Background: an optimization exercise with open tools, aiming at small area, a short achievable clock period and few clock cycles per item. Do not read the settings as production practice. RTL that was checked went through simulation tests only; none was proved equivalent to the original. Not every run is shown, and edits may drop behaviour that the tests do not exercise. The RTL of run 5 was laid out without a check of its function.

--- flow/run.sh ---
#!/bin/bash
# synth_recipe.tcl (not shown) runs the flow's synth.tcl, then flattens the netlist and writes it again
# the make line also repeats each setting of config.mk as NAME=value (left out here)
make -C /OpenROAD-flow-scripts/flow DESIGN_CONFIG=/design/flow/config.mk WORK_HOME=/design/flow/orfs CLKGATE_MAP_FILE= SYNTH_SCRIPT=/design/flow/synth_recipe.tcl finish
--- flow/config.mk ---
export PLATFORM = sky130hd
export DESIGN_NAME = pow_5_seq
export DESIGN_NICKNAME = pow_5_seq
export VERILOG_FILES = /design/flow/design.v
export SDC_FILE = /design/flow/constraint.sdc
export NUM_CORES = 4
export LEC_CHECK = 0
export CAP_MARGIN = 20
export CORE_MARGIN = 2
export CORE_UTILIZATION = 40
export SLEW_MARGIN = 20
--- flow/constraint.sdc ---
create_clock -name core_clock -period 5.8 [get_ports {clock}]
set_input_delay 1.1600 -clock core_clock [delete_from_list [all_inputs] [get_ports {clock}]]
set_output_delay 1.1600 -clock core_clock [all_outputs]
set_load 0.01 [all_outputs]
--- flow/design.v ---
module pow_5_seq
(
    input         clock,
    input         reset_n,
    input         run,
    input  [17:0] n,
    output        ready,
    output [17:0] n_pow_5
);
    reg [4:0] shift;
    always @(posedge clock or negedge reset_n)
        if (! reset_n)
            shift <= 0;
        else if (run)
            shift <= 5'b10000;
        else
            shift <= shift >> 1;
    assign ready = shift [0];
    reg [17:0] r_n, mul;
    always @(posedge clock)
        if (run)
        begin
            r_n <= n;
            mul <= n;
        end
        else
        begin
            mul <= mul * r_n;
        end
    assign n_pow_5 = mul;
endmodule
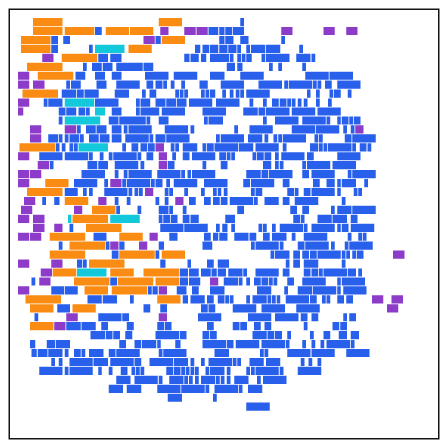
**Above:** run 1 (cells colored by class).
[clock drivers and dummy loads] cyan | cells: 8
[sequential cells] orange | cells: 41
[remaining buffers and delay cells] purple | cells: 55
[combinational and other logic] blue | cells: 612

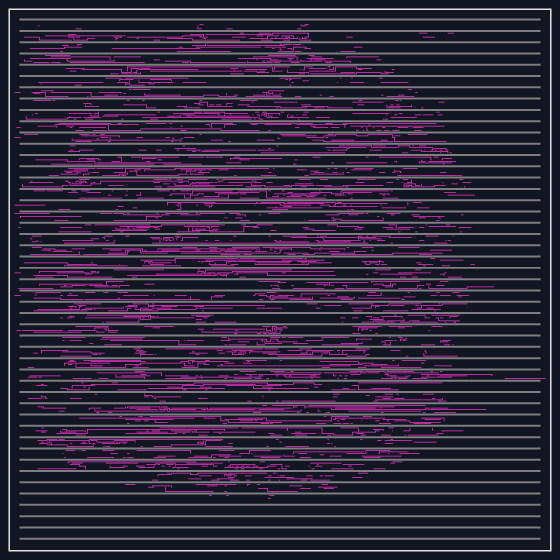
**Above:** run 1 (M1 wires).
Supply wires on this layer in gray.
share of all routed wire: 43%
nets with wire on the layer: 818
wire length on this layer: 6900 um
Global Route met1 Usage: 0.2959
WL final: 16.01 mm
Vias: 4496

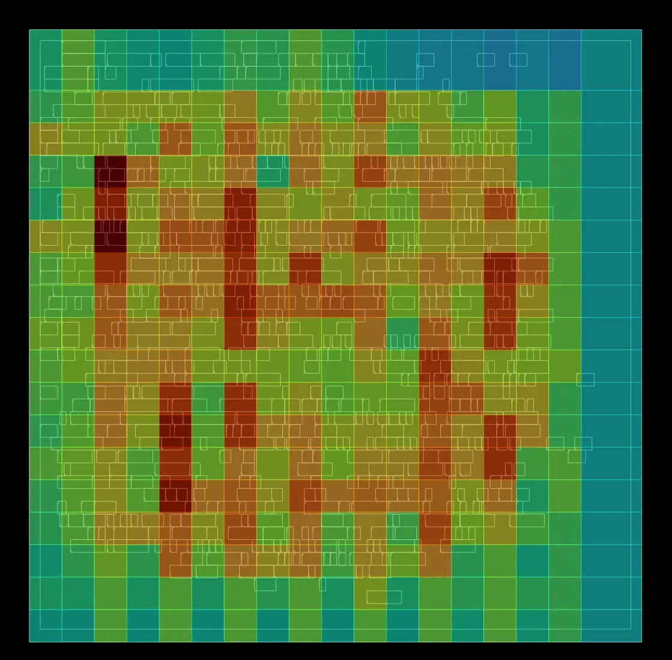
**Above:** run 1 (track usage over the die).
global route hottest layer: met2
utilization after layout: 0.4593
M2 GR Usage: 0.3332
WL/cell: 17.17 um

==> notes.md, run 1 <==
- Post-Syn Area per Cell: 9.445 um^2
- Die Wd: 130.2 um
- Kind of critical path: reg2reg
- Placed wire-length estimate: 12.80 mm
- Clock Sinks: 41
- Clock latency (worst-skew pair): 0.28 ns
- Slew Viols, Final: 0
- Depth of the worst register-to-register path: 18
- Post-synth EDFFs: 18
- Max Clock Freq: 180.9 MHz
- Share of the synthesized area in the top cell type: 0.3428
- Initial Util: 0.4052
- Worst path depth: 18
- Critical path buffers and inverters: 4
- Final period utilization: 0.9532
- First-pass GRT wire length: 26.59 mm
- Delay-heaviest family, CP: adder cells
- Post-synth ARST share: 0.1220
- CTS tree: built
- Total gr overflow: 0
- Finish-stage setup viols: 0
- Layout Skew: 0.004886 ns
- FILL cells: 1480
- CTS root buf: clkbuf_16
- Critical path capture point type: flip-flop
- Register area: 0.001026 mm^2
- CTS Buffer Depth: 2
- Area of the multi-input gates: 0.004621 mm^2
- Startpoint types: flip-flop
- Ports: 40
- Crit path max fanout: 15
- Register area share after synthesis: 0.1612
- DR pass1 iterations: 4
- FP Rows: 46
- WP data required: 5.93 ns
- # hold bufs at CTS: 0
- Largest net degree at the start of global routing: 57
- Synth area leaders: fa_1 (34%), ha_1 (10%), and2_1 (10%)
- Cell taking the most area after synthesis: fa_1
- Synth cell types: 40
- Port bufs: 39
- Routed Antenna Nets: 0
- Crit path time final: 5.529 ns
- Least-Margin Pin Slew: 1.032 ns
- Final Cell Area: 0.007217 mm^2
- Critical path origin: r_n[2]
- Setup TNS: 0 ns
- Residual DRC: 0
- Slew HR: 0.3121
- Final net count: 898
- Crit path largest cell delay: 0.70 ns
- Final GP Congestion: 0.8637
- Initial antenna violation count: 0
- 1st-iter DRT viols: 257
- Flip-flop and latch count after synthesis: 41
- Crit path top cell by count: fa_1
- R2R Path Start: r_n[2]
- Setup slack, reg-to-reg: 0.27 ns
- Commonest non-fill, non-tap cells in the layout: inv_1 (167), fa_1 (109), and2_1 (105), nand2_1 (68), ha_1 (53)
- Syn Nets: 857
- Die H: 130.2 um
- TritonCTS buffer count: 5
- Mapped Cells: 674
- Commonest register cell after synthesis: edfxtp_1
- Area Overhead vs Synth: 13.36%
- Post-Synthesis Cell Area: 0.006366 mm^2
- Crit path to: mul[15]
- Share of cells above drive strength 1: 0.05866
- Die area: 0.01694 mm^2
- Min Hold Slack: 0.4657 ns
- Crit path arrival time: 5.66 ns
- Most common cell after layout, fill and taps aside: inv_1
- Commonest cells in the netlist: inv_1 (167), fa_1 (109), and2_1 (105)
- Critical-path cell list: and2_2, fa_1, inv_1, fa_1, inv_1, fa_1, inv_1, fa_1, fa_1, inv_1, ha_1, a21o_1, nor3_1, a211oi_2, o21ai_1, nand2b_1, xnor2_1, o21ai_1
- Diode count: 0
- Capturing point of the worst reg2reg path: mul[15]
- Vias per inst: 4.824
- Clk slew on worst S/H paths: 0.06 ns
- Slowest CP cell: edfxtp_1
- Non-Filler Instances: 932
- MaxCap Viol Count: 0
- Outcome: timing/DRC/antenna clean
- Synth warn: 1
- RSZ-0062 raised after global routing: false
- Placed Area: 0.007007 mm^2
- Total track usage: 0.2068
- Count leader, synth: inv_1
- Vias in the first global route: 4993
- Worst min path class: reg2reg
- Hold Fails Final Rpt: 0
- Inst Count DP: 919
- Core area: 0.01571 mm^2
- H-Tree Level Count: 2
Testbench counts for the RTL of run 1, summed over its fixed seeds: cycles 120,000, items 24,000.
[run 1: cells by family after synthesis]
group	after synthesis	share of synthesized area
AO/OA/AOI/OAI	34	0.03479
XOR/XNOR	39	0.05916
adder cells (fa/ha/maj)	162	0.4469
buffers and inverters	188	0.1138
flip-flops	41	0.1612
multiplexers	6	0.01042
AND/OR/NAND/NOR	204	0.1737
[run 1: through the flow]
stage          utilization  setup slack, ns
2_1_floorplan            -           0.6819
3_3_place_gp        0.4459           0.2616
3_5_place_dp        0.4459           0.1842
4_1_cts             0.4566           0.1531
5_1_grt             0.4593          0.02842
6_report            0.4593           0.2713
[run 1: registers in the layout (all words and copies together), names as in the netlist]
| signal | flops |
|---|---|
| mul | 18 |
| shift | 5 |
| r_n | 18 |
[run 1: area by class of cell]
class	count	share of cell area
tap	216	0.03745
clock inverter	2	0.005374
timing repair buffer	55	0.07004
clock buffer	6	0.01786
inverter	167	0.08686
multi-input combinational	445	0.6403
sequential	41	0.1422
[run 1: worst min path at each step]
stage,startpoint,to,slack (ns),cells past startpoint
3_3_place_gp,shift[3],shift[2],0.45,1
6_report,shift[3],shift[2],0.47,1
2_1_floorplan,shift[1],shift[0],0.44,1
4_1_cts,shift[3],shift[2],0.47,1
3_5_place_dp,shift[3],shift[2],0.46,1
5_1_grt,shift[3],shift[2],0.48,1
[run 1: routing by layer]
metal	wire, um	vias to the layer above	GRT usage	share of wire
met4	329	0	0.05882	0.021
met1	6900	2275	0.2959	0.43
met5	0	-	0	0
met3	1201	25	0.02419	0.075
met2	7575	140	0.3332	0.47
li1	-	2056	-	-
[run 1: timing repair]
| item | 4_1_cts | 5_1_grt |
|---|---|---|
| endpoints found under the setup margin | 0 | 2 |
| hold endpoints to repair | 0 | 0 |
| resized for setup | 0 | 1 |
| setup buffers | 0 | 5 |
**Run 1: the whole layout, all layers**

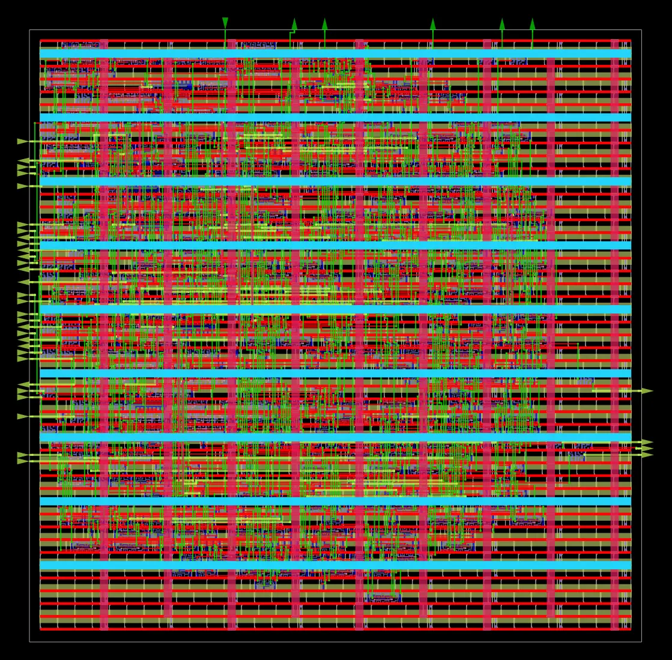

==> run 2: a larger rewrite; changed files in full <==
==> flow/design.v <==
module pow_5_seq
(
    input         clock,
    input         reset_n,
    input         run,
    input  [17:0] n,
    output        ready,
    output [17:0] n_pow_5
);
    reg rdy;
    always @(posedge clock or negedge reset_n)
        if (!reset_n) rdy <= 1'b0;
        else          rdy <= run;
    assign ready = rdy;
    wire w1;
    wire w2;
    wire w3;
    wire w4;
    wire w5;
    wire w6;
    wire w7;
    wire w8;
    wire w9;
    wire w10;
    wire w11;
    wire w12;
    wire w13;
    wire w14;
    wire w15;
    wire w16;
    wire w17;
    wire w18;
    wire w19;
    wire w20;
    wire w21;
    wire w22;
    wire w23;
    wire w24;
    wire w25;
    wire w26;
    wire w27;
    wire w28;
    wire w29;
    wire w30;
    wire w31;
    wire w32;
    wire w33;
    wire w34;
    wire w35;
    wire w36;
    wire w37;
    wire w38;
    wire w39;
    wire w40;
    wire w41;
    wire w42;
    wire w43;
    wire w44;
    wire w45;
    wire w46;
    wire w47;
    wire w48;
    wire w49;
    wire w50;
    wire w51;
    wire w52;
    wire w53;
    wire w54;
    wire w55;
    wire w56;
    wire w57;
    wire w58;
    wire w59;
    wire w60;
    wire w61;
    wire w62;
    wire w63;
    wire w64;
    wire w65;
    wire w66;
    wire w67;
    wire w68;
    wire w69;
    wire w70;
    wire w71;
    wire w72;
    wire w73;
    wire w74;
    wire w75;
    wire w76;
    wire w77;
    wire w78;
    wire w79;
    wire w80;
    wire w81;
    wire w82;
    wire w83;
    wire w84;
    wire w85;
    wire w86;
    wire w87;
    wire w88;
    wire w89;
    wire w90;
    wire w91;
    wire w92;
    wire w93;
    wire w94;
    wire w95;
    wire w96;
    wire w97;
    wire w98;
    wire w99;
    wire w100;
    wire w101;
    wire w102;
    wire w103;
    wire w104;
    wire w105;
    wire w106;
    wire w107;
    wire w108;
    wire w109;
    wire w110;
    wire w111;
    wire w112;
    wire w113;
    wire w114;
    wire w115;
    wire w116;
    wire w117;
    wire w118;
    wire w119;
    wire w120;
    wire w121;
    wire w122;
    wire w123;
    wire w124;
    wire w125;
    wire w126;
    wire w127;
    wire w128;
    wire w129;
    wire w130;
    wire w131;
    wire w132;
    wire w133;
    wire w134;
    wire w135;
    wire w136;
    wire w137;
    wire w138;
    wire w139;
    wire w140;
    wire w141;
    wire w142;
    wire w143;
    wire w144;
    wire w145;
    wire w146;
    wire w147;
    wire w148;
    wire w149;
    wire w150;
    wire w151;
    wire w152;
    wire w153;
    wire w154;
    wire w155;
    wire w156;
    wire w157;
    wire w158;
    wire w159;
    wire w160;
    wire w161;
    wire w162;
    wire w163;
    wire w164;
    wire w165;
    wire w166;
    wire w167;
    wire w168;
    wire w169;
    wire w170;
    wire w171;
    wire w172;
    wire w173;
    wire w174;
    wire w175;
    wire w176;
    wire w177;
    wire w178;
    wire w179;
    wire w180;
    wire w181;
    wire w182;
    wire w183;
    wire w184;
    wire w185;
    wire w186;
    wire w187;
    wire w188;
    wire w189;
    wire w190;
    wire w191;
    wire w192;
    wire w193;
    wire w194;
    wire w195;
    wire w196;
    wire w197;
    wire w198;
    wire w199;
    wire w200;
    wire w201;
    wire w202;
    wire w203;
    wire w204;
    wire w205;
    wire w206;
    wire w207;
    wire w208;
    wire w209;
    wire w210;
    wire w211;
    wire w212;
    wire w213;
    wire w214;
    wire w215;
    wire w216;
    wire w217;
    wire w218;
    wire w219;
    wire w220;
    wire w221;
    wire w222;
    wire w223;
    wire w224;
    wire w225;
    wire w226;
    wire w227;
    wire w228;
    wire w229;
    wire w230;
    wire w231;
    wire w232;
    wire w233;
    wire w234;
    wire w235;
    wire w236;
    wire w237;
    wire w238;
    wire w239;
    wire w240;
    wire w241;
    wire w242;
    wire w243;
    wire w244;
    wire w245;
    wire w246;
    wire w247;
    wire w248;
    wire w249;
    wire w250;
    wire w251;
    wire w252;
    wire w253;
    wire w254;
    wire w255;
    wire w256;
    wire w257;
    wire w258;
    wire w259;
    wire w260;
    wire w261;
    wire w262;
    wire w263;
    wire w264;
    wire w265;
    wire w266;
    wire w267;
    wire w268;
    wire w269;
    wire w270;
    wire w271;
    wire w272;
    wire w273;
    wire w274;
    wire w275;
    wire w276;
    wire w277;
    wire w278;
    wire w279;
    wire w280;
    wire w281;
    wire w282;
    wire w283;
    wire w284;
    wire w285;
    reg r_w99;
    reg r_w104;
    reg r_w101;
    reg r_w106;
    reg r_w103;
    reg r_w105;
    reg r_w107;
    reg r_w114;
    reg r_w116;
    reg r_w61;
    reg r_w83;
    reg r_w115;
    reg r_w117;
    reg r_w124;
    reg r_w126;
    reg r_w134;
    reg r_w125;
    reg r_w127;
    reg r_w136;
    reg r_w138;
    reg r_w140;
    reg r_w88;
    reg r_w135;
    reg r_w150;
    reg r_w137;
    reg r_w139;
    reg r_w141;
    reg r_w152;
    reg r_w154;
    reg r_w156;
    reg r_w157;
    reg r_w178;
    reg r_w179;
    reg r_w180;
    reg r_w181;
    reg r_w182;
    reg r_w100;
    reg r_w102;
    reg r_w197;
    reg r_w209;
    reg r_w221;
    reg r_w222;
    reg r_w207;
    reg r_w246;
    reg r_w219;
    reg r_w208;
    reg r_w255;
    reg r_w257;
    reg r_n_0;
    reg r_w1;
    reg r_w2;
    reg r_w3;
    reg r_w4;
    reg r_w5;
    reg r_w205;
    reg r_w275;
    reg r_w276;
    reg [16:0] lut_a5;
    always @(*)
        case ({n[5], n[4], n[3], n[2], n[1], n[0]})
            6'd0: lut_a5 = 17'b00000000000000000;
            6'd1: lut_a5 = 17'b00000000000000000;
            6'd2: lut_a5 = 17'b00000000000010000;
            6'd3: lut_a5 = 17'b00000000001111001;
            6'd4: lut_a5 = 17'b00000001000000000;
            6'd5: lut_a5 = 17'b00000011000011010;
            6'd6: lut_a5 = 17'b00000111100110000;
            6'd7: lut_a5 = 17'b00010000011010011;
            6'd8: lut_a5 = 17'b00100000000000000;
            6'd9: lut_a5 = 17'b00111001101010100;
            6'd10: lut_a5 = 17'b01100001101010000;
            6'd11: lut_a5 = 17'b10011101010001101;
            6'd12: lut_a5 = 17'b11110011000000000;
            6'd13: lut_a5 = 17'b01101010100101110;
            6'd14: lut_a5 = 17'b00001101001110000;
            6'd15: lut_a5 = 17'b11100101100100111;
            6'd16: lut_a5 = 17'b00000000000000000;
            6'd17: lut_a5 = 17'b01101010100101000;
            6'd18: lut_a5 = 17'b00110101010010000;
            6'd19: lut_a5 = 17'b01110010000100001;
            6'd20: lut_a5 = 17'b00110101000000000;
            6'd21: lut_a5 = 17'b10010100011000010;
            6'd22: lut_a5 = 17'b10101000110110000;
            6'd23: lut_a5 = 17'b10001101011111011;
            6'd24: lut_a5 = 17'b01100000000000000;
            6'd25: lut_a5 = 17'b01000000101111100;
            6'd26: lut_a5 = 17'b01010010111010000;
            6'd27: lut_a5 = 17'b10111100100110101;
            6'd28: lut_a5 = 17'b10100111000000000;
            6'd29: lut_a5 = 17'b00111110011010110;
            6'd30: lut_a5 = 17'b10110010011110000;
            6'd31: lut_a5 = 17'b00110110001001111;
            6'd32: lut_a5 = 17'b00000000000000000;
            6'd33: lut_a5 = 17'b01001010001010000;
            6'd34: lut_a5 = 17'b01010010100010000;
            6'd35: lut_a5 = 17'b01011010111001001;
            6'd36: lut_a5 = 17'b10101001000000000;
            6'd37: lut_a5 = 17'b10000110101101010;
            6'd38: lut_a5 = 17'b01000010000110000;
            6'd39: lut_a5 = 17'b00101101100100011;
            6'd40: lut_a5 = 17'b10100000000000000;
            6'd41: lut_a5 = 17'b11110100110100100;
            6'd42: lut_a5 = 17'b10001100001010000;
            6'd43: lut_a5 = 17'b11001010111011101;
            6'd44: lut_a5 = 17'b00011011000000000;
            6'd45: lut_a5 = 17'b11101011001111110;
            6'd46: lut_a5 = 17'b10101111101110000;
            6'd47: lut_a5 = 17'b11100001101110111;
            6'd48: lut_a5 = 17'b00000000000000000;
            6'd49: lut_a5 = 17'b10001110101111000;
            6'd50: lut_a5 = 17'b00010111110010000;
            6'd51: lut_a5 = 17'b00101010101110001;
            6'd52: lut_a5 = 17'b01011101000000000;
            6'd53: lut_a5 = 17'b01001010000010010;
            6'd54: lut_a5 = 17'b10010011010110000;
            6'd55: lut_a5 = 17'b11100000101001011;
            6'd56: lut_a5 = 17'b11100000000000000;
            6'd57: lut_a5 = 17'b01000101111001100;
            6'd58: lut_a5 = 17'b11001101011010000;
            6'd59: lut_a5 = 17'b00111000010000101;
            6'd60: lut_a5 = 17'b01001111000000000;
            6'd61: lut_a5 = 17'b11100001000100110;
            6'd62: lut_a5 = 17'b11000100111110000;
            6'd63: lut_a5 = 17'b11011000010011111;
        endcase
    assign w1 = lut_a5[0];
    assign w2 = lut_a5[1];
    assign w3 = lut_a5[2];
    assign w4 = lut_a5[3];
    assign w5 = lut_a5[4];
    assign w6 = lut_a5[5];
    assign w7 = lut_a5[6];
    assign w8 = lut_a5[7];
    assign w9 = lut_a5[8];
    assign w10 = lut_a5[9];
    assign w11 = lut_a5[10];
    assign w12 = lut_a5[11];
    assign w13 = lut_a5[12];
    assign w14 = lut_a5[13];
    assign w15 = lut_a5[14];
    assign w16 = lut_a5[15];
    assign w17 = lut_a5[16];
    reg [7:0] lut_p;
    always @(*)
        case ({n[5], n[4], n[3], n[2], n[1], n[0]})
            6'd0: lut_p = 8'b00000000;
            6'd1: lut_p = 8'b00000000;
            6'd2: lut_p = 8'b00000101;
            6'd3: lut_p = 8'b00011001;
            6'd4: lut_p = 8'b01010000;
            6'd5: lut_p = 8'b11000011;
            6'd6: lut_p = 8'b10010101;
            6'd7: lut_p = 8'b11101110;
            6'd8: lut_p = 8'b00000000;
            6'd9: lut_p = 8'b00000010;
            6'd10: lut_p = 8'b00110101;
            6'd11: lut_p = 8'b11011111;
            6'd12: lut_p = 8'b01010000;
            6'd13: lut_p = 8'b11011101;
            6'd14: lut_p = 8'b11100101;
            6'd15: lut_p = 8'b11001100;
            6'd16: lut_p = 8'b00000000;
            6'd17: lut_p = 8'b11110100;
            6'd18: lut_p = 8'b00100101;
            6'd19: lut_p = 8'b00010101;
            6'd20: lut_p = 8'b01010000;
            6'd21: lut_p = 8'b01100111;
            6'd22: lut_p = 8'b11110101;
            6'd23: lut_p = 8'b10011010;
            6'd24: lut_p = 8'b00000000;
            6'd25: lut_p = 8'b11010110;
            6'd26: lut_p = 8'b11010101;
            6'd27: lut_p = 8'b10111011;
            6'd28: lut_p = 8'b01010000;
            6'd29: lut_p = 8'b01100001;
            6'd30: lut_p = 8'b11000101;
            6'd31: lut_p = 8'b01011000;
            6'd32: lut_p = 8'b00000000;
            6'd33: lut_p = 8'b10101000;
            6'd34: lut_p = 8'b01000101;
            6'd35: lut_p = 8'b11010001;
            6'd36: lut_p = 8'b01010000;
            6'd37: lut_p = 8'b11001011;
            6'd38: lut_p = 8'b01010101;
            6'd39: lut_p = 8'b00000110;
            6'd40: lut_p = 8'b00000000;
            6'd41: lut_p = 8'b01101010;
            6'd42: lut_p = 8'b01110101;
            6'd43: lut_p = 8'b01010111;
            6'd44: lut_p = 8'b01010000;
            6'd45: lut_p = 8'b10100101;
            6'd46: lut_p = 8'b10100101;
            6'd47: lut_p = 8'b10100100;
            6'd48: lut_p = 8'b00000000;
            6'd49: lut_p = 8'b00011100;
            6'd50: lut_p = 8'b01100101;
            6'd51: lut_p = 8'b01001101;
            6'd52: lut_p = 8'b01010000;
            6'd53: lut_p = 8'b11101111;
            6'd54: lut_p = 8'b10110101;
            6'd55: lut_p = 8'b00110010;
            6'd56: lut_p = 8'b00000000;
            6'd57: lut_p = 8'b10111110;
            6'd58: lut_p = 8'b00010101;
            6'd59: lut_p = 8'b10110011;
            6'd60: lut_p = 8'b01010000;
            6'd61: lut_p = 8'b10101001;
            6'd62: lut_p = 8'b10000101;
            6'd63: lut_p = 8'b10110000;
        endcase
    assign w18 = lut_p[0];
    assign w19 = lut_p[1];
    assign w20 = lut_p[2];
    assign w21 = lut_p[3];
    assign w22 = lut_p[4];
    assign w23 = lut_p[5];
    assign w24 = lut_p[6];
    assign w25 = lut_p[7];
    reg [2:0] lut_q;
    always @(*)
        case ({n[5], n[4], n[3], n[2], n[1], n[0]})
            6'd0: lut_q = 3'b000;
            6'd1: lut_q = 3'b001;
            6'd2: lut_q = 3'b010;
            6'd3: lut_q = 3'b001;
            6'd4: lut_q = 3'b000;
            6'd5: lut_q = 3'b100;
            6'd6: lut_q = 3'b110;
            6'd7: lut_q = 3'b100;
            6'd8: lut_q = 3'b000;
            6'd9: lut_q = 3'b111;
            6'd10: lut_q = 3'b010;
            6'd11: lut_q = 3'b111;
            6'd12: lut_q = 3'b000;
            6'd13: lut_q = 3'b010;
            6'd14: lut_q = 3'b110;
            6'd15: lut_q = 3'b010;
            6'd16: lut_q = 3'b000;
            6'd17: lut_q = 3'b101;
            6'd18: lut_q = 3'b010;
            6'd19: lut_q = 3'b101;
            6'd20: lut_q = 3'b000;
            6'd21: lut_q = 3'b000;
            6'd22: lut_q = 3'b110;
            6'd23: lut_q = 3'b000;
            6'd24: lut_q = 3'b000;
            6'd25: lut_q = 3'b011;
            6'd26: lut_q = 3'b010;
            6'd27: lut_q = 3'b011;
            6'd28: lut_q = 3'b000;
            6'd29: lut_q = 3'b110;
            6'd30: lut_q = 3'b110;
            6'd31: lut_q = 3'b110;
            6'd32: lut_q = 3'b000;
            6'd33: lut_q = 3'b001;
            6'd34: lut_q = 3'b010;
            6'd35: lut_q = 3'b001;
            6'd36: lut_q = 3'b000;
            6'd37: lut_q = 3'b100;
            6'd38: lut_q = 3'b110;
            6'd39: lut_q = 3'b100;
            6'd40: lut_q = 3'b000;
            6'd41: lut_q = 3'b111;
            6'd42: lut_q = 3'b010;
            6'd43: lut_q = 3'b111;
            6'd44: lut_q = 3'b000;
            6'd45: lut_q = 3'b010;
            6'd46: lut_q = 3'b110;
            6'd47: lut_q = 3'b010;
            6'd48: lut_q = 3'b000;
            6'd49: lut_q = 3'b101;
            6'd50: lut_q = 3'b010;
            6'd51: lut_q = 3'b101;
            6'd52: lut_q = 3'b000;
            6'd53: lut_q = 3'b000;
            6'd54: lut_q = 3'b110;
            6'd55: lut_q = 3'b000;
            6'd56: lut_q = 3'b000;
            6'd57: lut_q = 3'b011;
            6'd58: lut_q = 3'b010;
            6'd59: lut_q = 3'b011;
            6'd60: lut_q = 3'b000;
            6'd61: lut_q = 3'b110;
            6'd62: lut_q = 3'b110;
            6'd63: lut_q = 3'b110;
        endcase
    assign w26 = lut_q[0];
    assign w27 = lut_q[1];
    assign w28 = lut_q[2];
    reg [2:0] lut_r;
    always @(*)
        case ({n[10], n[9], n[8], n[7], n[6]})
            5'd0: lut_r = 3'b000;
            5'd1: lut_r = 3'b000;
            5'd2: lut_r = 3'b001;
            5'd3: lut_r = 3'b010;
            5'd4: lut_r = 3'b100;
            5'd5: lut_r = 3'b110;
            5'd6: lut_r = 3'b001;
            5'd7: lut_r = 3'b100;
            5'd8: lut_r = 3'b000;
            5'd9: lut_r = 3'b100;
            5'd10: lut_r = 3'b001;
            5'd11: lut_r = 3'b110;
            5'd12: lut_r = 3'b100;
            5'd13: lut_r = 3'b010;
            5'd14: lut_r = 3'b001;
            5'd15: lut_r = 3'b000;
            5'd16: lut_r = 3'b000;
            5'd17: lut_r = 3'b000;
            5'd18: lut_r = 3'b001;
            5'd19: lut_r = 3'b010;
            5'd20: lut_r = 3'b100;
            5'd21: lut_r = 3'b110;
            5'd22: lut_r = 3'b001;
            5'd23: lut_r = 3'b100;
            5'd24: lut_r = 3'b000;
            5'd25: lut_r = 3'b100;
            5'd26: lut_r = 3'b001;
            5'd27: lut_r = 3'b110;
            5'd28: lut_r = 3'b100;
            5'd29: lut_r = 3'b010;
            5'd30: lut_r = 3'b001;
            5'd31: lut_r = 3'b000;
        endcase
    assign w29 = lut_r[0];
    assign w30 = lut_r[1];
    assign w31 = lut_r[2];
    assign w32 = n[0] & n[6];
    assign w33 = n[0] & n[7];
    assign w34 = n[0] & n[8];
    assign w35 = n[0] & n[9];
    assign w36 = n[0] & n[10];
    assign w37 = n[0] & n[11];
    assign w38 = w18 & n[6];
    assign w39 = w18 & n[7];
    assign w40 = w18 & n[8];
    assign w41 = w18 & n[9];
    assign w42 = w18 & n[10];
    assign w43 = w18 & n[11];
    assign w44 = w19 & n[6];
    assign w45 = w19 & n[7];
    assign w46 = w19 & n[8];
    assign w47 = w19 & n[9];
    assign w48 = w19 & n[10];
    assign w49 = w19 & n[11];
    assign w50 = w20 & n[6];
    assign w51 = w20 & n[7];
    assign w52 = w20 & n[8];
    assign w53 = w20 & n[9];
    assign w54 = w20 & n[10];
    assign w55 = w20 & n[11];
    assign w56 = w21 & n[6];
    assign w57 = w21 & n[7];
    assign w58 = w21 & n[8];
    assign w59 = w21 & n[9];
    assign w60 = w21 & n[10];
    assign w61 = w22 & n[6];
    assign w62 = w22 & n[7];
    assign w63 = w22 & n[8];
    assign w64 = w22 & n[9];
    assign w65 = w23 & n[6];
    assign w66 = w23 & n[7];
    assign w67 = w23 & n[8];
    assign w68 = w24 & n[6];
    assign w69 = w24 & n[7];
    assign w70 = w25 & n[6];
    assign w71 = n[0] & n[12];
    assign w72 = n[0] & n[13];
    assign w73 = n[0] & n[14];
    assign w74 = n[0] & n[15];
    assign w75 = n[0] & n[16];
    assign w76 = n[0] & n[17];
    assign w77 = w18 & n[12];
    assign w78 = w18 & n[13];
    assign w79 = w19 & n[12];
    assign w80 = n[0] & w29;
    assign w81 = n[0] & w30;
    assign w82 = n[0] & w31;
    assign w83 = w1 & n[6];
    assign w84 = w1 & w29;
    assign w85 = w1 & w30;
    assign w86 = w26 & n[6];
    assign w87 = w26 & w29;
    assign w88 = w27 & n[6];
    assign w89 = w28 & n[6];
    assign w90 = w34 ^ w32;
    assign w91 = w34 & w32;
    assign w92 = w35 ^ w33 ^ w91;
    assign w93 = (w35 & w33) | (w35 & w91) | (w33 & w91);
    assign w94 = w36 ^ w34 ^ w93;
    assign w95 = (w36 & w34) | (w36 & w93) | (w34 & w93);
    assign w96 = w10 ^ w38;
    assign w97 = w10 & w38;
    assign w98 = w37 ^ w35 ^ w11;
    assign w99 = (w37 & w35) | (w37 & w11) | (w35 & w11);
    assign w100 = w95 ^ w39 ^ w44;
    assign w101 = (w95 & w39) | (w95 & w44) | (w39 & w44);
    assign w102 = w97 ^ w98;
    assign w103 = w97 & w98;
    assign w104 = w36 ^ w71 ^ w12;
    assign w105 = (w36 & w71) | (w36 & w12) | (w71 & w12);
    assign w106 = w40 ^ w45 ^ w50;
    assign w107 = (w40 & w45) | (w40 & w50) | (w45 & w50);
    assign w108 = r_w99 ^ r_w104 ^ r_w101;
    assign w109 = (r_w99 & r_w104) | (r_w99 & r_w101) | (r_w104 & r_w101);
    assign w110 = r_w106 ^ r_w103;
    assign w111 = r_w106 & r_w103;
    assign w112 = w37 ^ w72 ^ w32;
    assign w113 = (w37 & w72) | (w37 & w32) | (w72 & w32);
    assign w114 = w112 ^ w13 ^ w41;
    assign w115 = (w112 & w13) | (w112 & w41) | (w13 & w41);
    assign w116 = w46 ^ w51 ^ w56;
    assign w117 = (w46 & w51) | (w46 & w56) | (w51 & w56);
    assign w118 = r_w105 ^ r_w107 ^ r_w114;
    assign w119 = (r_w105 & r_w107) | (r_w105 & r_w114) | (r_w107 & r_w114);
    assign w120 = r_w116 ^ w111 ^ w109;
    assign w121 = (r_w116 & w111) | (r_w116 & w109) | (w111 & w109);
    assign w122 = w73 ^ w71 ^ w113;
    assign w123 = (w73 & w71) | (w73 & w113) | (w71 & w113);
    assign w124 = w14 ^ w122 ^ w42;
    assign w125 = (w14 & w122) | (w14 & w42) | (w122 & w42);
    assign w126 = w47 ^ w52 ^ w57;
    assign w127 = (w47 & w52) | (w47 & w57) | (w52 & w57);
    assign w128 = r_w61 ^ r_w83 ^ r_w115;
    assign w129 = (r_w61 & r_w83) | (r_w61 & r_w115) | (r_w83 & r_w115);
    assign w130 = r_w117 ^ r_w124 ^ r_w126;
    assign w131 = (r_w117 & r_w124) | (r_w117 & r_w126) | (r_w124 & r_w126);
    assign w132 = w119 ^ w128 ^ w130;
    assign w133 = (w119 & w128) | (w119 & w130) | (w128 & w130);
    assign w134 = w74 ^ w72 ^ w123;
    assign w135 = (w74 & w72) | (w74 & w123) | (w72 & w123);
    assign w136 = w15 ^ w43 ^ w48;
    assign w137 = (w15 & w43) | (w15 & w48) | (w43 & w48);
    assign w138 = w53 ^ w58 ^ w62;
    assign w139 = (w53 & w58) | (w53 & w62) | (w58 & w62);
    assign w140 = w65 ^ w80 ^ w86;
    assign w141 = (w65 & w80) | (w65 & w86) | (w80 & w86);
    assign w142 = r_w134 ^ r_w125 ^ r_w127;
    assign w143 = (r_w134 & r_w125) | (r_w134 & r_w127) | (r_w125 & r_w127);
    assign w144 = r_w136 ^ r_w138 ^ r_w140;
    assign w145 = (r_w136 & r_w138) | (r_w136 & r_w140) | (r_w138 & r_w140);
    assign w146 = w129 ^ w131 ^ w142;
    assign w147 = (w129 & w131) | (w129 & w142) | (w131 & w142);
    assign w148 = w144 ^ w133;
    assign w149 = w144 & w133;
    assign w150 = w75 ^ w73 ^ w16;
    assign w151 = (w75 & w73) | (w75 & w16) | (w73 & w16);
    assign w152 = w49 ^ w54 ^ w59;
    assign w153 = (w49 & w54) | (w49 & w59) | (w54 & w59);
    assign w154 = w63 ^ w66 ^ w68;
    assign w155 = (w63 & w66) | (w63 & w68) | (w66 & w68);
    assign w156 = w77 ^ w81 ^ w84;
    assign w157 = (w77 & w81) | (w77 & w84) | (w81 & w84);
    assign w158 = r_w88 ^ r_w135 ^ r_w150;
    assign w159 = (r_w88 & r_w135) | (r_w88 & r_w150) | (r_w135 & r_w150);
    assign w160 = r_w137 ^ r_w139 ^ r_w141;
    assign w161 = (r_w137 & r_w139) | (r_w137 & r_w141) | (r_w139 & r_w141);
    assign w162 = r_w152 ^ r_w154 ^ r_w156;
    assign w163 = (r_w152 & r_w154) | (r_w152 & r_w156) | (r_w154 & r_w156);
    assign w164 = w143 ^ w158 ^ w145;
    assign w165 = (w143 & w158) | (w143 & w145) | (w158 & w145);
    assign w166 = w160 ^ w162 ^ w147;
    assign w167 = (w160 & w162) | (w160 & w147) | (w162 & w147);
    assign w168 = w164 ^ w149;
    assign w169 = w164 & w149;
    assign w170 = w76 ^ w74;
    assign w171 = w170 ^ w17;
    assign w172 = w55 ^ w60;
    assign w173 = w64 ^ w67;
    assign w174 = w69 ^ w70;
    assign w175 = w78 ^ w79;
    assign w176 = w82 ^ w85;
    assign w177 = w87 ^ w89;
    assign w178 = w171 ^ w172;
    assign w179 = w173 ^ w174;
    assign w180 = w175 ^ w176;
    assign w181 = w177 ^ w151;
    assign w182 = w153 ^ w155;
    assign w183 = r_w157 ^ r_w178;
    assign w184 = r_w179 ^ r_w180;
    assign w185 = r_w181 ^ r_w182;
    assign w186 = w183 ^ w184;
    assign w187 = w159 ^ w161;
    assign w188 = w185 ^ w163;
    assign w189 = w186 ^ w187;
    assign w190 = w188 ^ w189;
    assign w191 = w165 ^ w190;
    assign w192 = w167 ^ w191;
    assign w193 = w6 & w32;
    assign w194 = w7 & w33;
    assign w195 = w8 & w90;
    assign w196 = w9 & w92;
    assign w197 = w94 & w96;
    assign w198 = r_w100 & r_w102;
    assign w199 = w108 & w110;
    assign w200 = w118 & w120;
    assign w201 = w121 & w132;
    assign w202 = w146 & w148;
    assign w203 = w166 & w168;
    assign w204 = w169 & w192;
    assign w205 = w6 ^ w32;
    assign w206 = w7 ^ w33;
    assign w207 = w8 ^ w90;
    assign w208 = w9 ^ w92;
    assign w209 = w94 ^ w96;
    assign w210 = r_w100 ^ r_w102;
    assign w211 = w108 ^ w110;
    assign w212 = w118 ^ w120;
    assign w213 = w121 ^ w132;
    assign w214 = w146 ^ w148;
    assign w215 = w166 ^ w168;
    assign w216 = w169 ^ w192;
    assign w217 = w3 & w2;
    assign w218 = w5 & w4;
    assign w219 = w194 | (w206 & w193);
    assign w220 = w206 & w205;
    assign w221 = w196 | (w208 & w195);
    assign w222 = w208 & w207;
    assign w223 = w198 | (w210 & r_w197);
    assign w224 = w210 & r_w209;
    assign w225 = w200 | (w212 & w199);
    assign w226 = w212 & w211;
    assign w227 = w202 | (w214 & w201);
    assign w228 = w214 & w213;
    assign w229 = w204 | (w216 & w203);
    assign w230 = w216 & w215;
    assign w231 = w2 & w1;
    assign w232 = w217 & w1;
    assign w233 = w205 & w218;
    assign w234 = w220 & w218;
    assign w235 = r_w197 | (r_w209 & r_w221);
    assign w236 = r_w209 & r_w222;
    assign w237 = w223 | (w224 & r_w221);
    assign w238 = w224 & r_w222;
    assign w239 = w201 | (w213 & w225);
    assign w240 = w213 & w226;
    assign w241 = w227 | (w228 & w225);
    assign w242 = w228 & w226;
    assign w243 = w4 & w232;
    assign w244 = w218 & w232;
    assign w245 = w233 & w232;
    assign w246 = w234 & w232;
    assign w247 = w199 | (w211 & w237);
    assign w248 = w211 & w238;
    assign w249 = w225 | (w226 & w237);
    assign w250 = w226 & w238;
    assign w251 = w239 | (w240 & w237);
    assign w252 = w240 & w238;
    assign w253 = w241 | (w242 & w237);
    assign w254 = w242 & w238;
    assign w255 = w195 | (w207 & w219);
    assign w256 = r_w207 & r_w246;
    assign w257 = w221 | (w222 & w219);
    assign w258 = r_w222 & r_w246;
    assign w259 = w235 | (w236 & r_w219);
    assign w260 = w236 & r_w246;
    assign w261 = w237 | (w238 & r_w219);
    assign w262 = w238 & r_w246;
    assign w263 = w247 | (w248 & r_w219);
    assign w264 = w248 & r_w246;
    assign w265 = w249 | (w250 & r_w219);
    assign w266 = w250 & r_w246;
    assign w267 = w251 | (w252 & r_w219);
    assign w268 = w252 & r_w246;
    assign w269 = w253 | (w254 & r_w219);
    assign w270 = w254 & r_w246;
    assign w271 = w203 | (w215 & w269);
    assign w272 = w215 & w270;
    assign w273 = w229 | (w230 & w269);
    assign w274 = w230 & w270;
    assign w275 = w206 ^ w193;
    assign w276 = w207 ^ w219;
    assign w277 = r_w208 ^ r_w255;
    assign w278 = r_w209 ^ r_w257;
    assign w279 = w210 ^ w259;
    assign w280 = w211 ^ w261;
    assign w281 = w212 ^ w263;
    assign w282 = w213 ^ w265;
    assign w283 = w214 ^ w267;
    assign w284 = w215 ^ w269;
    assign w285 = w216 ^ w271;
    always @(posedge clock) begin
        r_w99 <= w99;
        r_w104 <= w104;
        r_w101 <= w101;
        r_w106 <= w106;
        r_w103 <= w103;
        r_w105 <= w105;
        r_w107 <= w107;
        r_w114 <= w114;
        r_w116 <= w116;
        r_w61 <= w61;
        r_w83 <= w83;
        r_w115 <= w115;
        r_w117 <= w117;
        r_w124 <= w124;
        r_w126 <= w126;
        r_w134 <= w134;
        r_w125 <= w125;
        r_w127 <= w127;
        r_w136 <= w136;
        r_w138 <= w138;
        r_w140 <= w140;
        r_w88 <= w88;
        r_w135 <= w135;
        r_w150 <= w150;
        r_w137 <= w137;
        r_w139 <= w139;
        r_w141 <= w141;
        r_w152 <= w152;
        r_w154 <= w154;
        r_w156 <= w156;
        r_w157 <= w157;
        r_w178 <= w178;
        r_w179 <= w179;
        r_w180 <= w180;
        r_w181 <= w181;
        r_w182 <= w182;
        r_w100 <= w100;
        r_w102 <= w102;
        r_w197 <= w197;
        r_w209 <= w209;
        r_w221 <= w221;
        r_w222 <= w222;
        r_w207 <= w207;
        r_w246 <= w246;
        r_w219 <= w219;
        r_w208 <= w208;
        r_w255 <= w255;
        r_w257 <= w257;
        r_n_0 <= n[0];
        r_w1 <= w1;
        r_w2 <= w2;
        r_w3 <= w3;
        r_w4 <= w4;
        r_w5 <= w5;
        r_w205 <= w205;
        r_w275 <= w275;
        r_w276 <= w276;
    end
    assign n_pow_5 = {w285, w284, w283, w282, w281, w280, w279, w278, w277, r_w276, r_w275, r_w205, r_w5, r_w4, r_w3, r_w2, r_w1, r_n_0};
endmodule
==> flow/config.mk <==
export PLATFORM = sky130hd
export DESIGN_NAME = pow_5_seq
export DESIGN_NICKNAME = pow_5_seq
export VERILOG_FILES = /design/flow/design.v
export SDC_FILE = /design/flow/constraint.sdc
export NUM_CORES = 4
export LEC_CHECK = 0
export CAP_MARGIN = 20
export CORE_MARGIN = 2
export CORE_UTILIZATION = 40
export SETUP_SLACK_MARGIN = 1.0
export SLEW_MARGIN = 20
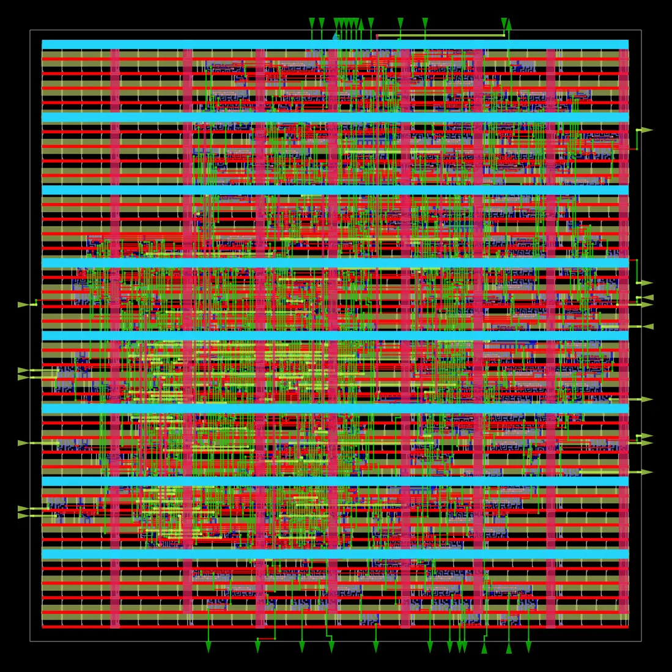
**Above:** run 2 (the whole layout, all layers).
Final Cell Area: 0.005359 mm^2
Die Wd: 114.2 um
Die H: 114.2 um
utilization after layout: 0.4499

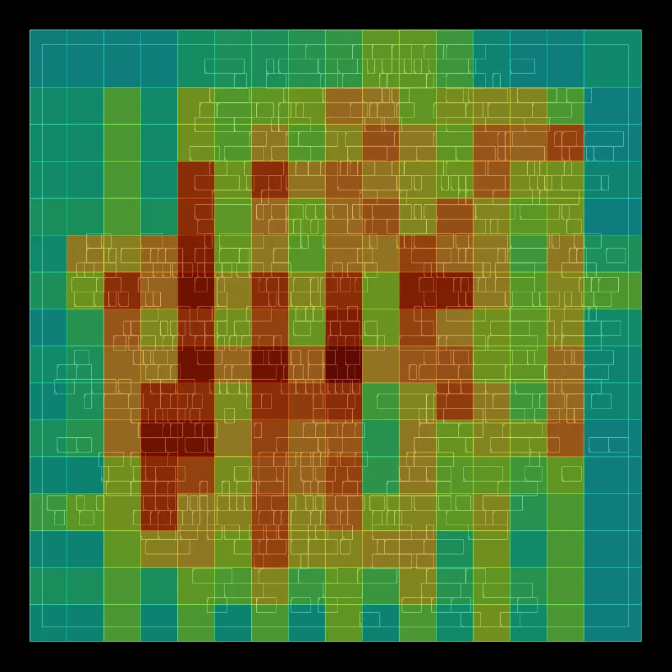
**Above:** run 2 (track usage over the die).
WL/cell: 17.53 um
total track usage: 0.2035

==> run 2 against run 1 <==
Largest cell class unchanged; cell area is 26% lower; still clean on timing, DRC and antenna; critical path type is now reg2out; die area is 23% lower; area after synthesis is 24% lower; global-route usage is 0.33 points lower; worst hold slack better by 0.54 ns; setup slack better by 0.86 ns; sequential cell count is 15 higher; count of clock-buffer cells in the layout stayed put.
==> notes.md, run 2 <==
- Outcome: timing/DRC/antenna clean
- Post-CTS setup buffer count: 0 (unchanged)
- Slew HR: 0.3910 (+0.07892)
- Flip-flop and latch count after synthesis: 56 (+37%)
- Hold Fails Final Rpt: 0 (unchanged)
- Vias: 3908 (-13%)
- # hold bufs at CTS: 0 (unchanged)
- Post-Syn Area per Cell: 8.541 um^2 (-9.6%)
- Global Route met1 Usage: 0.2687 (-0.02713)
- MaxCap Viol Count: 0 (unchanged)
- RSZ-0062 raised after global routing: true
- Die area: 0.01305 mm^2 (-23%)
- Clk slew on worst S/H paths: 0.07 ns (about the same)
- Commonest cells in the netlist: nand2_1 (66), inv_1 (59), dfxtp_1 (55)
- 1st-iter DRT viols: 406 (+58%)
- Port bufs: 39 (unchanged)
- WP data required: 4.64 ns (-1.29 ns)
- Share of cells above drive strength 1: 0.06491 (+0.006253)
- Placed wire-length estimate: 9.660 mm (-25%)
- Vias per inst: 5.450 (+13%)
- Max Clock Freq: 214.1 MHz (+18%)
- GR Layer Usage met3: 0.02912 (+0.004926)
- Critical-path cell list: fa_1, inv_1, fa_1, inv_1, ha_1, or2_2, a21oi_1, a21oi_1, a21o_1, fa_2, xnor2_2, xnor2_1, xnor2_1, buf_2
- Post-Synthesis Cell Area: 0.004860 mm^2 (-24%)
- TritonCTS buffer count: 5 (unchanged)
- Non-Filler Instances: 717 (-23%)
- Placed Area: 0.005187 mm^2 (-26%)
- CTS root buf: clkbuf_16
- Synth area leaders: dfxtp_1 (23%), fa_1 (15%), ha_1 (7.0%)
- Slowest CP cell: fa_1
- Least-Margin Pin Slew: 0.9106 ns (-0.1212 ns)
- CTS tree: built
- Startpoint types: flip-flop
- Area Overhead vs Synth: 10.27%
- Inst Count DP: 709 (-23%)
- Routed Antenna Nets: 0 (unchanged)
- Final period utilization: 0.8052 (-0.1480)
- Most common cell after layout, fill and taps aside: nand2_1
- Core area: 0.01191 mm^2 (-24%)
- Diode count: 0 (unchanged)
- Register area share after synthesis: 0.2317 (+0.07056)
- Crit path arrival time: 3.51 ns (-2.15 ns)
- Slew Viols, Final: 0 (unchanged)
- Clock Sinks: 56 (+37%)
- Final net count: 654 (-27%)
- Total gr overflow: 0 (unchanged)
- Commonest non-fill, non-tap cells in the layout: nand2_1 (66), inv_1 (59), dfxtp_1 (55), fa_1 (36), clkdlybuf4s50_1 (36)
- Crit path max fanout: 2 (-13)
- Post-synth ARST share: 0.01786 (-0.1041)
- Count leader, synth: nand2_1
- Post-synth EDFFs: 0 (-18)
- Crit path largest cell delay: 0.40 ns (-0.30 ns)
- Delay-heaviest family, CP: adder cells
- M2 GR Usage: 0.3234 (-0.009818)
- Setup TNS: 0 ns (unchanged)
- WL final: 12.57 mm (-21%)
- Cts repair resizes: 5 (+5)
- Synth warn: 1 (unchanged)
- FP Rows: 40 (-13%)
- Share of the synthesized area in the top cell type: 0.2266 (-0.1162)
- Initial antenna violation count: 0 (unchanged)
- Kind of critical path: reg2out
- Synth cell types: 70 (+75%)
Testbench counts for the RTL of run 2, summed over its fixed seeds: cycles 24,000, items 24,000.
[run 2: changes by cell type after synthesis, moves of 9 or more]
cell / previous run / this run
a31oi_1: 0 / 12
buf_2: 0 / 22
nand3_1: 1 / 14
buf_4: 1 / 19
o21ai_0: 11 / 24
dfxtp_1: 18 / 55
nand2b_1: 3 / 12
a21oi_1: 6 / 28
inv_1: 167 / 59
ha_1: 53 / 27
and2_1: 105 / 12
edfxtp_1: 18 / 0
nor2_1: 5 / 25
fa_1: 109 / 37
[run 2: how the worst max path moves through the flow]
stage / start / slack (ns) / to / depth (start not counted)
6_report: r_w99 / 1.13 / n_pow_5[17] / 14
5_1_grt: r_w99 / 0.99 / n_pow_5[17] / 14
4_1_cts: r_w99 / 1.01 / n_pow_5[17] / 14
3_5_place_dp: r_w99 / 0.94 / n_pow_5[17] / 14
3_3_place_gp: r_w99 / 0.94 / n_pow_5[17] / 14
2_1_floorplan: r_w99 / 1.56 / n_pow_5[17] / 14
[run 2: layer usage]
| metal | share of wire | vias up |
|---|---|---|
| met3 | 0.061 | 38 |
| met5 | 0 | - |
| met4 | 0.044 | 0 |
| li1 | - | 1880 |
| met1 | 0.43 | 1843 |
| met2 | 0.46 | 147 |
[run 2: per-stage QoR]
| stage | setup slack (ns) |
|---|---|
| 3_3_place_gp | 0.9422 |
| 3_5_place_dp | 0.9400 |
| 6_report | 1.130 |
| 2_1_floorplan | 1.556 |
| 5_1_grt | 0.9880 |
| 4_1_cts | 1.015 |
[run 2: kinds of logic after synthesis]
group                      count (synthesis)  share of synthesized area
AOI/OAI and AO/OA                        121                     0.1730
and+or+nand+nor                          170                     0.1733
buffers and inverters                    117                     0.1123
adders and majority gates                 64                     0.2219
xor gates and xnor gates                  34                    0.06565
muxes                                      7                    0.02214
DFF                                       56                     0.2317
[run 2: layout make-up]
class                      instances  area (um^2)
clock inverter                     2        35.03
timing repair buffer              49        457.9
inverter                          61        229.0
sequential                        56         1126
clock buffer                       6        128.9
fill                            1165         6553
tap                              147        183.9
multi-input combinational        396         3198
**Run 2: cells colored by class**

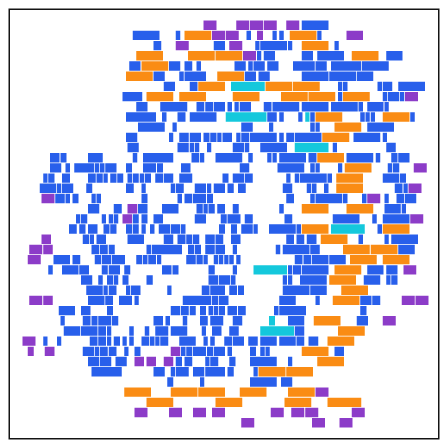

## Run 3: what changed since run 2
--- a/flow/config.mk
+++ b/flow/config.mk
@@ -8,5 +8,5 @@
 export CAP_MARGIN = 20
 export CORE_MARGIN = 2
 export CORE_UTILIZATION = 40
-export SETUP_SLACK_MARGIN = 1.0
+export SETUP_SLACK_MARGIN = 2.0
 export SLEW_MARGIN = 20
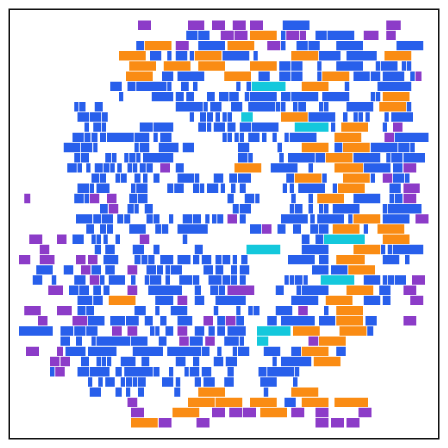
**Above:** run 3 (cells colored by class).
[remaining buffers and delay cells] purple | cells: 79
[clock drivers and dummy loads] cyan | cells: 8
[combinational and other logic] blue | cells: 457
[sequential cells] orange | cells: 56
sequential cell area share: 0.1922
FP Rows: 40
core area: 0.01191 mm^2
utilization after layout: 0.4931

==> run 3 against run 2 <==
Still clean; setup slack gained 0.20 ns; sequential share of layout area is 1.8 points lower; first-iteration DRC count down 14%; cell area is 9.6% higher; core utilization grew 4.3 points.
==> notes.md, run 3 <==
- Register area: 0.001129 mm^2 (+0.22%)
- Share of cells above drive strength 1: 0.1817 (+0.1168)
- WP data required: 4.64 ns (about the same)
- Die Wd: 114.2 um (unchanged)
- Least-Margin Pin Slew: 0.7399 ns (-0.1707 ns)
- Synth cell types: 70 (unchanged)
- Placed wire-length estimate: 10.40 mm (+7.7%)
- Slew HR: 0.5068 (+0.1157)
- Vias per inst: 5.557 (+2.0%)
- Die area: 0.01305 mm^2 (unchanged)
- WL final: 14.16 mm (+13%)
- Commonest cells in the netlist: nand2_1 (66), inv_1 (59), dfxtp_1 (55)
- Crit path arrival time: 3.31 ns (-0.20 ns)
- Post-synth ARST share: 0.01786 (unchanged)
- Kind of critical path: reg2out
- Area of the multi-input gates: 0.003440 mm^2 (+7.6%)
- Clock Sinks: 56 (unchanged)
- CTS tree: built
- Clk slew on worst S/H paths: 0.07 ns (about the same)
- Outcome: timing/DRC/antenna clean
- Setup TNS: 0 ns (unchanged)
- Flip-flop and latch count after synthesis: 56 (unchanged)
- Max Clock Freq: 223.6 MHz (+4.4%)
- Port bufs: 39 (unchanged)
- Final period utilization: 0.7711 (-0.03411)
- FILL cells: 1173 (+0.69%)
- Crit path max fanout: 2 (unchanged)
- 1st-iter DRT viols: 351 (-14%)
- Most common cell after layout, fill and taps aside: nand2_1
- Critical-path cell list: fa_1, inv_1, fa_1, inv_1, ha_4, a21oi_4, a21oi_2, a21o_1, fa_2, xnor2_2, xnor2_1, xnor2_1, buf_2
- Post-synth EDFFs: 0 (unchanged)
- Share of the synthesized area in the top cell type: 0.2266 (unchanged)
- # hold bufs at CTS: 0 (unchanged)
- Post-Synthesis Cell Area: 0.004860 mm^2 (unchanged)
- Commonest non-fill, non-tap cells in the layout: nand2_1 (64), inv_1 (53), dfxtp_1 (53), fa_1 (34), buf_4 (34)
- Final net count: 684 (+4.6%)
- WL/cell: 18.96 um (+8.1%)
- Diode count: 0 (unchanged)
- Total track usage: 0.2226 (+0.01907)
- Vias: 4151 (+6.2%)
- Slew Viols, Final: 0 (unchanged)
- Slowest CP cell: fa_1
- Synth area leaders: dfxtp_1 (23%), fa_1 (15%), ha_1 (7.0%)
- Register area share after synthesis: 0.2317 (unchanged)
- Area Overhead vs Synth: 20.85%
- Synth warn: 1 (unchanged)
- MaxCap Viol Count: 0 (unchanged)
- Hold Fails Final Rpt: 0 (unchanged)
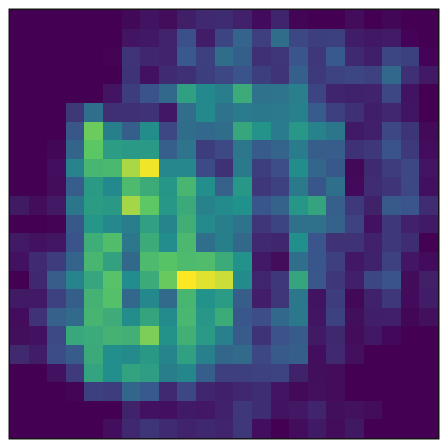
**Above:** run 3 (routed metal per tile).
23 x 23 tiles, from dark purple (low) to yellow (high), scaled to the fullest tile. Values are wire area over tile area, all layers added.
fullest tile: 0.77
nearly empty tiles: 19%
tiles over half the peak: 15%
mean over tiles: 0.18
emptiest ninth of the die: lower right

## run 3: cell counts after synthesis
No cell type changed its count.
## run 3: cell type report
cell class | instances | share of cell area
multi-input cells | 396 | 0.5856
flip-flops and latches | 56 | 0.1922
repair buffers | 79 | 0.1208
inverters | 61 | 0.04069
well taps | 147 | 0.03132
clock buffers | 5 | 0.02130
clock inverters | 3 | 0.008095
## run 3: repair_timing
action,CTS,global route
pin swaps,8,11
setup buffers,16,12
gates resized for setup,51,30
endpoints found under the setup margin,32,9
## run 3: worst min path at each step
stage	start	end	slack, ns
after floorplan	reset_n	rdy	0.86
after global routing	reset_n	rdy	0.99
after global placement	reset_n	rdy	1.31
final	reset_n	rdy	1.00
after CTS	reset_n	rdy	1.0
after detailed placement	reset_n	rdy	1.31
## run 3: routing by layer
| metal | wire (um) | part of all wire | track usage |
|---|---|---|---|
| met2 | 6597 | 0.47 | 0.3607 |
| met5 | 0 | 0 | 0 |
| met3 | 931 | 0.066 | 0.03335 |
| met1 | 5980 | 0.42 | 0.2894 |
| met4 | 651 | 0.046 | 0.1130 |
## run 3: critical path: cells and delay by family (launching register included)
family | cells | cell delay (ns)
buffers and inverters | 3 | 0.26
XOR/XNOR | 3 | 0.44
flip-flops | 1 | 0.32
adder cells (fa/ha/maj) | 4 | 1.59
AO/OA/AOI/OAI | 3 | 0.39
## run 3: cells by family (layout without fill, tap and decap cells)
logic type / after synthesis / in the layout / synth area share
DFF: 56 / 56 / 0.2317
xor gates and xnor gates: 34 / 34 / 0.06565
muxes: 7 / 7 / 0.02214
adders and majority gates: 64 / 64 / 0.2219
AOI/OAI and AO/OA: 121 / 121 / 0.1730
buffers and inverters: 117 / 148 / 0.1123
and+or+nand+nor: 170 / 170 / 0.1733
## run 3: stage by stage
step	std cells	cell area [um^2]	setup WS [ns]
6_report	747	5873	1.328
5_1_grt	747	5873	1.190
4_1_cts	735	5673	1.299
3_5_place_dp	711	5249	1.084
3_3_place_gp	711	5249	1.148
2_1_floorplan	569	4906	1.725
**Run 3: the whole layout, all layers**

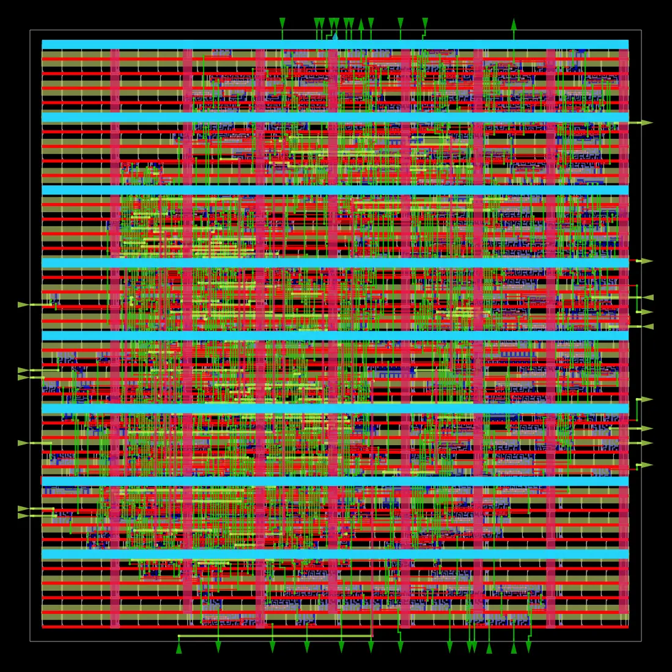

## Run 4: what changed since run 3
--- a/flow/config.mk
+++ b/flow/config.mk
@@ -8,5 +8,4 @@
 export CAP_MARGIN = 20
 export CORE_MARGIN = 2
 export CORE_UTILIZATION = 40
-export SETUP_SLACK_MARGIN = 2.0
 export SLEW_MARGIN = 20
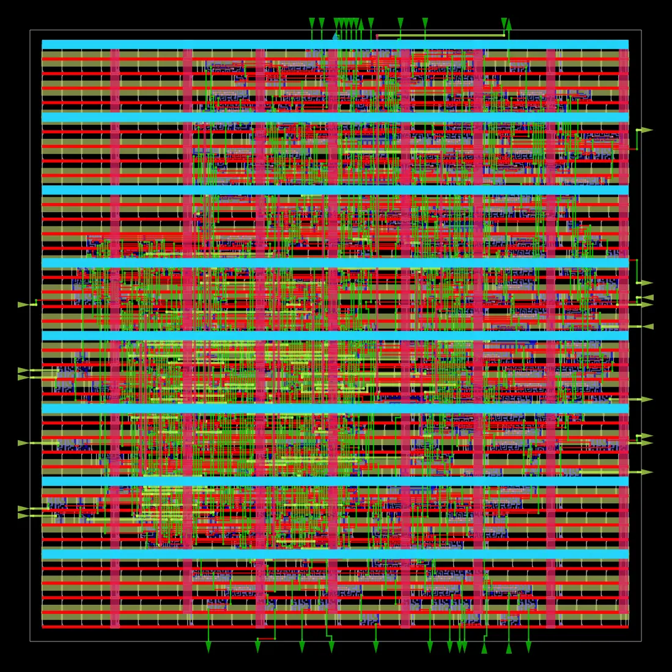
**Above:** run 4 (the whole layout, all layers).
utilization after layout: 0.4493
WL final: 12.64 mm

==> run 4 against run 3 <==
Still clean; count of clock-buffer cells in the layout rose by 1; sequential cell count did not move; sequential share of layout area rose by 1.8 points; critical path type unchanged; largest cell class unchanged.
==> notes.md, run 4 <==
- Setup TNS: 0 ns (unchanged)
- Commonest non-fill, non-tap cells in the layout: nand2_1 (66), inv_1 (59), dfxtp_1 (55), clkdlybuf4s50_1 (38), fa_1 (37)
- Outcome: timing/DRC/antenna clean
- Crit path arrival time: 4.00 ns (+0.69 ns)
- Placement Setup Slack: 0.9400 ns (-0.1443 ns)
- CTS root buf: clkbuf_16
- Vias: 3943 (-5.0%)
- Clock Sinks: 56 (unchanged)
- Crit path max fanout: 2 (unchanged)
- Placed Area: 0.005187 mm^2 (-1.2%)
- Cts repair resizes: 0 (-100%)
- Max Clock Freq: 193.7 MHz (-13%)
- Critical path origin: r_w99
- Die area: 0.01305 mm^2 (unchanged)
- Kind of critical path: reg2out
- Share of cells above drive strength 1: 0.05965 (-0.1220)
- Least-Margin Pin Slew: 0.9306 ns (+0.1908 ns)
- Die Wd: 114.2 um (unchanged)
- Global route hottest layer: met2
- Area Overhead vs Synth: 10.12%
- Hold Fails Final Rpt: 0 (unchanged)
- Register area share after synthesis: 0.2317 (unchanged)
- Share of the synthesized area in the top cell type: 0.2266 (unchanged)
- Diode count: 0 (unchanged)
- 1st-iter DRT viols: 401 (+14%)
- CTS tree: built
- Post-synth EDFFs: 0 (unchanged)
- DR pass1 iterations: 5
- Residual DRC: 0
- Non-Filler Instances: 717 (-4.0%)
- WP data required: 4.64 ns (about the same)
- Slew HR: 0.3776 (-0.1291)
- Commonest register cell after synthesis: dfxtp_1
- Final Cell Area: 0.005351 mm^2 (-8.9%)
- Setup WS post-layout: 0.6365 ns (-0.6913 ns)
- Post-Synthesis Cell Area: 0.004860 mm^2 (unchanged)
- Post-synth ARST share: 0.01786 (unchanged)
- MaxCap Viol Count: 0 (unchanged)
- Final net count: 654 (-4.4%)
- GR Layer Usage met3: 0.02912 (-0.004235)
- Synth cell types: 70 (unchanged)
- H-Tree Level Count: 2
- Commonest cells in the netlist: nand2_1 (66), inv_1 (59), dfxtp_1 (55)
- Largest net degree at the start of global routing: 39
- Global Route met1 Usage: 0.2687 (-0.02071)
- Mapped Cells: 569
- FILL cells: 1165 (-0.68%)
- M2 GR Usage: 0.3234 (-0.03730)
- First-pass GRT wire length: 20.58 mm
- Vias per inst: 5.499 (-1.0%)
- Inst Count DP: 709 (-0.28%)
- FP Rows: 40 (unchanged)
- CTS Buffer Depth: 2
- Final period utilization: 0.8903 (+0.1192)
- Core area: 0.01191 mm^2 (unchanged)
- Clk slew on worst S/H paths: 0.07 ns (about the same)
- Initial Util: 0.4080
- # hold bufs at CTS: 0 (unchanged)
- Synth area leaders: dfxtp_1 (23%), fa_1 (15%), ha_1 (7.0%)
- Total track usage: 0.2035 (-0.01909)
- Flip-flop and latch count after synthesis: 56 (unchanged)
- Slew Viols, Final: 0 (unchanged)
- Syn Nets: 654
- Port bufs: 39 (unchanged)
- Synth warn: 1 (unchanged)
- WL/cell: 17.62 um (-7.0%)
- Placed wire-length estimate: 9.660 mm (-7.2%)
- Post-CTS setup buffer count: 0 (-16)
- Most common cell after layout, fill and taps aside: nand2_1
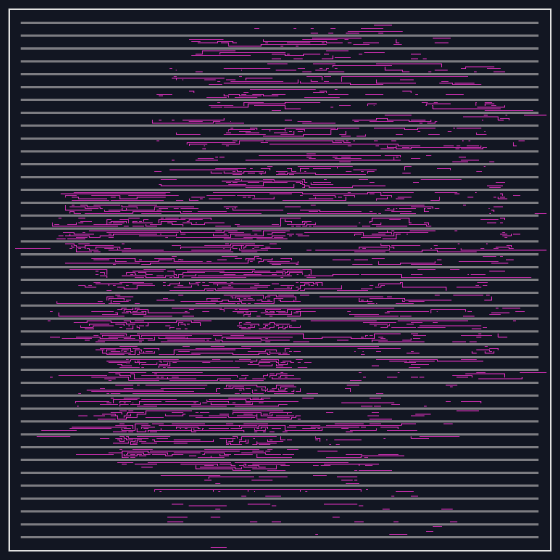
**Above:** run 4 (M1 wires).
Supply wires on this layer in gray.
share of all routed wire: 43%
main direction: horizontal
wire length on this layer: 5430 um
longest straight run: 43.7 um
nets with wire on the layer: 593

## run 4: stage by stage
stage	utilization	hold WS [ns]
after floorplan	-	0.8644
after global placement	0.4355	1.308
after detailed placement	0.4355	1.313
after CTS	0.4493	0.9980
after global routing	0.4493	1.004
final	0.4493	1.006
## run 4: critical path, cell delays in order (launching register included)
cell and delay [ns]:
dfxtp_1 0.32, fa_1 0.40, inv_1 0.07, fa_1 0.40, inv_1 0.06, ha_1 0.24
or2_2 0.30, a21oi_1 0.15, a21oi_1 0.08, a21o_1 0.22, fa_1 0.38, xnor2_1 0.23
xnor2_1 0.16, xnor2_1 0.14, clkdlybuf4s50_1 0.56
## run 4: routing by layer
layer  wire [um]  part of all wire  vias up
li1            -                 -     1881
met1        5431              0.43     1881
met2        5894              0.47      147
met3         751             0.059       34
met4         557             0.044        0
met5           0                 0        -
## run 4: area by class of cell
class | count | area [um^2] | share of cell area
well taps | 147 | 183.9 | 0.03437
multi-input cells | 396 | 3188 | 0.5957
flip-flops and latches | 56 | 1126 | 0.2104
repair buffers | 49 | 460.4 | 0.08604
inverters | 61 | 229.0 | 0.04279
clock inverters | 2 | 35.03 | 0.006547
clock buffers | 6 | 128.9 | 0.02408
## run 4: cell families after synthesis
logic type,Yosys count,synth area share
AO/OA/AOI/OAI,121,0.1730
XOR/XNOR,34,0.06565
adder cells (fa/ha/maj),64,0.2219
buffers and inverters,117,0.1123
flip-flops,56,0.2317
multiplexers,7,0.02214
AND/OR/NAND/NOR,170,0.1733
## run 4: path summary, 6_finish.rpt
check / endpoint / slack, ns / cells past startpoint
setup / recovery: n_pow_5[17] / 0.64 / 14
hold / removal: rdy / 1.01 / 1
max in group asynchronous: rdy / 4.70 / 1
min in group core_clock: rdy / 1.31 / 1
**Run 4: track usage over the die**

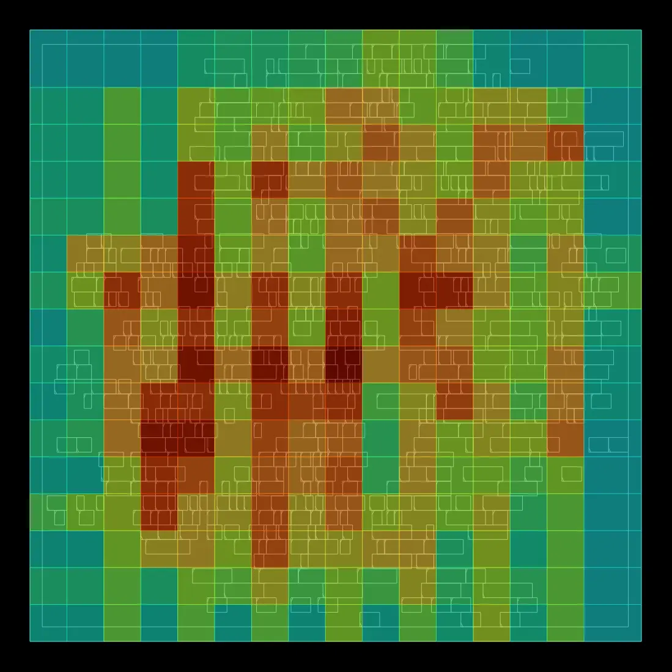

## Run 5: what changed since run 4
--- a/flow/design.v
+++ b/flow/design.v
@@ -297,54 +297,46 @@
     wire w283;
     wire w284;
     wire w285;
-    reg r_w99;
-    reg r_w104;
-    reg r_w101;
-    reg r_w106;
-    reg r_w103;
     reg r_w105;
     reg r_w107;
     reg r_w114;
     reg r_w116;
-    reg r_w61;
-    reg r_w83;
-    reg r_w115;
+    reg r_w111;
+    reg r_w109;
     reg r_w117;
     reg r_w124;
     reg r_w126;
-    reg r_w134;
-    reg r_w125;
-    reg r_w127;
+    reg r_w119;
+    reg r_w128;
     reg r_w136;
     reg r_w138;
     reg r_w140;
-    reg r_w88;
-    reg r_w135;
-    reg r_w150;
-    reg r_w137;
-    reg r_w139;
-    reg r_w141;
+    reg r_w129;
+    reg r_w131;
+    reg r_w142;
     reg r_w152;
     reg r_w154;
     reg r_w156;
-    reg r_w157;
-    reg r_w178;
-    reg r_w179;
-    reg r_w180;
-    reg r_w181;
-    reg r_w182;
-    reg r_w100;
-    reg r_w102;
+    reg r_w143;
+    reg r_w158;
+    reg r_w145;
+    reg r_w160;
+    reg r_w159;
+    reg r_w161;
+    reg r_w185;
+    reg r_w163;
+    reg r_w186;
+    reg r_w108;
+    reg r_w110;
+    reg r_w198;
+    reg r_w210;
     reg r_w197;
     reg r_w209;
     reg r_w221;
     reg r_w222;
-    reg r_w207;
-    reg r_w246;
     reg r_w219;
-    reg r_w208;
-    reg r_w255;
-    reg r_w257;
+    reg r_w246;
+    reg r_w259;
     reg r_n_0;
     reg r_w1;
     reg r_w2;
@@ -354,6 +346,8 @@
     reg r_w205;
     reg r_w275;
     reg r_w276;
+    reg r_w277;
+    reg r_w278;
     reg [16:0] lut_a5;
     always @(*)
         case ({n[5], n[4], n[3], n[2], n[1], n[0]})
@@ -701,10 +695,10 @@
     assign w105 = (w36 & w71) | (w36 & w12) | (w71 & w12);
     assign w106 = w40 ^ w45 ^ w50;
     assign w107 = (w40 & w45) | (w40 & w50) | (w45 & w50);
-    assign w108 = r_w99 ^ r_w104 ^ r_w101;
-    assign w109 = (r_w99 & r_w104) | (r_w99 & r_w101) | (r_w104 & r_w101);
-    assign w110 = r_w106 ^ r_w103;
-    assign w111 = r_w106 & r_w103;
+    assign w108 = w99 ^ w104 ^ w101;
+    assign w109 = (w99 & w104) | (w99 & w101) | (w104 & w101);
+    assign w110 = w106 ^ w103;
+    assign w111 = w106 & w103;
     assign w112 = w37 ^ w72 ^ w32;
     assign w113 = (w37 & w72) | (w37 & w32) | (w72 & w32);
     assign w114 = w112 ^ w13 ^ w41;
@@ -712,21 +706,21 @@
     assign w116 = w46 ^ w51 ^ w56;
     assign w117 = (w46 & w51) | (w46 & w56) | (w51 & w56);
     assign w118 = r_w105 ^ r_w107 ^ r_w114;
-    assign w119 = (r_w105 & r_w107) | (r_w105 & r_w114) | (r_w107 & r_w114);
-    assign w120 = r_w116 ^ w111 ^ w109;
-    assign w121 = (r_w116 & w111) | (r_w116 & w109) | (w111 & w109);
+    assign w119 = (w105 & w107) | (w105 & w114) | (w107 & w114);
+    assign w120 = r_w116 ^ r_w111 ^ r_w109;
+    assign w121 = (r_w116 & r_w111) | (r_w116 & r_w109) | (r_w111 & r_w109);
     assign w122 = w73 ^ w71 ^ w113;
     assign w123 = (w73 & w71) | (w73 & w113) | (w71 & w113);
     assign w124 = w14 ^ w122 ^ w42;
     assign w125 = (w14 & w122) | (w14 & w42) | (w122 & w42);
     assign w126 = w47 ^ w52 ^ w57;
     assign w127 = (w47 & w52) | (w47 & w57) | (w52 & w57);
-    assign w128 = r_w61 ^ r_w83 ^ r_w115;
-    assign w129 = (r_w61 & r_w83) | (r_w61 & r_w115) | (r_w83 & r_w115);
+    assign w128 = w61 ^ w83 ^ w115;
+    assign w129 = (w61 & w83) | (w61 & w115) | (w83 & w115);
     assign w130 = r_w117 ^ r_w124 ^ r_w126;
-    assign w131 = (r_w117 & r_w124) | (r_w117 & r_w126) | (r_w124 & r_w126);
-    assign w132 = w119 ^ w128 ^ w130;
-    assign w133 = (w119 & w128) | (w119 & w130) | (w128 & w130);
+    assign w131 = (w117 & w124) | (w117 & w126) | (w124 & w126);
+    assign w132 = r_w119 ^ r_w128 ^ w130;
+    assign w133 = (r_w119 & r_w128) | (r_w119 & w130) | (r_w128 & w130);
     assign w134 = w74 ^ w72 ^ w123;
     assign w135 = (w74 & w72) | (w74 & w123) | (w72 & w123);
     assign w136 = w15 ^ w43 ^ w48;
@@ -735,12 +729,12 @@
     assign w139 = (w53 & w58) | (w53 & w62) | (w58 & w62);
     assign w140 = w65 ^ w80 ^ w86;
     assign w141 = (w65 & w80) | (w65 & w86) | (w80 & w86);
-    assign w142 = r_w134 ^ r_w125 ^ r_w127;
-    assign w143 = (r_w134 & r_w125) | (r_w134 & r_w127) | (r_w125 & r_w127);
+    assign w142 = w134 ^ w125 ^ w127;
+    assign w143 = (w134 & w125) | (w134 & w127) | (w125 & w127);
     assign w144 = r_w136 ^ r_w138 ^ r_w140;
-    assign w145 = (r_w136 & r_w138) | (r_w136 & r_w140) | (r_w138 & r_w140);
-    assign w146 = w129 ^ w131 ^ w142;
-    assign w147 = (w129 & w131) | (w129 & w142) | (w131 & w142);
+    assign w145 = (w136 & w138) | (w136 & w140) | (w138 & w140);
+    assign w146 = r_w129 ^ r_w131 ^ r_w142;
+    assign w147 = (r_w129 & r_w131) | (r_w129 & r_w142) | (r_w131 & r_w142);
     assign w148 = w144 ^ w133;
     assign w149 = w144 & w133;
     assign w150 = w75 ^ w73 ^ w16;
@@ -751,16 +745,16 @@
     assign w155 = (w63 & w66) | (w63 & w68) | (w66 & w68);
     assign w156 = w77 ^ w81 ^ w84;
     assign w157 = (w77 & w81) | (w77 & w84) | (w81 & w84);
-    assign w158 = r_w88 ^ r_w135 ^ r_w150;
-    assign w159 = (r_w88 & r_w135) | (r_w88 & r_w150) | (r_w135 & r_w150);
-    assign w160 = r_w137 ^ r_w139 ^ r_w141;
-    assign w161 = (r_w137 & r_w139) | (r_w137 & r_w141) | (r_w139 & r_w141);
+    assign w158 = w88 ^ w135 ^ w150;
+    assign w159 = (w88 & w135) | (w88 & w150) | (w135 & w150);
+    assign w160 = w137 ^ w139 ^ w141;
+    assign w161 = (w137 & w139) | (w137 & w141) | (w139 & w141);
     assign w162 = r_w152 ^ r_w154 ^ r_w156;
-    assign w163 = (r_w152 & r_w154) | (r_w152 & r_w156) | (r_w154 & r_w156);
-    assign w164 = w143 ^ w158 ^ w145;
-    assign w165 = (w143 & w158) | (w143 & w145) | (w158 & w145);
-    assign w166 = w160 ^ w162 ^ w147;
-    assign w167 = (w160 & w162) | (w160 & w147) | (w162 & w147);
+    assign w163 = (w152 & w154) | (w152 & w156) | (w154 & w156);
+    assign w164 = r_w143 ^ r_w158 ^ r_w145;
+    assign w165 = (r_w143 & r_w158) | (r_w143 & r_w145) | (r_w158 & r_w145);
+    assign w166 = r_w160 ^ w162 ^ w147;
+    assign w167 = (r_w160 & w162) | (r_w160 & w147) | (w162 & w147);
     assign w168 = w164 ^ w149;
     assign w169 = w164 & w149;
     assign w170 = w76 ^ w74;
@@ -776,13 +770,13 @@
     assign w180 = w175 ^ w176;
     assign w181 = w177 ^ w151;
     assign w182 = w153 ^ w155;
-    assign w183 = r_w157 ^ r_w178;
-    assign w184 = r_w179 ^ r_w180;
-    assign w185 = r_w181 ^ r_w182;
+    assign w183 = w157 ^ w178;
+    assign w184 = w179 ^ w180;
+    assign w185 = w181 ^ w182;
     assign w186 = w183 ^ w184;
-    assign w187 = w159 ^ w161;
-    assign w188 = w185 ^ w163;
-    assign w189 = w186 ^ w187;
+    assign w187 = r_w159 ^ r_w161;
+    assign w188 = r_w185 ^ r_w163;
+    assign w189 = r_w186 ^ w187;
     assign w190 = w188 ^ w189;
     assign w191 = w165 ^ w190;
     assign w192 = w167 ^ w191;
@@ -791,8 +785,8 @@
     assign w195 = w8 & w90;
     assign w196 = w9 & w92;
     assign w197 = w94 & w96;
-    assign w198 = r_w100 & r_w102;
-    assign w199 = w108 & w110;
+    assign w198 = w100 & w102;
+    assign w199 = r_w108 & r_w110;
     assign w200 = w118 & w120;
     assign w201 = w121 & w132;
     assign w202 = w146 & w148;
@@ -803,8 +797,8 @@
     assign w207 = w8 ^ w90;
     assign w208 = w9 ^ w92;
     assign w209 = w94 ^ w96;
-    assign w210 = r_w100 ^ r_w102;
-    assign w211 = w108 ^ w110;
+    assign w210 = w100 ^ w102;
+    assign w211 = r_w108 ^ r_w110;
     assign w212 = w118 ^ w120;
     assign w213 = w121 ^ w132;
     assign w214 = w146 ^ w148;
@@ -816,8 +810,8 @@
     assign w220 = w206 & w205;
     assign w221 = w196 | (w208 & w195);
     assign w222 = w208 & w207;
-    assign w223 = w198 | (w210 & r_w197);
-    assign w224 = w210 & r_w209;
+    assign w223 = r_w198 | (r_w210 & r_w197);
+    assign w224 = r_w210 & r_w209;
     assign w225 = w200 | (w212 & w199);
     assign w226 = w212 & w211;
     assign w227 = w202 | (w214 & w201);
@@ -828,8 +822,8 @@
     assign w232 = w217 & w1;
     assign w233 = w205 & w218;
     assign w234 = w220 & w218;
-    assign w235 = r_w197 | (r_w209 & r_w221);
-    assign w236 = r_w209 & r_w222;
+    assign w235 = w197 | (w209 & w221);
+    assign w236 = w209 & w222;
     assign w237 = w223 | (w224 & r_w221);
     assign w238 = w224 & r_w222;
     assign w239 = w201 | (w213 & w225);
@@ -849,11 +843,11 @@
     assign w253 = w241 | (w242 & w237);
     assign w254 = w242 & w238;
     assign w255 = w195 | (w207 & w219);
-    assign w256 = r_w207 & r_w246;
+    assign w256 = w207 & w246;
     assign w257 = w221 | (w222 & w219);
-    assign w258 = r_w222 & r_w246;
-    assign w259 = w235 | (w236 & r_w219);
-    assign w260 = w236 & r_w246;
+    assign w258 = w222 & w246;
+    assign w259 = w235 | (w236 & w219);
+    assign w260 = w236 & w246;
     assign w261 = w237 | (w238 & r_w219);
     assign w262 = w238 & r_w246;
     assign w263 = w247 | (w248 & r_w219);
@@ -870,9 +864,9 @@
     assign w274 = w230 & w270;
     assign w275 = w206 ^ w193;
     assign w276 = w207 ^ w219;
-    assign w277 = r_w208 ^ r_w255;
-    assign w278 = r_w209 ^ r_w257;
-    assign w279 = w210 ^ w259;
+    assign w277 = w208 ^ w255;
+    assign w278 = w209 ^ w257;
+    assign w279 = r_w210 ^ r_w259;
     assign w280 = w211 ^ w261;
     assign w281 = w212 ^ w263;
     assign w282 = w213 ^ w265;
@@ -880,54 +874,46 @@
     assign w284 = w215 ^ w269;
     assign w285 = w216 ^ w271;
     always @(posedge clock) begin
-        r_w99 <= w99;
-        r_w104 <= w104;
-        r_w101 <= w101;
-        r_w106 <= w106;
-        r_w103 <= w103;
         r_w105 <= w105;
         r_w107 <= w107;
         r_w114 <= w114;
         r_w116 <= w116;
-        r_w61 <= w61;
-        r_w83 <= w83;
-        r_w115 <= w115;
+        r_w111 <= w111;
+        r_w109 <= w109;
         r_w117 <= w117;
         r_w124 <= w124;
         r_w126 <= w126;
-        r_w134 <= w134;
-        r_w125 <= w125;
-        r_w127 <= w127;
+        r_w119 <= w119;
+        r_w128 <= w128;
         r_w136 <= w136;
         r_w138 <= w138;
         r_w140 <= w140;
-        r_w88 <= w88;
-        r_w135 <= w135;
-        r_w150 <= w150;
-        r_w137 <= w137;
-        r_w139 <= w139;
-        r_w141 <= w141;
+        r_w129 <= w129;
+        r_w131 <= w131;
+        r_w142 <= w142;
         r_w152 <= w152;
         r_w154 <= w154;
         r_w156 <= w156;
-        r_w157 <= w157;
-        r_w178 <= w178;
-        r_w179 <= w179;
-        r_w180 <= w180;
-        r_w181 <= w181;
-        r_w182 <= w182;
-        r_w100 <= w100;
-        r_w102 <= w102;
+        r_w143 <= w143;
+        r_w158 <= w158;
+        r_w145 <= w145;
+        r_w160 <= w160;
+        r_w159 <= w159;
+        r_w161 <= w161;
+        r_w185 <= w185;
+        r_w163 <= w163;
+        r_w186 <= w186;
+        r_w108 <= w108;
+        r_w110 <= w110;
+        r_w198 <= w198;
+        r_w210 <= w210;
         r_w197 <= w197;
         r_w209 <= w209;
         r_w221 <= w221;
         r_w222 <= w222;
-        r_w207 <= w207;
-        r_w246 <= w246;
         r_w219 <= w219;
-        r_w208 <= w208;
-        r_w255 <= w255;
-        r_w257 <= w257;
+        r_w246 <= w246;
+        r_w259 <= w259;
         r_n_0 <= n[0];
         r_w1 <= w1;
         r_w2 <= w2;
@@ -937,6 +923,8 @@
         r_w205 <= w205;
         r_w275 <= w275;
         r_w276 <= w276;
+        r_w277 <= w277;
+        r_w278 <= w278;
     end
-    assign n_pow_5 = {w285, w284, w283, w282, w281, w280, w279, w278, w277, r_w276, r_w275, r_w205, r_w5, r_w4, r_w3, r_w2, r_w1, r_n_0};
+    assign n_pow_5 = {w285, w284, w283, w282, w281, w280, w279, r_w278, r_w277, r_w276, r_w275, r_w205, r_w5, r_w4, r_w3, r_w2, r_w1, r_n_0};
 endmodule
--- a/flow/config.mk
+++ b/flow/config.mk
@@ -8,4 +8,5 @@
 export CAP_MARGIN = 20
 export CORE_MARGIN = 2
 export CORE_UTILIZATION = 40
+export SETUP_SLACK_MARGIN = 1.0
 export SLEW_MARGIN = 20
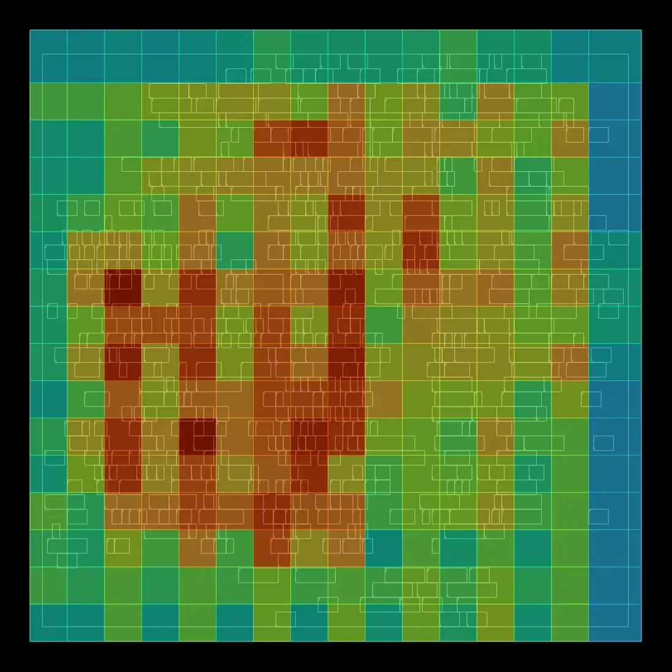
**Above:** run 5 (track usage over the die).
utilization after layout: 0.4585
Global Route met1 Usage: 0.2920
total track usage: 0.2069
M2 GR Usage: 0.3257

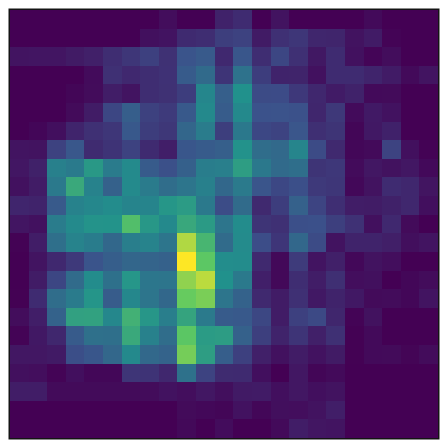
**Above:** run 5 (routed metal per tile).
23 x 23 tiles, from dark purple (low) to yellow (high), scaled to the fullest tile. Values are wire area over tile area, all layers added.
densest ninth of the die: center
tiles over half the peak: 6.2%
mean over tiles: 0.17
fullest tile: 0.97
emptiest ninth of the die: lower right
Vias: 4075
WL final: 12.75 mm
WL/cell: 17.56 um

==> run 5 against run 4 <==
Count of clock-buffer cells in the layout shrank 1; synthesized cell count grew 2.8%; first-iteration DRC count grew 60%; still clean; fmax grew 14%.
==> notes.md, run 5 <==
- Crit path top cell by count: buf_4
- CTS tree: built
- RSZ-0062 raised after global routing: false
- Post-synth ARST share: 0.01961 (+0.001751)
- FP Rows: 39 (-2.5%)
- Max Clock Freq: 219.8 MHz (+14%)
- Startpoint types: input port
- Synth warn: 1 (unchanged)
- Clock Sinks: 51 (-8.9%)
- CTS root buf: clkbuf_16
- Setup TNS: 0 ns (unchanged)
- Critical-path cell list: clkdlybuf4s50_1, buf_4, ha_1, buf_4, o32ai_1, nor3_1, o21ai_0, fa_1, inv_1, maj3_1
- TritonCTS buffer count: 5
- Post-Syn Area per Cell: 8.164 um^2
- Final period utilization: 0.7843 (-0.1059)
- Port bufs: 39 (unchanged)
- Final GP Congestion: 0.9634
- Share of cells above drive strength 1: 0.06861 (+0.008962)
- Commonest non-fill, non-tap cells in the layout: nand2_1 (78), inv_1 (57), dfxtp_1 (50), o21ai_0 (40), clkdlybuf4s50_1 (35)
- Post-CTS setup buffer count: 0 (unchanged)
- Finish-stage setup viols: 0
- Crit path time final: 4.549 ns
- Vias per inst: 5.613 (+2.1%)
- Worst min path class: in2async
- Total gr overflow: 0
- Die area: 0.01283 mm^2 (-1.7%)
- Synth area leaders: dfxtp_1 (21%), fa_1 (14%), ha_1 (6.3%)
- Post-Synthesis Cell Area: 0.004776 mm^2 (-1.7%)
- Syn Nets: 663 (+1.4%)
- Core area: 0.01152 mm^2 (-3.3%)
- Initial Util: 0.4147 (+0.006728)
- Most common cell after layout, fill and taps aside: nand2_1
- Count leader, synth: nand2_1
- Post-synth EDFFs: 0 (unchanged)
- Least-Margin Pin Slew: 0.7707 ns (-0.1599 ns)
- Ports: 40
- Residual DRC: 0 (unchanged)
- Critical path buffers and inverters: 4 (+1)
- WP data required: 5.98 ns (+1.34 ns)
- Final net count: 660 (+0.92%)
- Cell taking the most area after synthesis: dfxtp_1
- Die H: 113.3 um
- Flip-flop and latch count after synthesis: 51 (-8.9%)
- Initial antenna violation count: 0
- Hold Fails Final Rpt: 0 (unchanged)
- CTS Buffer Depth: 2 (unchanged)
- Kind of critical path: in2reg
- Synth cell types: 64 (-8.6%)
- Clk slew on worst S/H paths: 0.07 ns (about the same)
- Share of the synthesized area in the top cell type: 0.2096 (-0.01698)
- Placed wire-length estimate: 9.645 mm (-0.15%)
- Commonest cells in the netlist: nand2_1 (78), inv_1 (57), dfxtp_1 (50)
- Routed Antenna Nets: 0
- Cts repair resizes: 3 (+3)
- Inst Count DP: 718 (+1.3%)
- MaxCap Viol Count: 0 (unchanged)
- Diode count: 0 (unchanged)
- Outcome: timing/DRC/antenna clean
- Mapped Cells: 585 (+2.8%)
- Critical path capture point type: flip-flop
- Slew Viols, Final: 0 (unchanged)
- Non-Filler Instances: 726 (+1.3%)
- Crit path max fanout: 32 (+30)
- Slowest CP cell: nor3_1
- Die Wd: 113.3 um (-0.84%)
- FILL cells: 1134 (-2.7%)
- H-Tree Level Count: 2 (unchanged)
- Min Hold Slack: 1.002 ns (-0.004000 ns)
- Commonest register cell after synthesis: dfxtp_1
- Register area share after synthesis: 0.2148 (-0.01689)
- Crit path largest cell delay: 0.59 ns (+0.03 ns)
- Area Overhead vs Synth: 10.56%
- First-pass GRT wire length: 20.78 mm (+0.97%)
- Vias in the first global route: 3925
- 1st-iter DRT viols: 643 (+60%)
- Delay-heaviest family, CP: adder cells
- Crit path arrival time: 4.73 ns (+0.73 ns)
- # hold bufs at CTS: 0 (unchanged)
- Largest net degree at the start of global routing: 47 (+21%)
- Slew HR: 0.4862 (+0.1086)
- DR pass1 iterations: 17 (+12)
[run 5: cell types whose count changed in the layout (fill, tap and decap cells not counted), moves of 5 or more]
cell,delta
a211oi_1,+6
nand2_1,+12
o21ai_0,+16
and2b_1,-6
xnor2_1,+6
dfxtp_1,-5
o211ai_1,-7
and3_1,-5
nor2_1,+8
[run 5: per-layer routing]
layer  track usage  vias up  share of wire  wire length [um]
met5             0        -              0                 0
met4       0.08049        0          0.036               453
met3       0.02357       39          0.085              1082
met2        0.3257      225           0.46              5817
met1        0.2920     1886           0.42              5398
li1              -     1925              -                 -
[run 5: area by class of cell]
type | instances | area, um^2 | area share
Clock buffer | 5 | 125.1 | 0.02370
Clock inverter | 3 | 47.55 | 0.009005
Inverter | 60 | 225.2 | 0.04265
Multi-Input combinational cell | 416 | 3228 | 0.6114
Sequential cell | 51 | 1026 | 0.1943
Tap cell | 143 | 178.9 | 0.03389
Timing Repair Buffer | 48 | 449.2 | 0.08507
[run 5: path summary, 6_finish.rpt]
| kind | start | endpoint | cells past startpoint |
|---|---|---|---|
| worst max-delay path | n[0] | r_w163 | 10 |
| min in group core_clock | run | rdy | 1 |
| max in group asynchronous | reset_n | rdy | 1 |
| worst min-delay path | reset_n | rdy | 1 |
[run 5: kinds of logic (layout without fill, tap and decap cells)]
family | count (synthesis) | after routing | synth area share
AOI/OAI and AO/OA | 133 | 133 | 0.1795
xor gates and xnor gates | 40 | 40 | 0.08252
adders and majority gates | 61 | 61 | 0.2096
buffers and inverters | 118 | 116 | 0.1121
DFF | 51 | 51 | 0.2148
muxes | 11 | 11 | 0.03642
and+or+nand+nor | 171 | 171 | 0.1651
[run 5: through the flow]
stage,cell area [um^2],setup WS (ns)
after CTS,5275,1.102
final,5280,1.251
after floorplan,4776,1.714
after global routing,5280,1.019
after detailed placement,5092,0.7882
after global placement,5092,0.9218
**Run 5: cells colored by class**

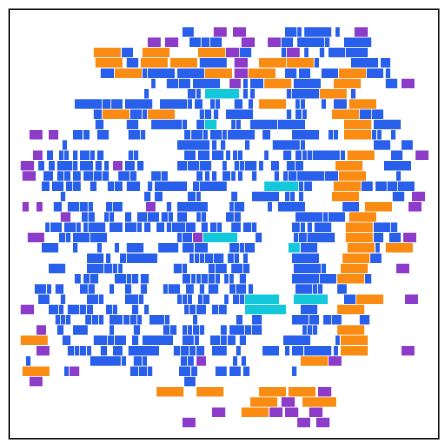

## Run 6: what changed since run 5
--- a/flow/design.v
+++ b/flow/design.v
@@ -297,45 +297,36 @@
     wire w283;
     wire w284;
     wire w285;
-    reg r_w105;
-    reg r_w107;
-    reg r_w114;
     reg r_w116;
     reg r_w111;
     reg r_w109;
-    reg r_w117;
-    reg r_w124;
-    reg r_w126;
     reg r_w119;
     reg r_w128;
-    reg r_w136;
-    reg r_w138;
-    reg r_w140;
+    reg r_w130;
     reg r_w129;
     reg r_w131;
     reg r_w142;
-    reg r_w152;
-    reg r_w154;
-    reg r_w156;
+    reg r_w144;
     reg r_w143;
     reg r_w158;
     reg r_w145;
     reg r_w160;
-    reg r_w159;
-    reg r_w161;
+    reg r_w162;
     reg r_w185;
     reg r_w163;
     reg r_w186;
+    reg r_w187;
+    reg r_w118;
     reg r_w108;
     reg r_w110;
-    reg r_w198;
-    reg r_w210;
-    reg r_w197;
-    reg r_w209;
+    reg r_w199;
+    reg r_w223;
+    reg r_w224;
     reg r_w221;
     reg r_w222;
     reg r_w219;
     reg r_w246;
+    reg r_w210;
     reg r_w259;
     reg r_n_0;
     reg r_w1;
@@ -705,7 +696,7 @@
     assign w115 = (w112 & w13) | (w112 & w41) | (w13 & w41);
     assign w116 = w46 ^ w51 ^ w56;
     assign w117 = (w46 & w51) | (w46 & w56) | (w51 & w56);
-    assign w118 = r_w105 ^ r_w107 ^ r_w114;
+    assign w118 = w105 ^ w107 ^ w114;
     assign w119 = (w105 & w107) | (w105 & w114) | (w107 & w114);
     assign w120 = r_w116 ^ r_w111 ^ r_w109;
     assign w121 = (r_w116 & r_w111) | (r_w116 & r_w109) | (r_w111 & r_w109);
@@ -717,10 +708,10 @@
     assign w127 = (w47 & w52) | (w47 & w57) | (w52 & w57);
     assign w128 = w61 ^ w83 ^ w115;
     assign w129 = (w61 & w83) | (w61 & w115) | (w83 & w115);
-    assign w130 = r_w117 ^ r_w124 ^ r_w126;
+    assign w130 = w117 ^ w124 ^ w126;
     assign w131 = (w117 & w124) | (w117 & w126) | (w124 & w126);
-    assign w132 = r_w119 ^ r_w128 ^ w130;
-    assign w133 = (r_w119 & r_w128) | (r_w119 & w130) | (r_w128 & w130);
+    assign w132 = r_w119 ^ r_w128 ^ r_w130;
+    assign w133 = (r_w119 & r_w128) | (r_w119 & r_w130) | (r_w128 & r_w130);
     assign w134 = w74 ^ w72 ^ w123;
     assign w135 = (w74 & w72) | (w74 & w123) | (w72 & w123);
     assign w136 = w15 ^ w43 ^ w48;
@@ -731,12 +722,12 @@
     assign w141 = (w65 & w80) | (w65 & w86) | (w80 & w86);
     assign w142 = w134 ^ w125 ^ w127;
     assign w143 = (w134 & w125) | (w134 & w127) | (w125 & w127);
-    assign w144 = r_w136 ^ r_w138 ^ r_w140;
+    assign w144 = w136 ^ w138 ^ w140;
     assign w145 = (w136 & w138) | (w136 & w140) | (w138 & w140);
     assign w146 = r_w129 ^ r_w131 ^ r_w142;
     assign w147 = (r_w129 & r_w131) | (r_w129 & r_w142) | (r_w131 & r_w142);
-    assign w148 = w144 ^ w133;
-    assign w149 = w144 & w133;
+    assign w148 = r_w144 ^ w133;
+    assign w149 = r_w144 & w133;
     assign w150 = w75 ^ w73 ^ w16;
     assign w151 = (w75 & w73) | (w75 & w16) | (w73 & w16);
     assign w152 = w49 ^ w54 ^ w59;
@@ -749,12 +740,12 @@
     assign w159 = (w88 & w135) | (w88 & w150) | (w135 & w150);
     assign w160 = w137 ^ w139 ^ w141;
     assign w161 = (w137 & w139) | (w137 & w141) | (w139 & w141);
-    assign w162 = r_w152 ^ r_w154 ^ r_w156;
+    assign w162 = w152 ^ w154 ^ w156;
     assign w163 = (w152 & w154) | (w152 & w156) | (w154 & w156);
     assign w164 = r_w143 ^ r_w158 ^ r_w145;
     assign w165 = (r_w143 & r_w158) | (r_w143 & r_w145) | (r_w158 & r_w145);
-    assign w166 = r_w160 ^ w162 ^ w147;
-    assign w167 = (r_w160 & w162) | (r_w160 & w147) | (w162 & w147);
+    assign w166 = r_w160 ^ r_w162 ^ w147;
+    assign w167 = (r_w160 & r_w162) | (r_w160 & w147) | (r_w162 & w147);
     assign w168 = w164 ^ w149;
     assign w169 = w164 & w149;
     assign w170 = w76 ^ w74;
@@ -774,9 +765,9 @@
     assign w184 = w179 ^ w180;
     assign w185 = w181 ^ w182;
     assign w186 = w183 ^ w184;
-    assign w187 = r_w159 ^ r_w161;
+    assign w187 = w159 ^ w161;
     assign w188 = r_w185 ^ r_w163;
-    assign w189 = r_w186 ^ w187;
+    assign w189 = r_w186 ^ r_w187;
     assign w190 = w188 ^ w189;
     assign w191 = w165 ^ w190;
     assign w192 = w167 ^ w191;
@@ -786,8 +777,8 @@
     assign w196 = w9 & w92;
     assign w197 = w94 & w96;
     assign w198 = w100 & w102;
-    assign w199 = r_w108 & r_w110;
-    assign w200 = w118 & w120;
+    assign w199 = w108 & w110;
+    assign w200 = r_w118 & w120;
     assign w201 = w121 & w132;
     assign w202 = w146 & w148;
     assign w203 = w166 & w168;
@@ -799,7 +790,7 @@
     assign w209 = w94 ^ w96;
     assign w210 = w100 ^ w102;
     assign w211 = r_w108 ^ r_w110;
-    assign w212 = w118 ^ w120;
+    assign w212 = r_w118 ^ w120;
     assign w213 = w121 ^ w132;
     assign w214 = w146 ^ w148;
     assign w215 = w166 ^ w168;
@@ -810,9 +801,9 @@
     assign w220 = w206 & w205;
     assign w221 = w196 | (w208 & w195);
     assign w222 = w208 & w207;
-    assign w223 = r_w198 | (r_w210 & r_w197);
-    assign w224 = r_w210 & r_w209;
-    assign w225 = w200 | (w212 & w199);
+    assign w223 = w198 | (w210 & w197);
+    assign w224 = w210 & w209;
+    assign w225 = w200 | (w212 & r_w199);
     assign w226 = w212 & w211;
     assign w227 = w202 | (w214 & w201);
     assign w228 = w214 & w213;
@@ -824,8 +815,8 @@
     assign w234 = w220 & w218;
     assign w235 = w197 | (w209 & w221);
     assign w236 = w209 & w222;
-    assign w237 = w223 | (w224 & r_w221);
-    assign w238 = w224 & r_w222;
+    assign w237 = r_w223 | (r_w224 & r_w221);
+    assign w238 = r_w224 & r_w222;
     assign w239 = w201 | (w213 & w225);
     assign w240 = w213 & w226;
     assign w241 = w227 | (w228 & w225);
@@ -834,7 +825,7 @@
     assign w244 = w218 & w232;
     assign w245 = w233 & w232;
     assign w246 = w234 & w232;
-    assign w247 = w199 | (w211 & w237);
+    assign w247 = r_w199 | (w211 & w237);
     assign w248 = w211 & w238;
     assign w249 = w225 | (w226 & w237);
     assign w250 = w226 & w238;
@@ -874,45 +865,36 @@
     assign w284 = w215 ^ w269;
     assign w285 = w216 ^ w271;
     always @(posedge clock) begin
-        r_w105 <= w105;
-        r_w107 <= w107;
-        r_w114 <= w114;
         r_w116 <= w116;
         r_w111 <= w111;
         r_w109 <= w109;
-        r_w117 <= w117;
-        r_w124 <= w124;
-        r_w126 <= w126;
         r_w119 <= w119;
         r_w128 <= w128;
-        r_w136 <= w136;
-        r_w138 <= w138;
-        r_w140 <= w140;
+        r_w130 <= w130;
         r_w129 <= w129;
         r_w131 <= w131;
         r_w142 <= w142;
-        r_w152 <= w152;
-        r_w154 <= w154;
-        r_w156 <= w156;
+        r_w144 <= w144;
         r_w143 <= w143;
         r_w158 <= w158;
         r_w145 <= w145;
         r_w160 <= w160;
-        r_w159 <= w159;
-        r_w161 <= w161;
+        r_w162 <= w162;
         r_w185 <= w185;
         r_w163 <= w163;
         r_w186 <= w186;
+        r_w187 <= w187;
+        r_w118 <= w118;
         r_w108 <= w108;
         r_w110 <= w110;
-        r_w198 <= w198;
-        r_w210 <= w210;
-        r_w197 <= w197;
-        r_w209 <= w209;
+        r_w199 <= w199;
+        r_w223 <= w223;
+        r_w224 <= w224;
         r_w221 <= w221;
         r_w222 <= w222;
         r_w219 <= w219;
         r_w246 <= w246;
+        r_w210 <= w210;
         r_w259 <= w259;
         r_n_0 <= n[0];
         r_w1 <= w1;
--- a/flow/config.mk
+++ b/flow/config.mk
@@ -7,6 +7,6 @@
 export LEC_CHECK = 0
 export CAP_MARGIN = 20
 export CORE_MARGIN = 2
-export CORE_UTILIZATION = 40
+export CORE_UTILIZATION = 70
 export SETUP_SLACK_MARGIN = 1.0
 export SLEW_MARGIN = 20
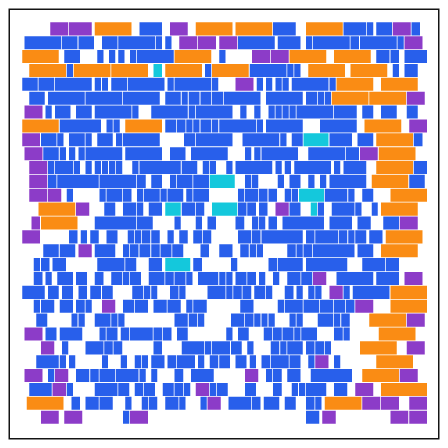
**Above:** run 6 (cells colored by class).
[combinational and other logic] blue | cells: 447
[sequential cells] orange | cells: 42
[clock drivers and dummy loads] cyan | cells: 8
[remaining buffers and delay cells] purple | cells: 54

==> run 6 against run 5 <==
Fmax increased by 2.7%; critical path depth increased by 1; still clean on timing, DRC and antenna; routed wire length is 11% lower.
==> notes.md, run 6 <==
- Post-synthesis xor/xnor area fraction: 0.06797 (-0.01455)
- Ports: 40 (unchanged)
- Crit path arrival time: 4.63 ns (-0.10 ns)
- FILL cells: 460 (-59%)
- Mapped Cells: 548 (-6.3%)
- Crit path max fanout: 10 (-69%)
- Worst min path class: in2async
- WL/cell: 18.13 um (+3.2%)
- Residual DRC: 0 (unchanged)
- Vias in the first global route: 3796 (-3.3%)
- Synth area leaders: dfxtp_1 (18%), fa_1 (17%), nand2_1 (6.8%)
- Area Overhead vs Synth: 7.972%
- Vias: 3910 (-4.0%)
- Critical path capture point type: flip-flop
- Most common cell after layout, fill and taps aside: nand2_1
- Synth warn: 1 (unchanged)
- DR pass1 iterations: 6 (-11)
- Largest family of logic cells by synthesized area: adder cells
- Max Clock Freq: 225.8 MHz (+2.7%)
- WP data required: 6.00 ns (+0.02 ns)
- CTS Buffer Depth: 2 (unchanged)
- Initial Util: 0.7126 (+0.2979)
- Crit path time final: 4.429 ns (-0.1202 ns)
- RSZ-0062 raised after global routing: false
- Count leader, synth: nand2_1
- FP Rows: 29 (-26%)
- WL final: 11.39 mm (-11%)
- H-Tree Level Count: 2 (unchanged)
- Initial antenna violation count: 0 (unchanged)
- Commonest cells in the netlist: nand2_1 (81), nor2_1 (43), dfxtp_1 (41)
- Clock Sinks: 42 (-18%)
- Die Wd: 83.94 um (-26%)
- Kind of critical path: in2reg
- Final net count: 632 (-4.2%)
- Outcome: timing/DRC/antenna clean
- Post-CTS setup buffer count: 0 (unchanged)
- Finish-stage setup viols: 0 (unchanged)
- Crit path to: r_w186
- Register area share after synthesis: 0.1891 (-0.02574)
- Area of the multi-input gates: 0.003151 mm^2 (-2.4%)
- Core area: 0.006277 mm^2 (-45%)
Testbench counts for the RTL of run 6, summed over its fixed seeds: cycles 24,000, items 24,000.
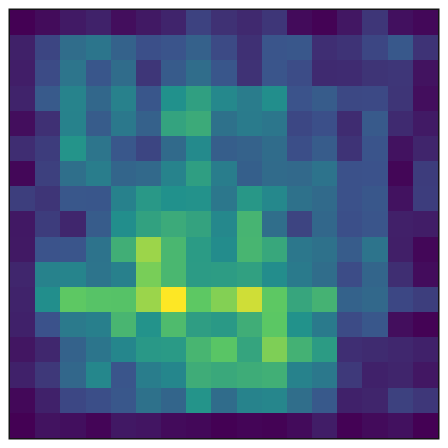
**Above:** run 6 (routed metal per tile).
17 x 17 tiles, from dark purple (low) to yellow (high), scaled to the fullest tile. Values are wire area over tile area, all layers added.
nearly empty tiles: 4.5%
mean over tiles: 0.27
fullest tile: 0.88

-- run 6: changes by cell type in the layout (fill, tap and decap cells not counted), moves of 6 or more --
cell	before	now
xnor2_1	26	20
inv_1	57	38
buf_4	9	15
o21ai_0	40	28
o211ai_1	2	14
nor2_1	33	43
dfxtp_1	50	41
-- run 6: layout make-up --
type | count | share of cell area
sequential | 42 | 0.1751
timing repair buffer | 54 | 0.1036
inverter | 40 | 0.03109
tap | 77 | 0.01995
clock buffer | 6 | 0.01503
multi-input combinational | 407 | 0.6523
clock inverter | 2 | 0.002850
-- run 6: what timing repair did --
action / in CTS / in global routing
endpoints found under the setup margin: 0 / 1
endpoints found under the hold margin: 0 / 0
gates resized for setup: 0 / 2
-- run 6: through the flow --
| step | utilization | setup slack [ns] | area [um^2] | instances | hold slack (ns) |
|---|---|---|---|---|---|
| 6_report | 0.7694 | 1.371 | 4830 | 628 | 0.9988 |
| 5_1_grt | 0.7694 | 1.174 | 4830 | 628 | 0.9912 |
| 3_5_place_dp | 0.7552 | 1.084 | 4741 | 620 | 1.313 |
| 3_3_place_gp | 0.7552 | 1.140 | 4741 | 620 | 1.308 |
| 4_1_cts | 0.7690 | 1.048 | 4827 | 628 | 0.9994 |
| 2_1_floorplan | - | 1.701 | 4473 | 548 | 0.8644 |
-- run 6: worst max-delay path: stages --
cell	delay, ns
clkdlybuf4s50_1	0.51
inv_1	0.21
ha_1	0.48
mux2_2	0.40
and2_1	0.21
fa_1	0.43
xnor2_1	0.20
xnor2_1	0.16
xnor2_1	0.16
xnor3_1	0.36
xnor3_1	0.34
-- run 6: worst min path at each step --
stage | to | slack (ns)
finish | rdy | 1.0
detailed placement | rdy | 1.31
global route | rdy | 0.99
CTS | rdy | 1.0
global placement | rdy | 1.31
floorplan | rdy | 0.86
-- run 6: layer usage --
metal | part of all wire | vias up | track usage
met2 | 0.46 | 240 | 0.5309
met4 | 0.031 | 0 | 0.1056
met5 | 0 | - | 0
met3 | 0.097 | 40 | 0.05737
li1 | - | 1812 | -
met1 | 0.41 | 1818 | 0.4819
**Run 6: the whole layout, all layers**

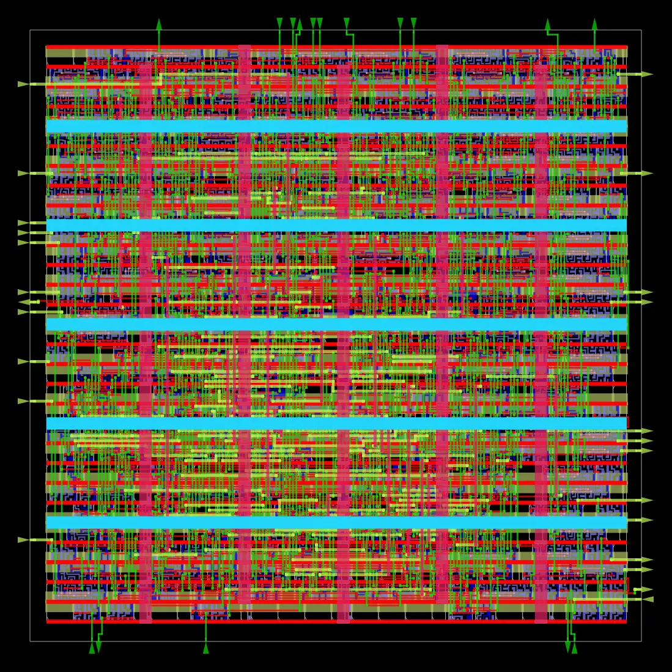

## Run 7: what changed since run 6
--- a/flow/config.mk
+++ b/flow/config.mk
@@ -5,8 +5,9 @@
 export SDC_FILE = /design/flow/constraint.sdc
 export NUM_CORES = 4
 export LEC_CHECK = 0
+export ABC_AREA = 1
 export CAP_MARGIN = 20
 export CORE_MARGIN = 2
-export CORE_UTILIZATION = 70
+export CORE_UTILIZATION = 40
 export SETUP_SLACK_MARGIN = 1.0
 export SLEW_MARGIN = 20
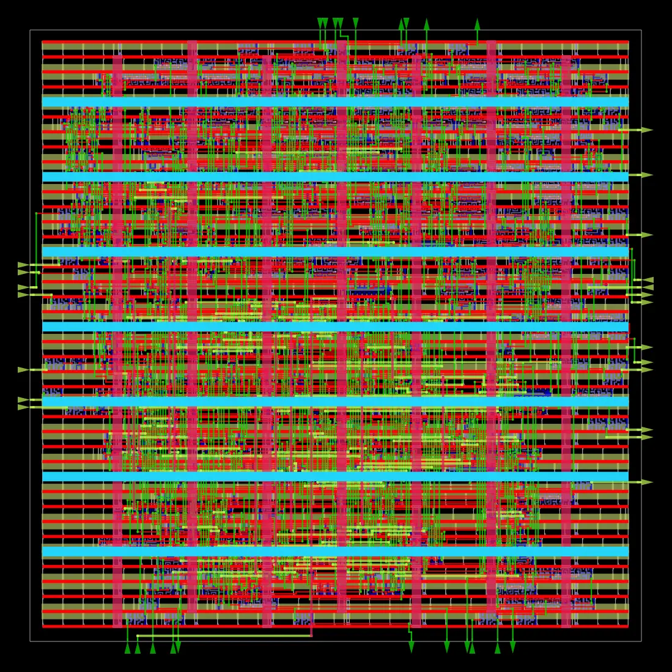
**Above:** run 7 (the whole layout, all layers).
Ports: 40
Die Wd: 111.0 um
Final Cell Area: 0.005039 mm^2
FP Rows: 39

==> run 7 against run 6 <==
Non-clock buffer count decreased by 7; still clean; fmax fell by 4.2%; highest routed layer unchanged; critical path type unchanged; sequential share of layout area shrank 0.73 points.
==> notes.md, run 7 <==
- Critical path capture point type: flip-flop
- CTS Buffer Depth: 2 (unchanged)
- Core area: 0.01127 mm^2 (+80%)
- Most common cell after layout, fill and taps aside: nand2_1
- Slew HR: 0.5533
- WL final: 15.40 mm (+35%)
- Min Hold Slack: 1.001 ns (+0.002347 ns)
- Count leader, synth: nand2_1
- Crit path top cell by count: inv_1
- Worst min path class: in2async
- Finish-stage setup viols: 0 (unchanged)
- Crit path max fanout: 11 (+1)
- H-Tree Level Count: 2 (unchanged)
- Vias in the first global route: 4367 (+15%)
- Slowest CP cell: clkdlybuf4s50_1
- Commonest register cell after synthesis: dfxtp_1
- Residual DRC: 0 (unchanged)
- Crit path largest cell delay: 0.59 ns (+0.08 ns)
- Crit path arrival time: 4.79 ns (+0.16 ns)
- Register area share after synthesis: 0.1848 (-0.004290)
- Kind of critical path: in2reg
- Vias per inst: 5.451
- Share of the synthesized area in the top cell type: 0.1793
- Synth area leaders: dfxtp_1 (18%), fa_1 (16%), nand2_1 (15%)
- Area Overhead vs Synth: 10.09%
- Clock Sinks: 42 (unchanged)
- Initial Util: 0.4060 (-0.3065)
- Commonest cells in the netlist: nand2_1 (180), inv_1 (89), nor2_1 (56)
- Inst Count DP: 812 (+31%)
- Synth cell types: 43
- Post-CTS setup buffer count: 0 (unchanged)
- FILL cells: 1181 (+160%)
- Cts repair resizes: 0 (unchanged)
- Crit path time final: 4.624 ns (+0.1953 ns)
- Final net count: 758 (+20%)
- WP data required: 5.96 ns (-0.04 ns)
- Max Clock Freq: 216.3 MHz (-4.2%)
- Vias: 4470 (+14%)
- Initial antenna violation count: 0 (unchanged)
- Non-Filler Instances: 820 (+31%)
- Outcome: timing/DRC/antenna clean
- Mapped Cells: 671 (+22%)
- Critical-path cell list: clkdlybuf4s50_1, inv_1, ha_1, inv_1, nand2_1, nand2_1, nor2_1, inv_1, a21oi_1, nor3_1, o22ai_1, fa_1, inv_1, fa_1
- Synth warn: 1 (unchanged)
- RSZ-0062 raised after global routing: false
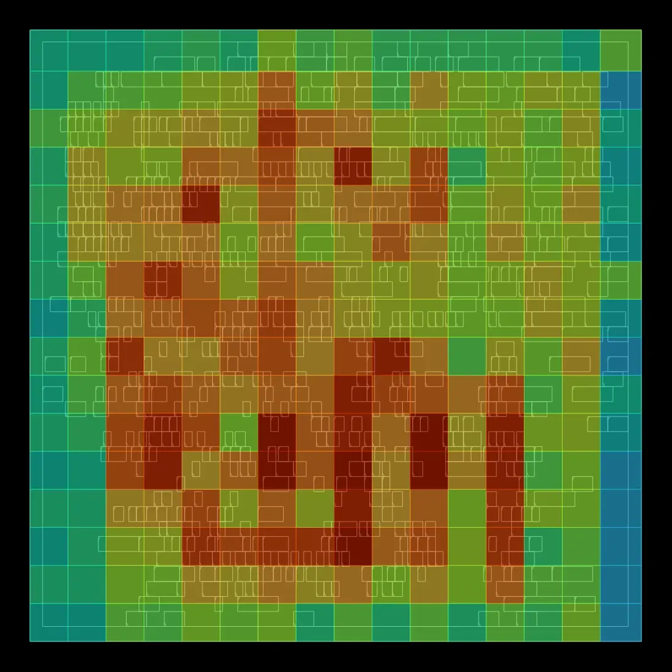
**Above:** run 7 (track usage over the die).
M2 GR Usage: 0.3914
WL/cell: 18.78 um
Global Route met1 Usage: 0.3672

run 7: cell types whose count changed in the layout (fill, tap and decap cells not counted), sizes merged, moves of 15 or more:
cell,change
nand3,+46
nand2,+107
inv,+55
nand2b,-17
nor2,+15
run 7: worst min path at each step:
stage,from,end,slack (ns),cells past startpoint
after floorplan,reset_n,rdy,0.86,0
after global placement,reset_n,rdy,1.31,1
after detailed placement,reset_n,rdy,1.31,1
after CTS,reset_n,rdy,1.0,1
after global routing,reset_n,rdy,1.0,1
final,reset_n,rdy,1.00,1
run 7: logic make-up after synthesis:
kind of cell / count (synthesis) / synth area share
and+or+nand+nor: 312 / 0.2821
buffers and inverters: 145 / 0.1476
AOI/OAI and AO/OA: 92 / 0.1217
adders and majority gates: 61 / 0.2274
DFF: 42 / 0.1848
xor gates and xnor gates: 19 / 0.03636
run 7: per-layer routing:
metal / wire, um / global-route usage / up-vias
li1: - / - / 2109
met1: 7029 / 0.3672 / 2102
met2: 6720 / 0.3914 / 230
met3: 1242 / 0.03937 / 29
met4: 410 / 0.09667 / 0
met5: 0 / 0 / -
run 7: area by class of cell:
| class | count | area [um^2] | share of cell area |
|---|---|---|---|
| timing repair buffer | 47 | 452.9 | 0.08989 |
| sequential | 42 | 845.8 | 0.1679 |
| inverter | 96 | 360.3 | 0.07152 |
| multi-input combinational | 484 | 3058 | 0.6069 |
| tap | 143 | 178.9 | 0.03551 |
| clock buffer | 6 | 128.9 | 0.02558 |
| clock inverter | 2 | 13.76 | 0.002732 |
run 7: through the flow:
step	cell area, um^2	worst slack [ns]
after floorplan	4577	2.028
after global placement	4891	0.7981
after detailed placement	4891	0.9025
after CTS	5034	1.204
after global routing	5039	1.015
final	5039	1.176
run 7: worst max-delay path, delay by kind of cell:
kind	cells	cell delay, ns
buffers and inverters	5	1.11
AND/OR/NAND/NOR	4	0.66
adder cells (fa/ha/maj)	3	1.15
AO/OA/AOI/OAI	2	0.69
**Run 7: M1 wires**

Supply wires on this layer in gray.
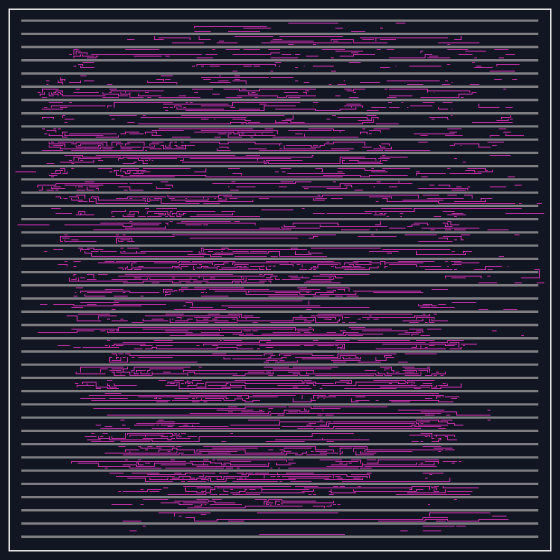

## Run 8: what changed since run 7
--- a/flow/config.mk
+++ b/flow/config.mk
@@ -5,9 +5,8 @@
 export SDC_FILE = /design/flow/constraint.sdc
 export NUM_CORES = 4
 export LEC_CHECK = 0
-export ABC_AREA = 1
 export CAP_MARGIN = 20
 export CORE_MARGIN = 2
 export CORE_UTILIZATION = 40
-export SETUP_SLACK_MARGIN = 1.0
+export SETUP_SLACK_MARGIN = 2.0
 export SLEW_MARGIN = 20
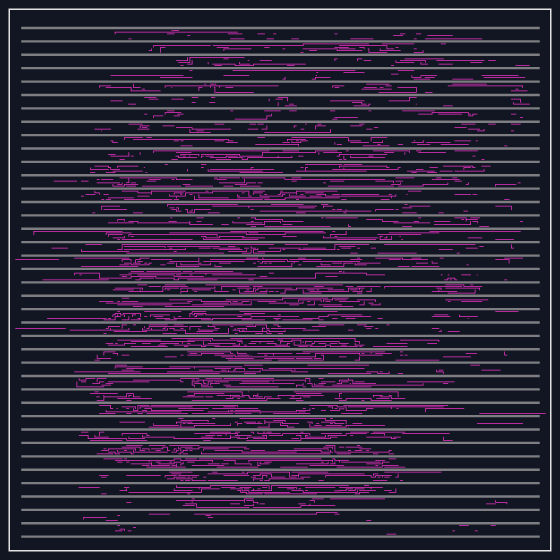
**Above:** run 8 (M1 wires).
Supply wires on this layer in gray.
share of all routed wire: 43%
wire length on this layer: 5380 um
Global Route met1 Usage: 0.2921
Vias: 3863
WL final: 12.38 mm

==> run 8 against run 7 <==
Still clean; via count shrank 14%; final cell count shrank 15%; sequential cell count is the same; critical path depth shrank 3; sequential share of layout area shrank 0.31 points; routed wire length shrank 20%; worst hold slack lost 0.021 ns; cell area grew 2.0%; count of clock-buffer cells in the layout is the same; critical path type is now reg2out; critical endpoint is now n_pow_5[17]; highest routed layer unchanged.
==> notes.md, run 8 <==
- Crit path largest cell delay: 0.58 ns (about the same)
- Delay-heaviest family, CP: adder cells
- Initial Util: 0.4108 (+0.004787)
- Area of the multi-input gates: 0.003271 mm^2 (+7.0%)
- Register area share after synthesis: 0.1891 (+0.004290)
- Synth area leaders: dfxtp_1 (18%), fa_1 (17%), nand2_1 (6.8%)
- Initial antenna violation count: 0 (unchanged)
- Residual DRC: 0 (unchanged)
- Crit path time final: 4.061 ns (-0.5635 ns)
- Mapped Cells: 548 (-18%)
- Share of the synthesized area in the top cell type: 0.1835 (+0.004164)
- Outcome: timing/DRC/antenna clean
- Commonest cells in the netlist: nand2_1 (81), nor2_1 (43), dfxtp_1 (41)
- Total track usage: 0.2141
- Syn Nets: 630
- Clock Sinks: 42 (unchanged)
- Placement Setup Slack: 0.8824 ns (-0.02006 ns)
- Final net count: 638 (-16%)
- Critical-path cell list: fa_1, ha_4, o21a_1, o21a_1, o21ai_1, nand2b_1, fa_2, xnor2_2, xnor2_1, xnor2_1, buf_2
- Critical path buffers and inverters: 1 (-4)
- Vias in the first global route: 3615 (-17%)
- Inst Count DP: 674 (-17%)
- Hold Fails Final Rpt: 0
- Slew HR: 0.5781 (+0.02477)
- Kind of critical path: reg2out
- CTS tree: built
- Finish-stage setup viols: 0 (unchanged)
- Synth cell types: 55 (+28%)
- Share of cells above drive strength 1: 0.1382
- Ports: 40 (unchanged)
- Crit path max fanout: 2 (-9)
- Synth warn: 1 (unchanged)
- RSZ-0062 raised after global routing: true
- Worst min path class: in2async
- FILL cells: 1079 (-8.6%)
- Placed Area: 0.004777 mm^2 (-2.3%)
- CTS Buffer Depth: 2 (unchanged)
- H-Tree Level Count: 2 (unchanged)
- Slowest CP cell: fa_1
- Count leader, synth: nand2_1
- Non-Filler Instances: 697 (-15%)
- Core area: 0.01089 mm^2 (-3.4%)
- Most common cell after layout, fill and taps aside: nand2_1
- Max Clock Freq: 246.3 MHz (+14%)
- Critical path capture point type: primary output
- WL/cell: 17.76 um (-5.4%)
- FP Rows: 38 (-2.6%)
- Crit path arrival time: 2.90 ns (-1.89 ns)
- Clk slew on worst S/H paths: 0.10 ns
- Commonest register cell after synthesis: dfxtp_1
- WP data required: 4.64 ns (-1.32 ns)
- Register area: 847.1 um^2 (+0.15%)
- Vias per inst: 5.542 (+1.7%)
- Setup WS post-layout: 1.739 ns (+0.5635 ns)
- Startpoint types: flip-flop
- Area Overhead vs Synth: 14.91%
- Min Hold Slack: 0.9805 ns (-0.02067 ns)
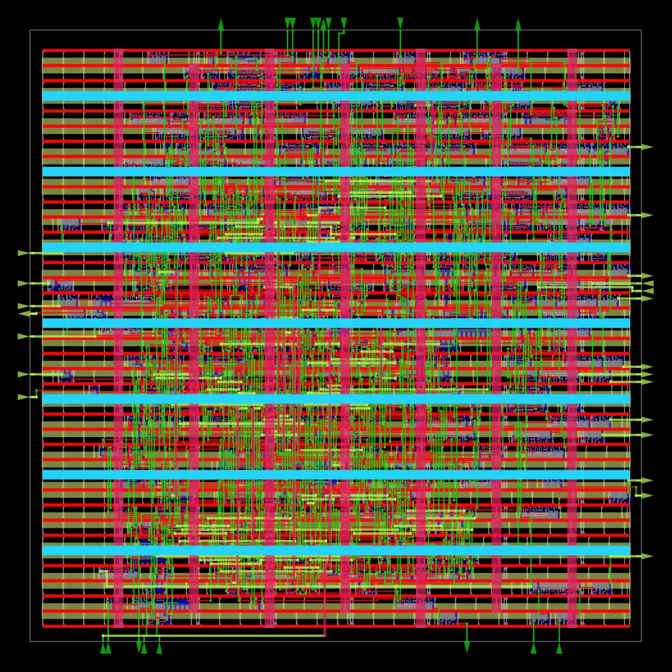
**Above:** run 8 (the whole layout, all layers).
Final Cell Area: 0.005140 mm^2
Die Wd: 109.7 um

==> run 8: changes by cell type after synthesis, sizes merged, moves of 6 or more <==
cell    change
a21oi       +7
and2       +14
clkbuf     +13
inv        -55
mux4        +6
nand2     -107
nand2b     +17
nand3      -46
nor2       -15
nor2b       +7
o211ai     +10
xnor2      +14
xor2        -6
==> run 8: cells by family after synthesis <==
kind of cell	share of synthesized area
AND/OR/NAND/NOR	0.1827
AO/OA/AOI/OAI	0.1810
buffers and inverters	0.1066
adder cells (fa/ha/maj)	0.2327
flip-flops	0.1891
XOR/XNOR	0.06797
multiplexers	0.04000
==> run 8: worst max-delay path by stage <==
stage	start	to	slack (ns)	cells past startpoint
finish	r_w116	n_pow_5[17]	1.74	11
global placement	n[1]	r_w223	0.99	11
floorplan	n[0]	r_w130	2.00	9
detailed placement	n[1]	r_w223	0.88	11
CTS	r_w109	n_pow_5[17]	1.70	11
global route	r_w116	n_pow_5[17]	1.60	11
==> run 8: cell type report <==
| class | instances | area share |
|---|---|---|
| Clock inverter | 2 | 0.007303 |
| Clock buffer | 6 | 0.01412 |
| Timing Repair Buffer | 60 | 0.1127 |
| Tap cell | 140 | 0.03408 |
| Multi-Input combinational cell | 407 | 0.6363 |
| Sequential cell | 42 | 0.1648 |
| Inverter | 40 | 0.03067 |
==> run 8: per-layer routing <==
metal	GRT usage	vias to the layer above	routed length, um
li1	-	1837	-
met1	0.2921	1834	5379
met2	0.3444	169	5739
met3	0.03675	23	932
met4	0.06962	0	330
met5	0	-	0
==> run 8: repair_timing <==
| action | CTS | global route |
|---|---|---|
| setup buffers | 7 | 7 |
| endpoints found under the hold margin | 0 | 0 |
| gates resized for setup | 42 | 24 |
| endpoints found under the setup margin | 35 | 24 |
| pin swaps | 3 | 2 |
| cloned | 0 | 1 |
| hold buffers | 0 | 0 |

==> notes/layouts.md <==
Pictures saved along the way, in no particular order.

Track usage over the die.
picture 1
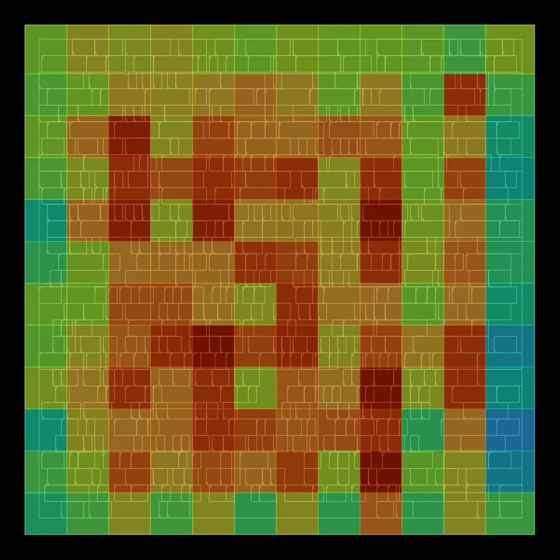
picture 2
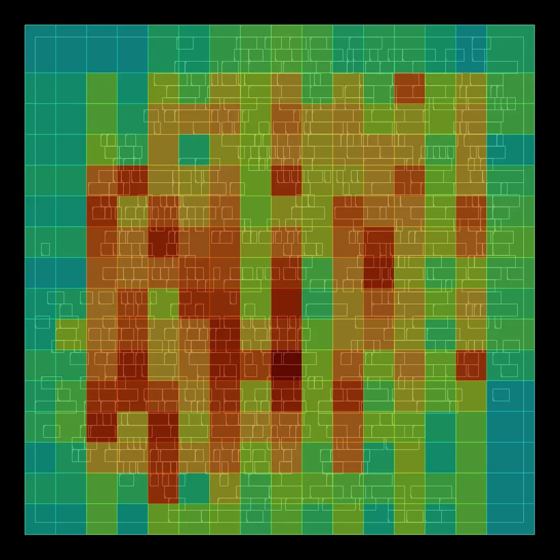
picture 3
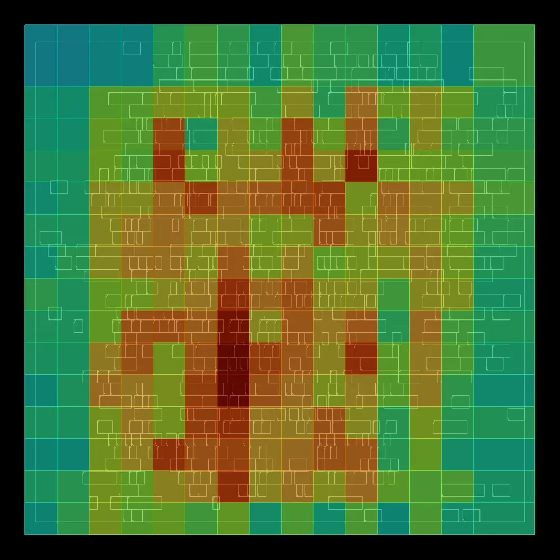
The one with the highest track usage is picture 1.
picture 1: run 6
picture 3: run 8
picture 2: run 3


## Gallery

Cells colored by class.
shot_01.png
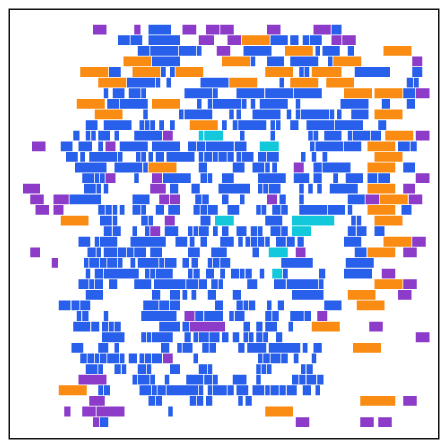
shot_02.png
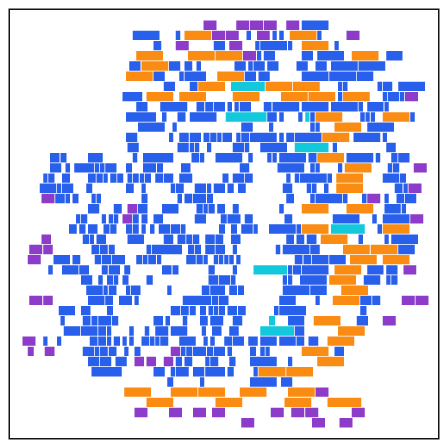
shot_03.png
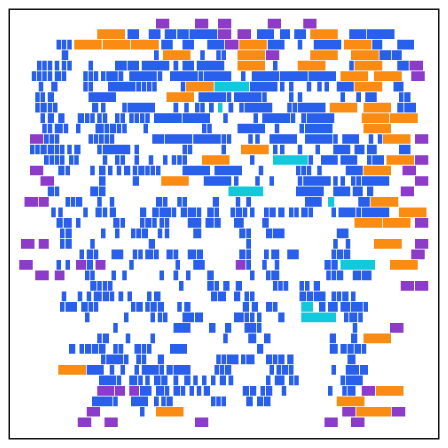
The one with the most sequential cells is shot_02.png.
shot_01.png comes from run 8.
shot_02.png comes from run 4.
shot_03.png comes from run 7.

==> separate check: timing with driven ports <==
How much do the figures lean on ideal ports? The routed layouts below were timed once more, with nothing changed but the port constraints. Step 1, drivers: a clkbuf_16 drives clock and a buf_2 each remaining input, both assumed. Step 2 also shifts input and output timing later by t, the mid clock arrival at the registers, as if the neighbouring blocks saw the same clock. a / b / c = ideal / step 1 / step 2; a / b = the first two.
run	t (ns)	setup WS [ns]	slew at the worst register clock pin (ns)	worst data-port slew with drivers (ns)
run 1	0.310	0.271 / 0.271 / 0.271	0.06 / 0.06	0.04
run 2	0.325	1.130 / 1.092 / 1.041	0.07 / 0.07	0.04
run 3	0.327	1.328 / 1.295 / 1.622	0.07 / 0.07	0.04
run 4	0.324	0.637 / 0.599 / 0.923	0.07 / 0.07	0.04
run 5	0.327	1.251 / 1.231 / 0.942	0.07 / 0.07	0.04
run 6	0.329	1.371 / 1.380 / 1.051	0.10 / 0.10	0.05
run 7	0.326	1.176 / 1.194 / 0.868	0.07 / 0.07	0.03
run 8	0.333	1.739 / 1.707 / 1.790	0.10 / 0.10	0.04
After both steps setup and hold are still met in every run listed. For run 6, which loses most, drivers alone change the setup slack by +0.009 ns; drivers and shift together by -0.320 ns.
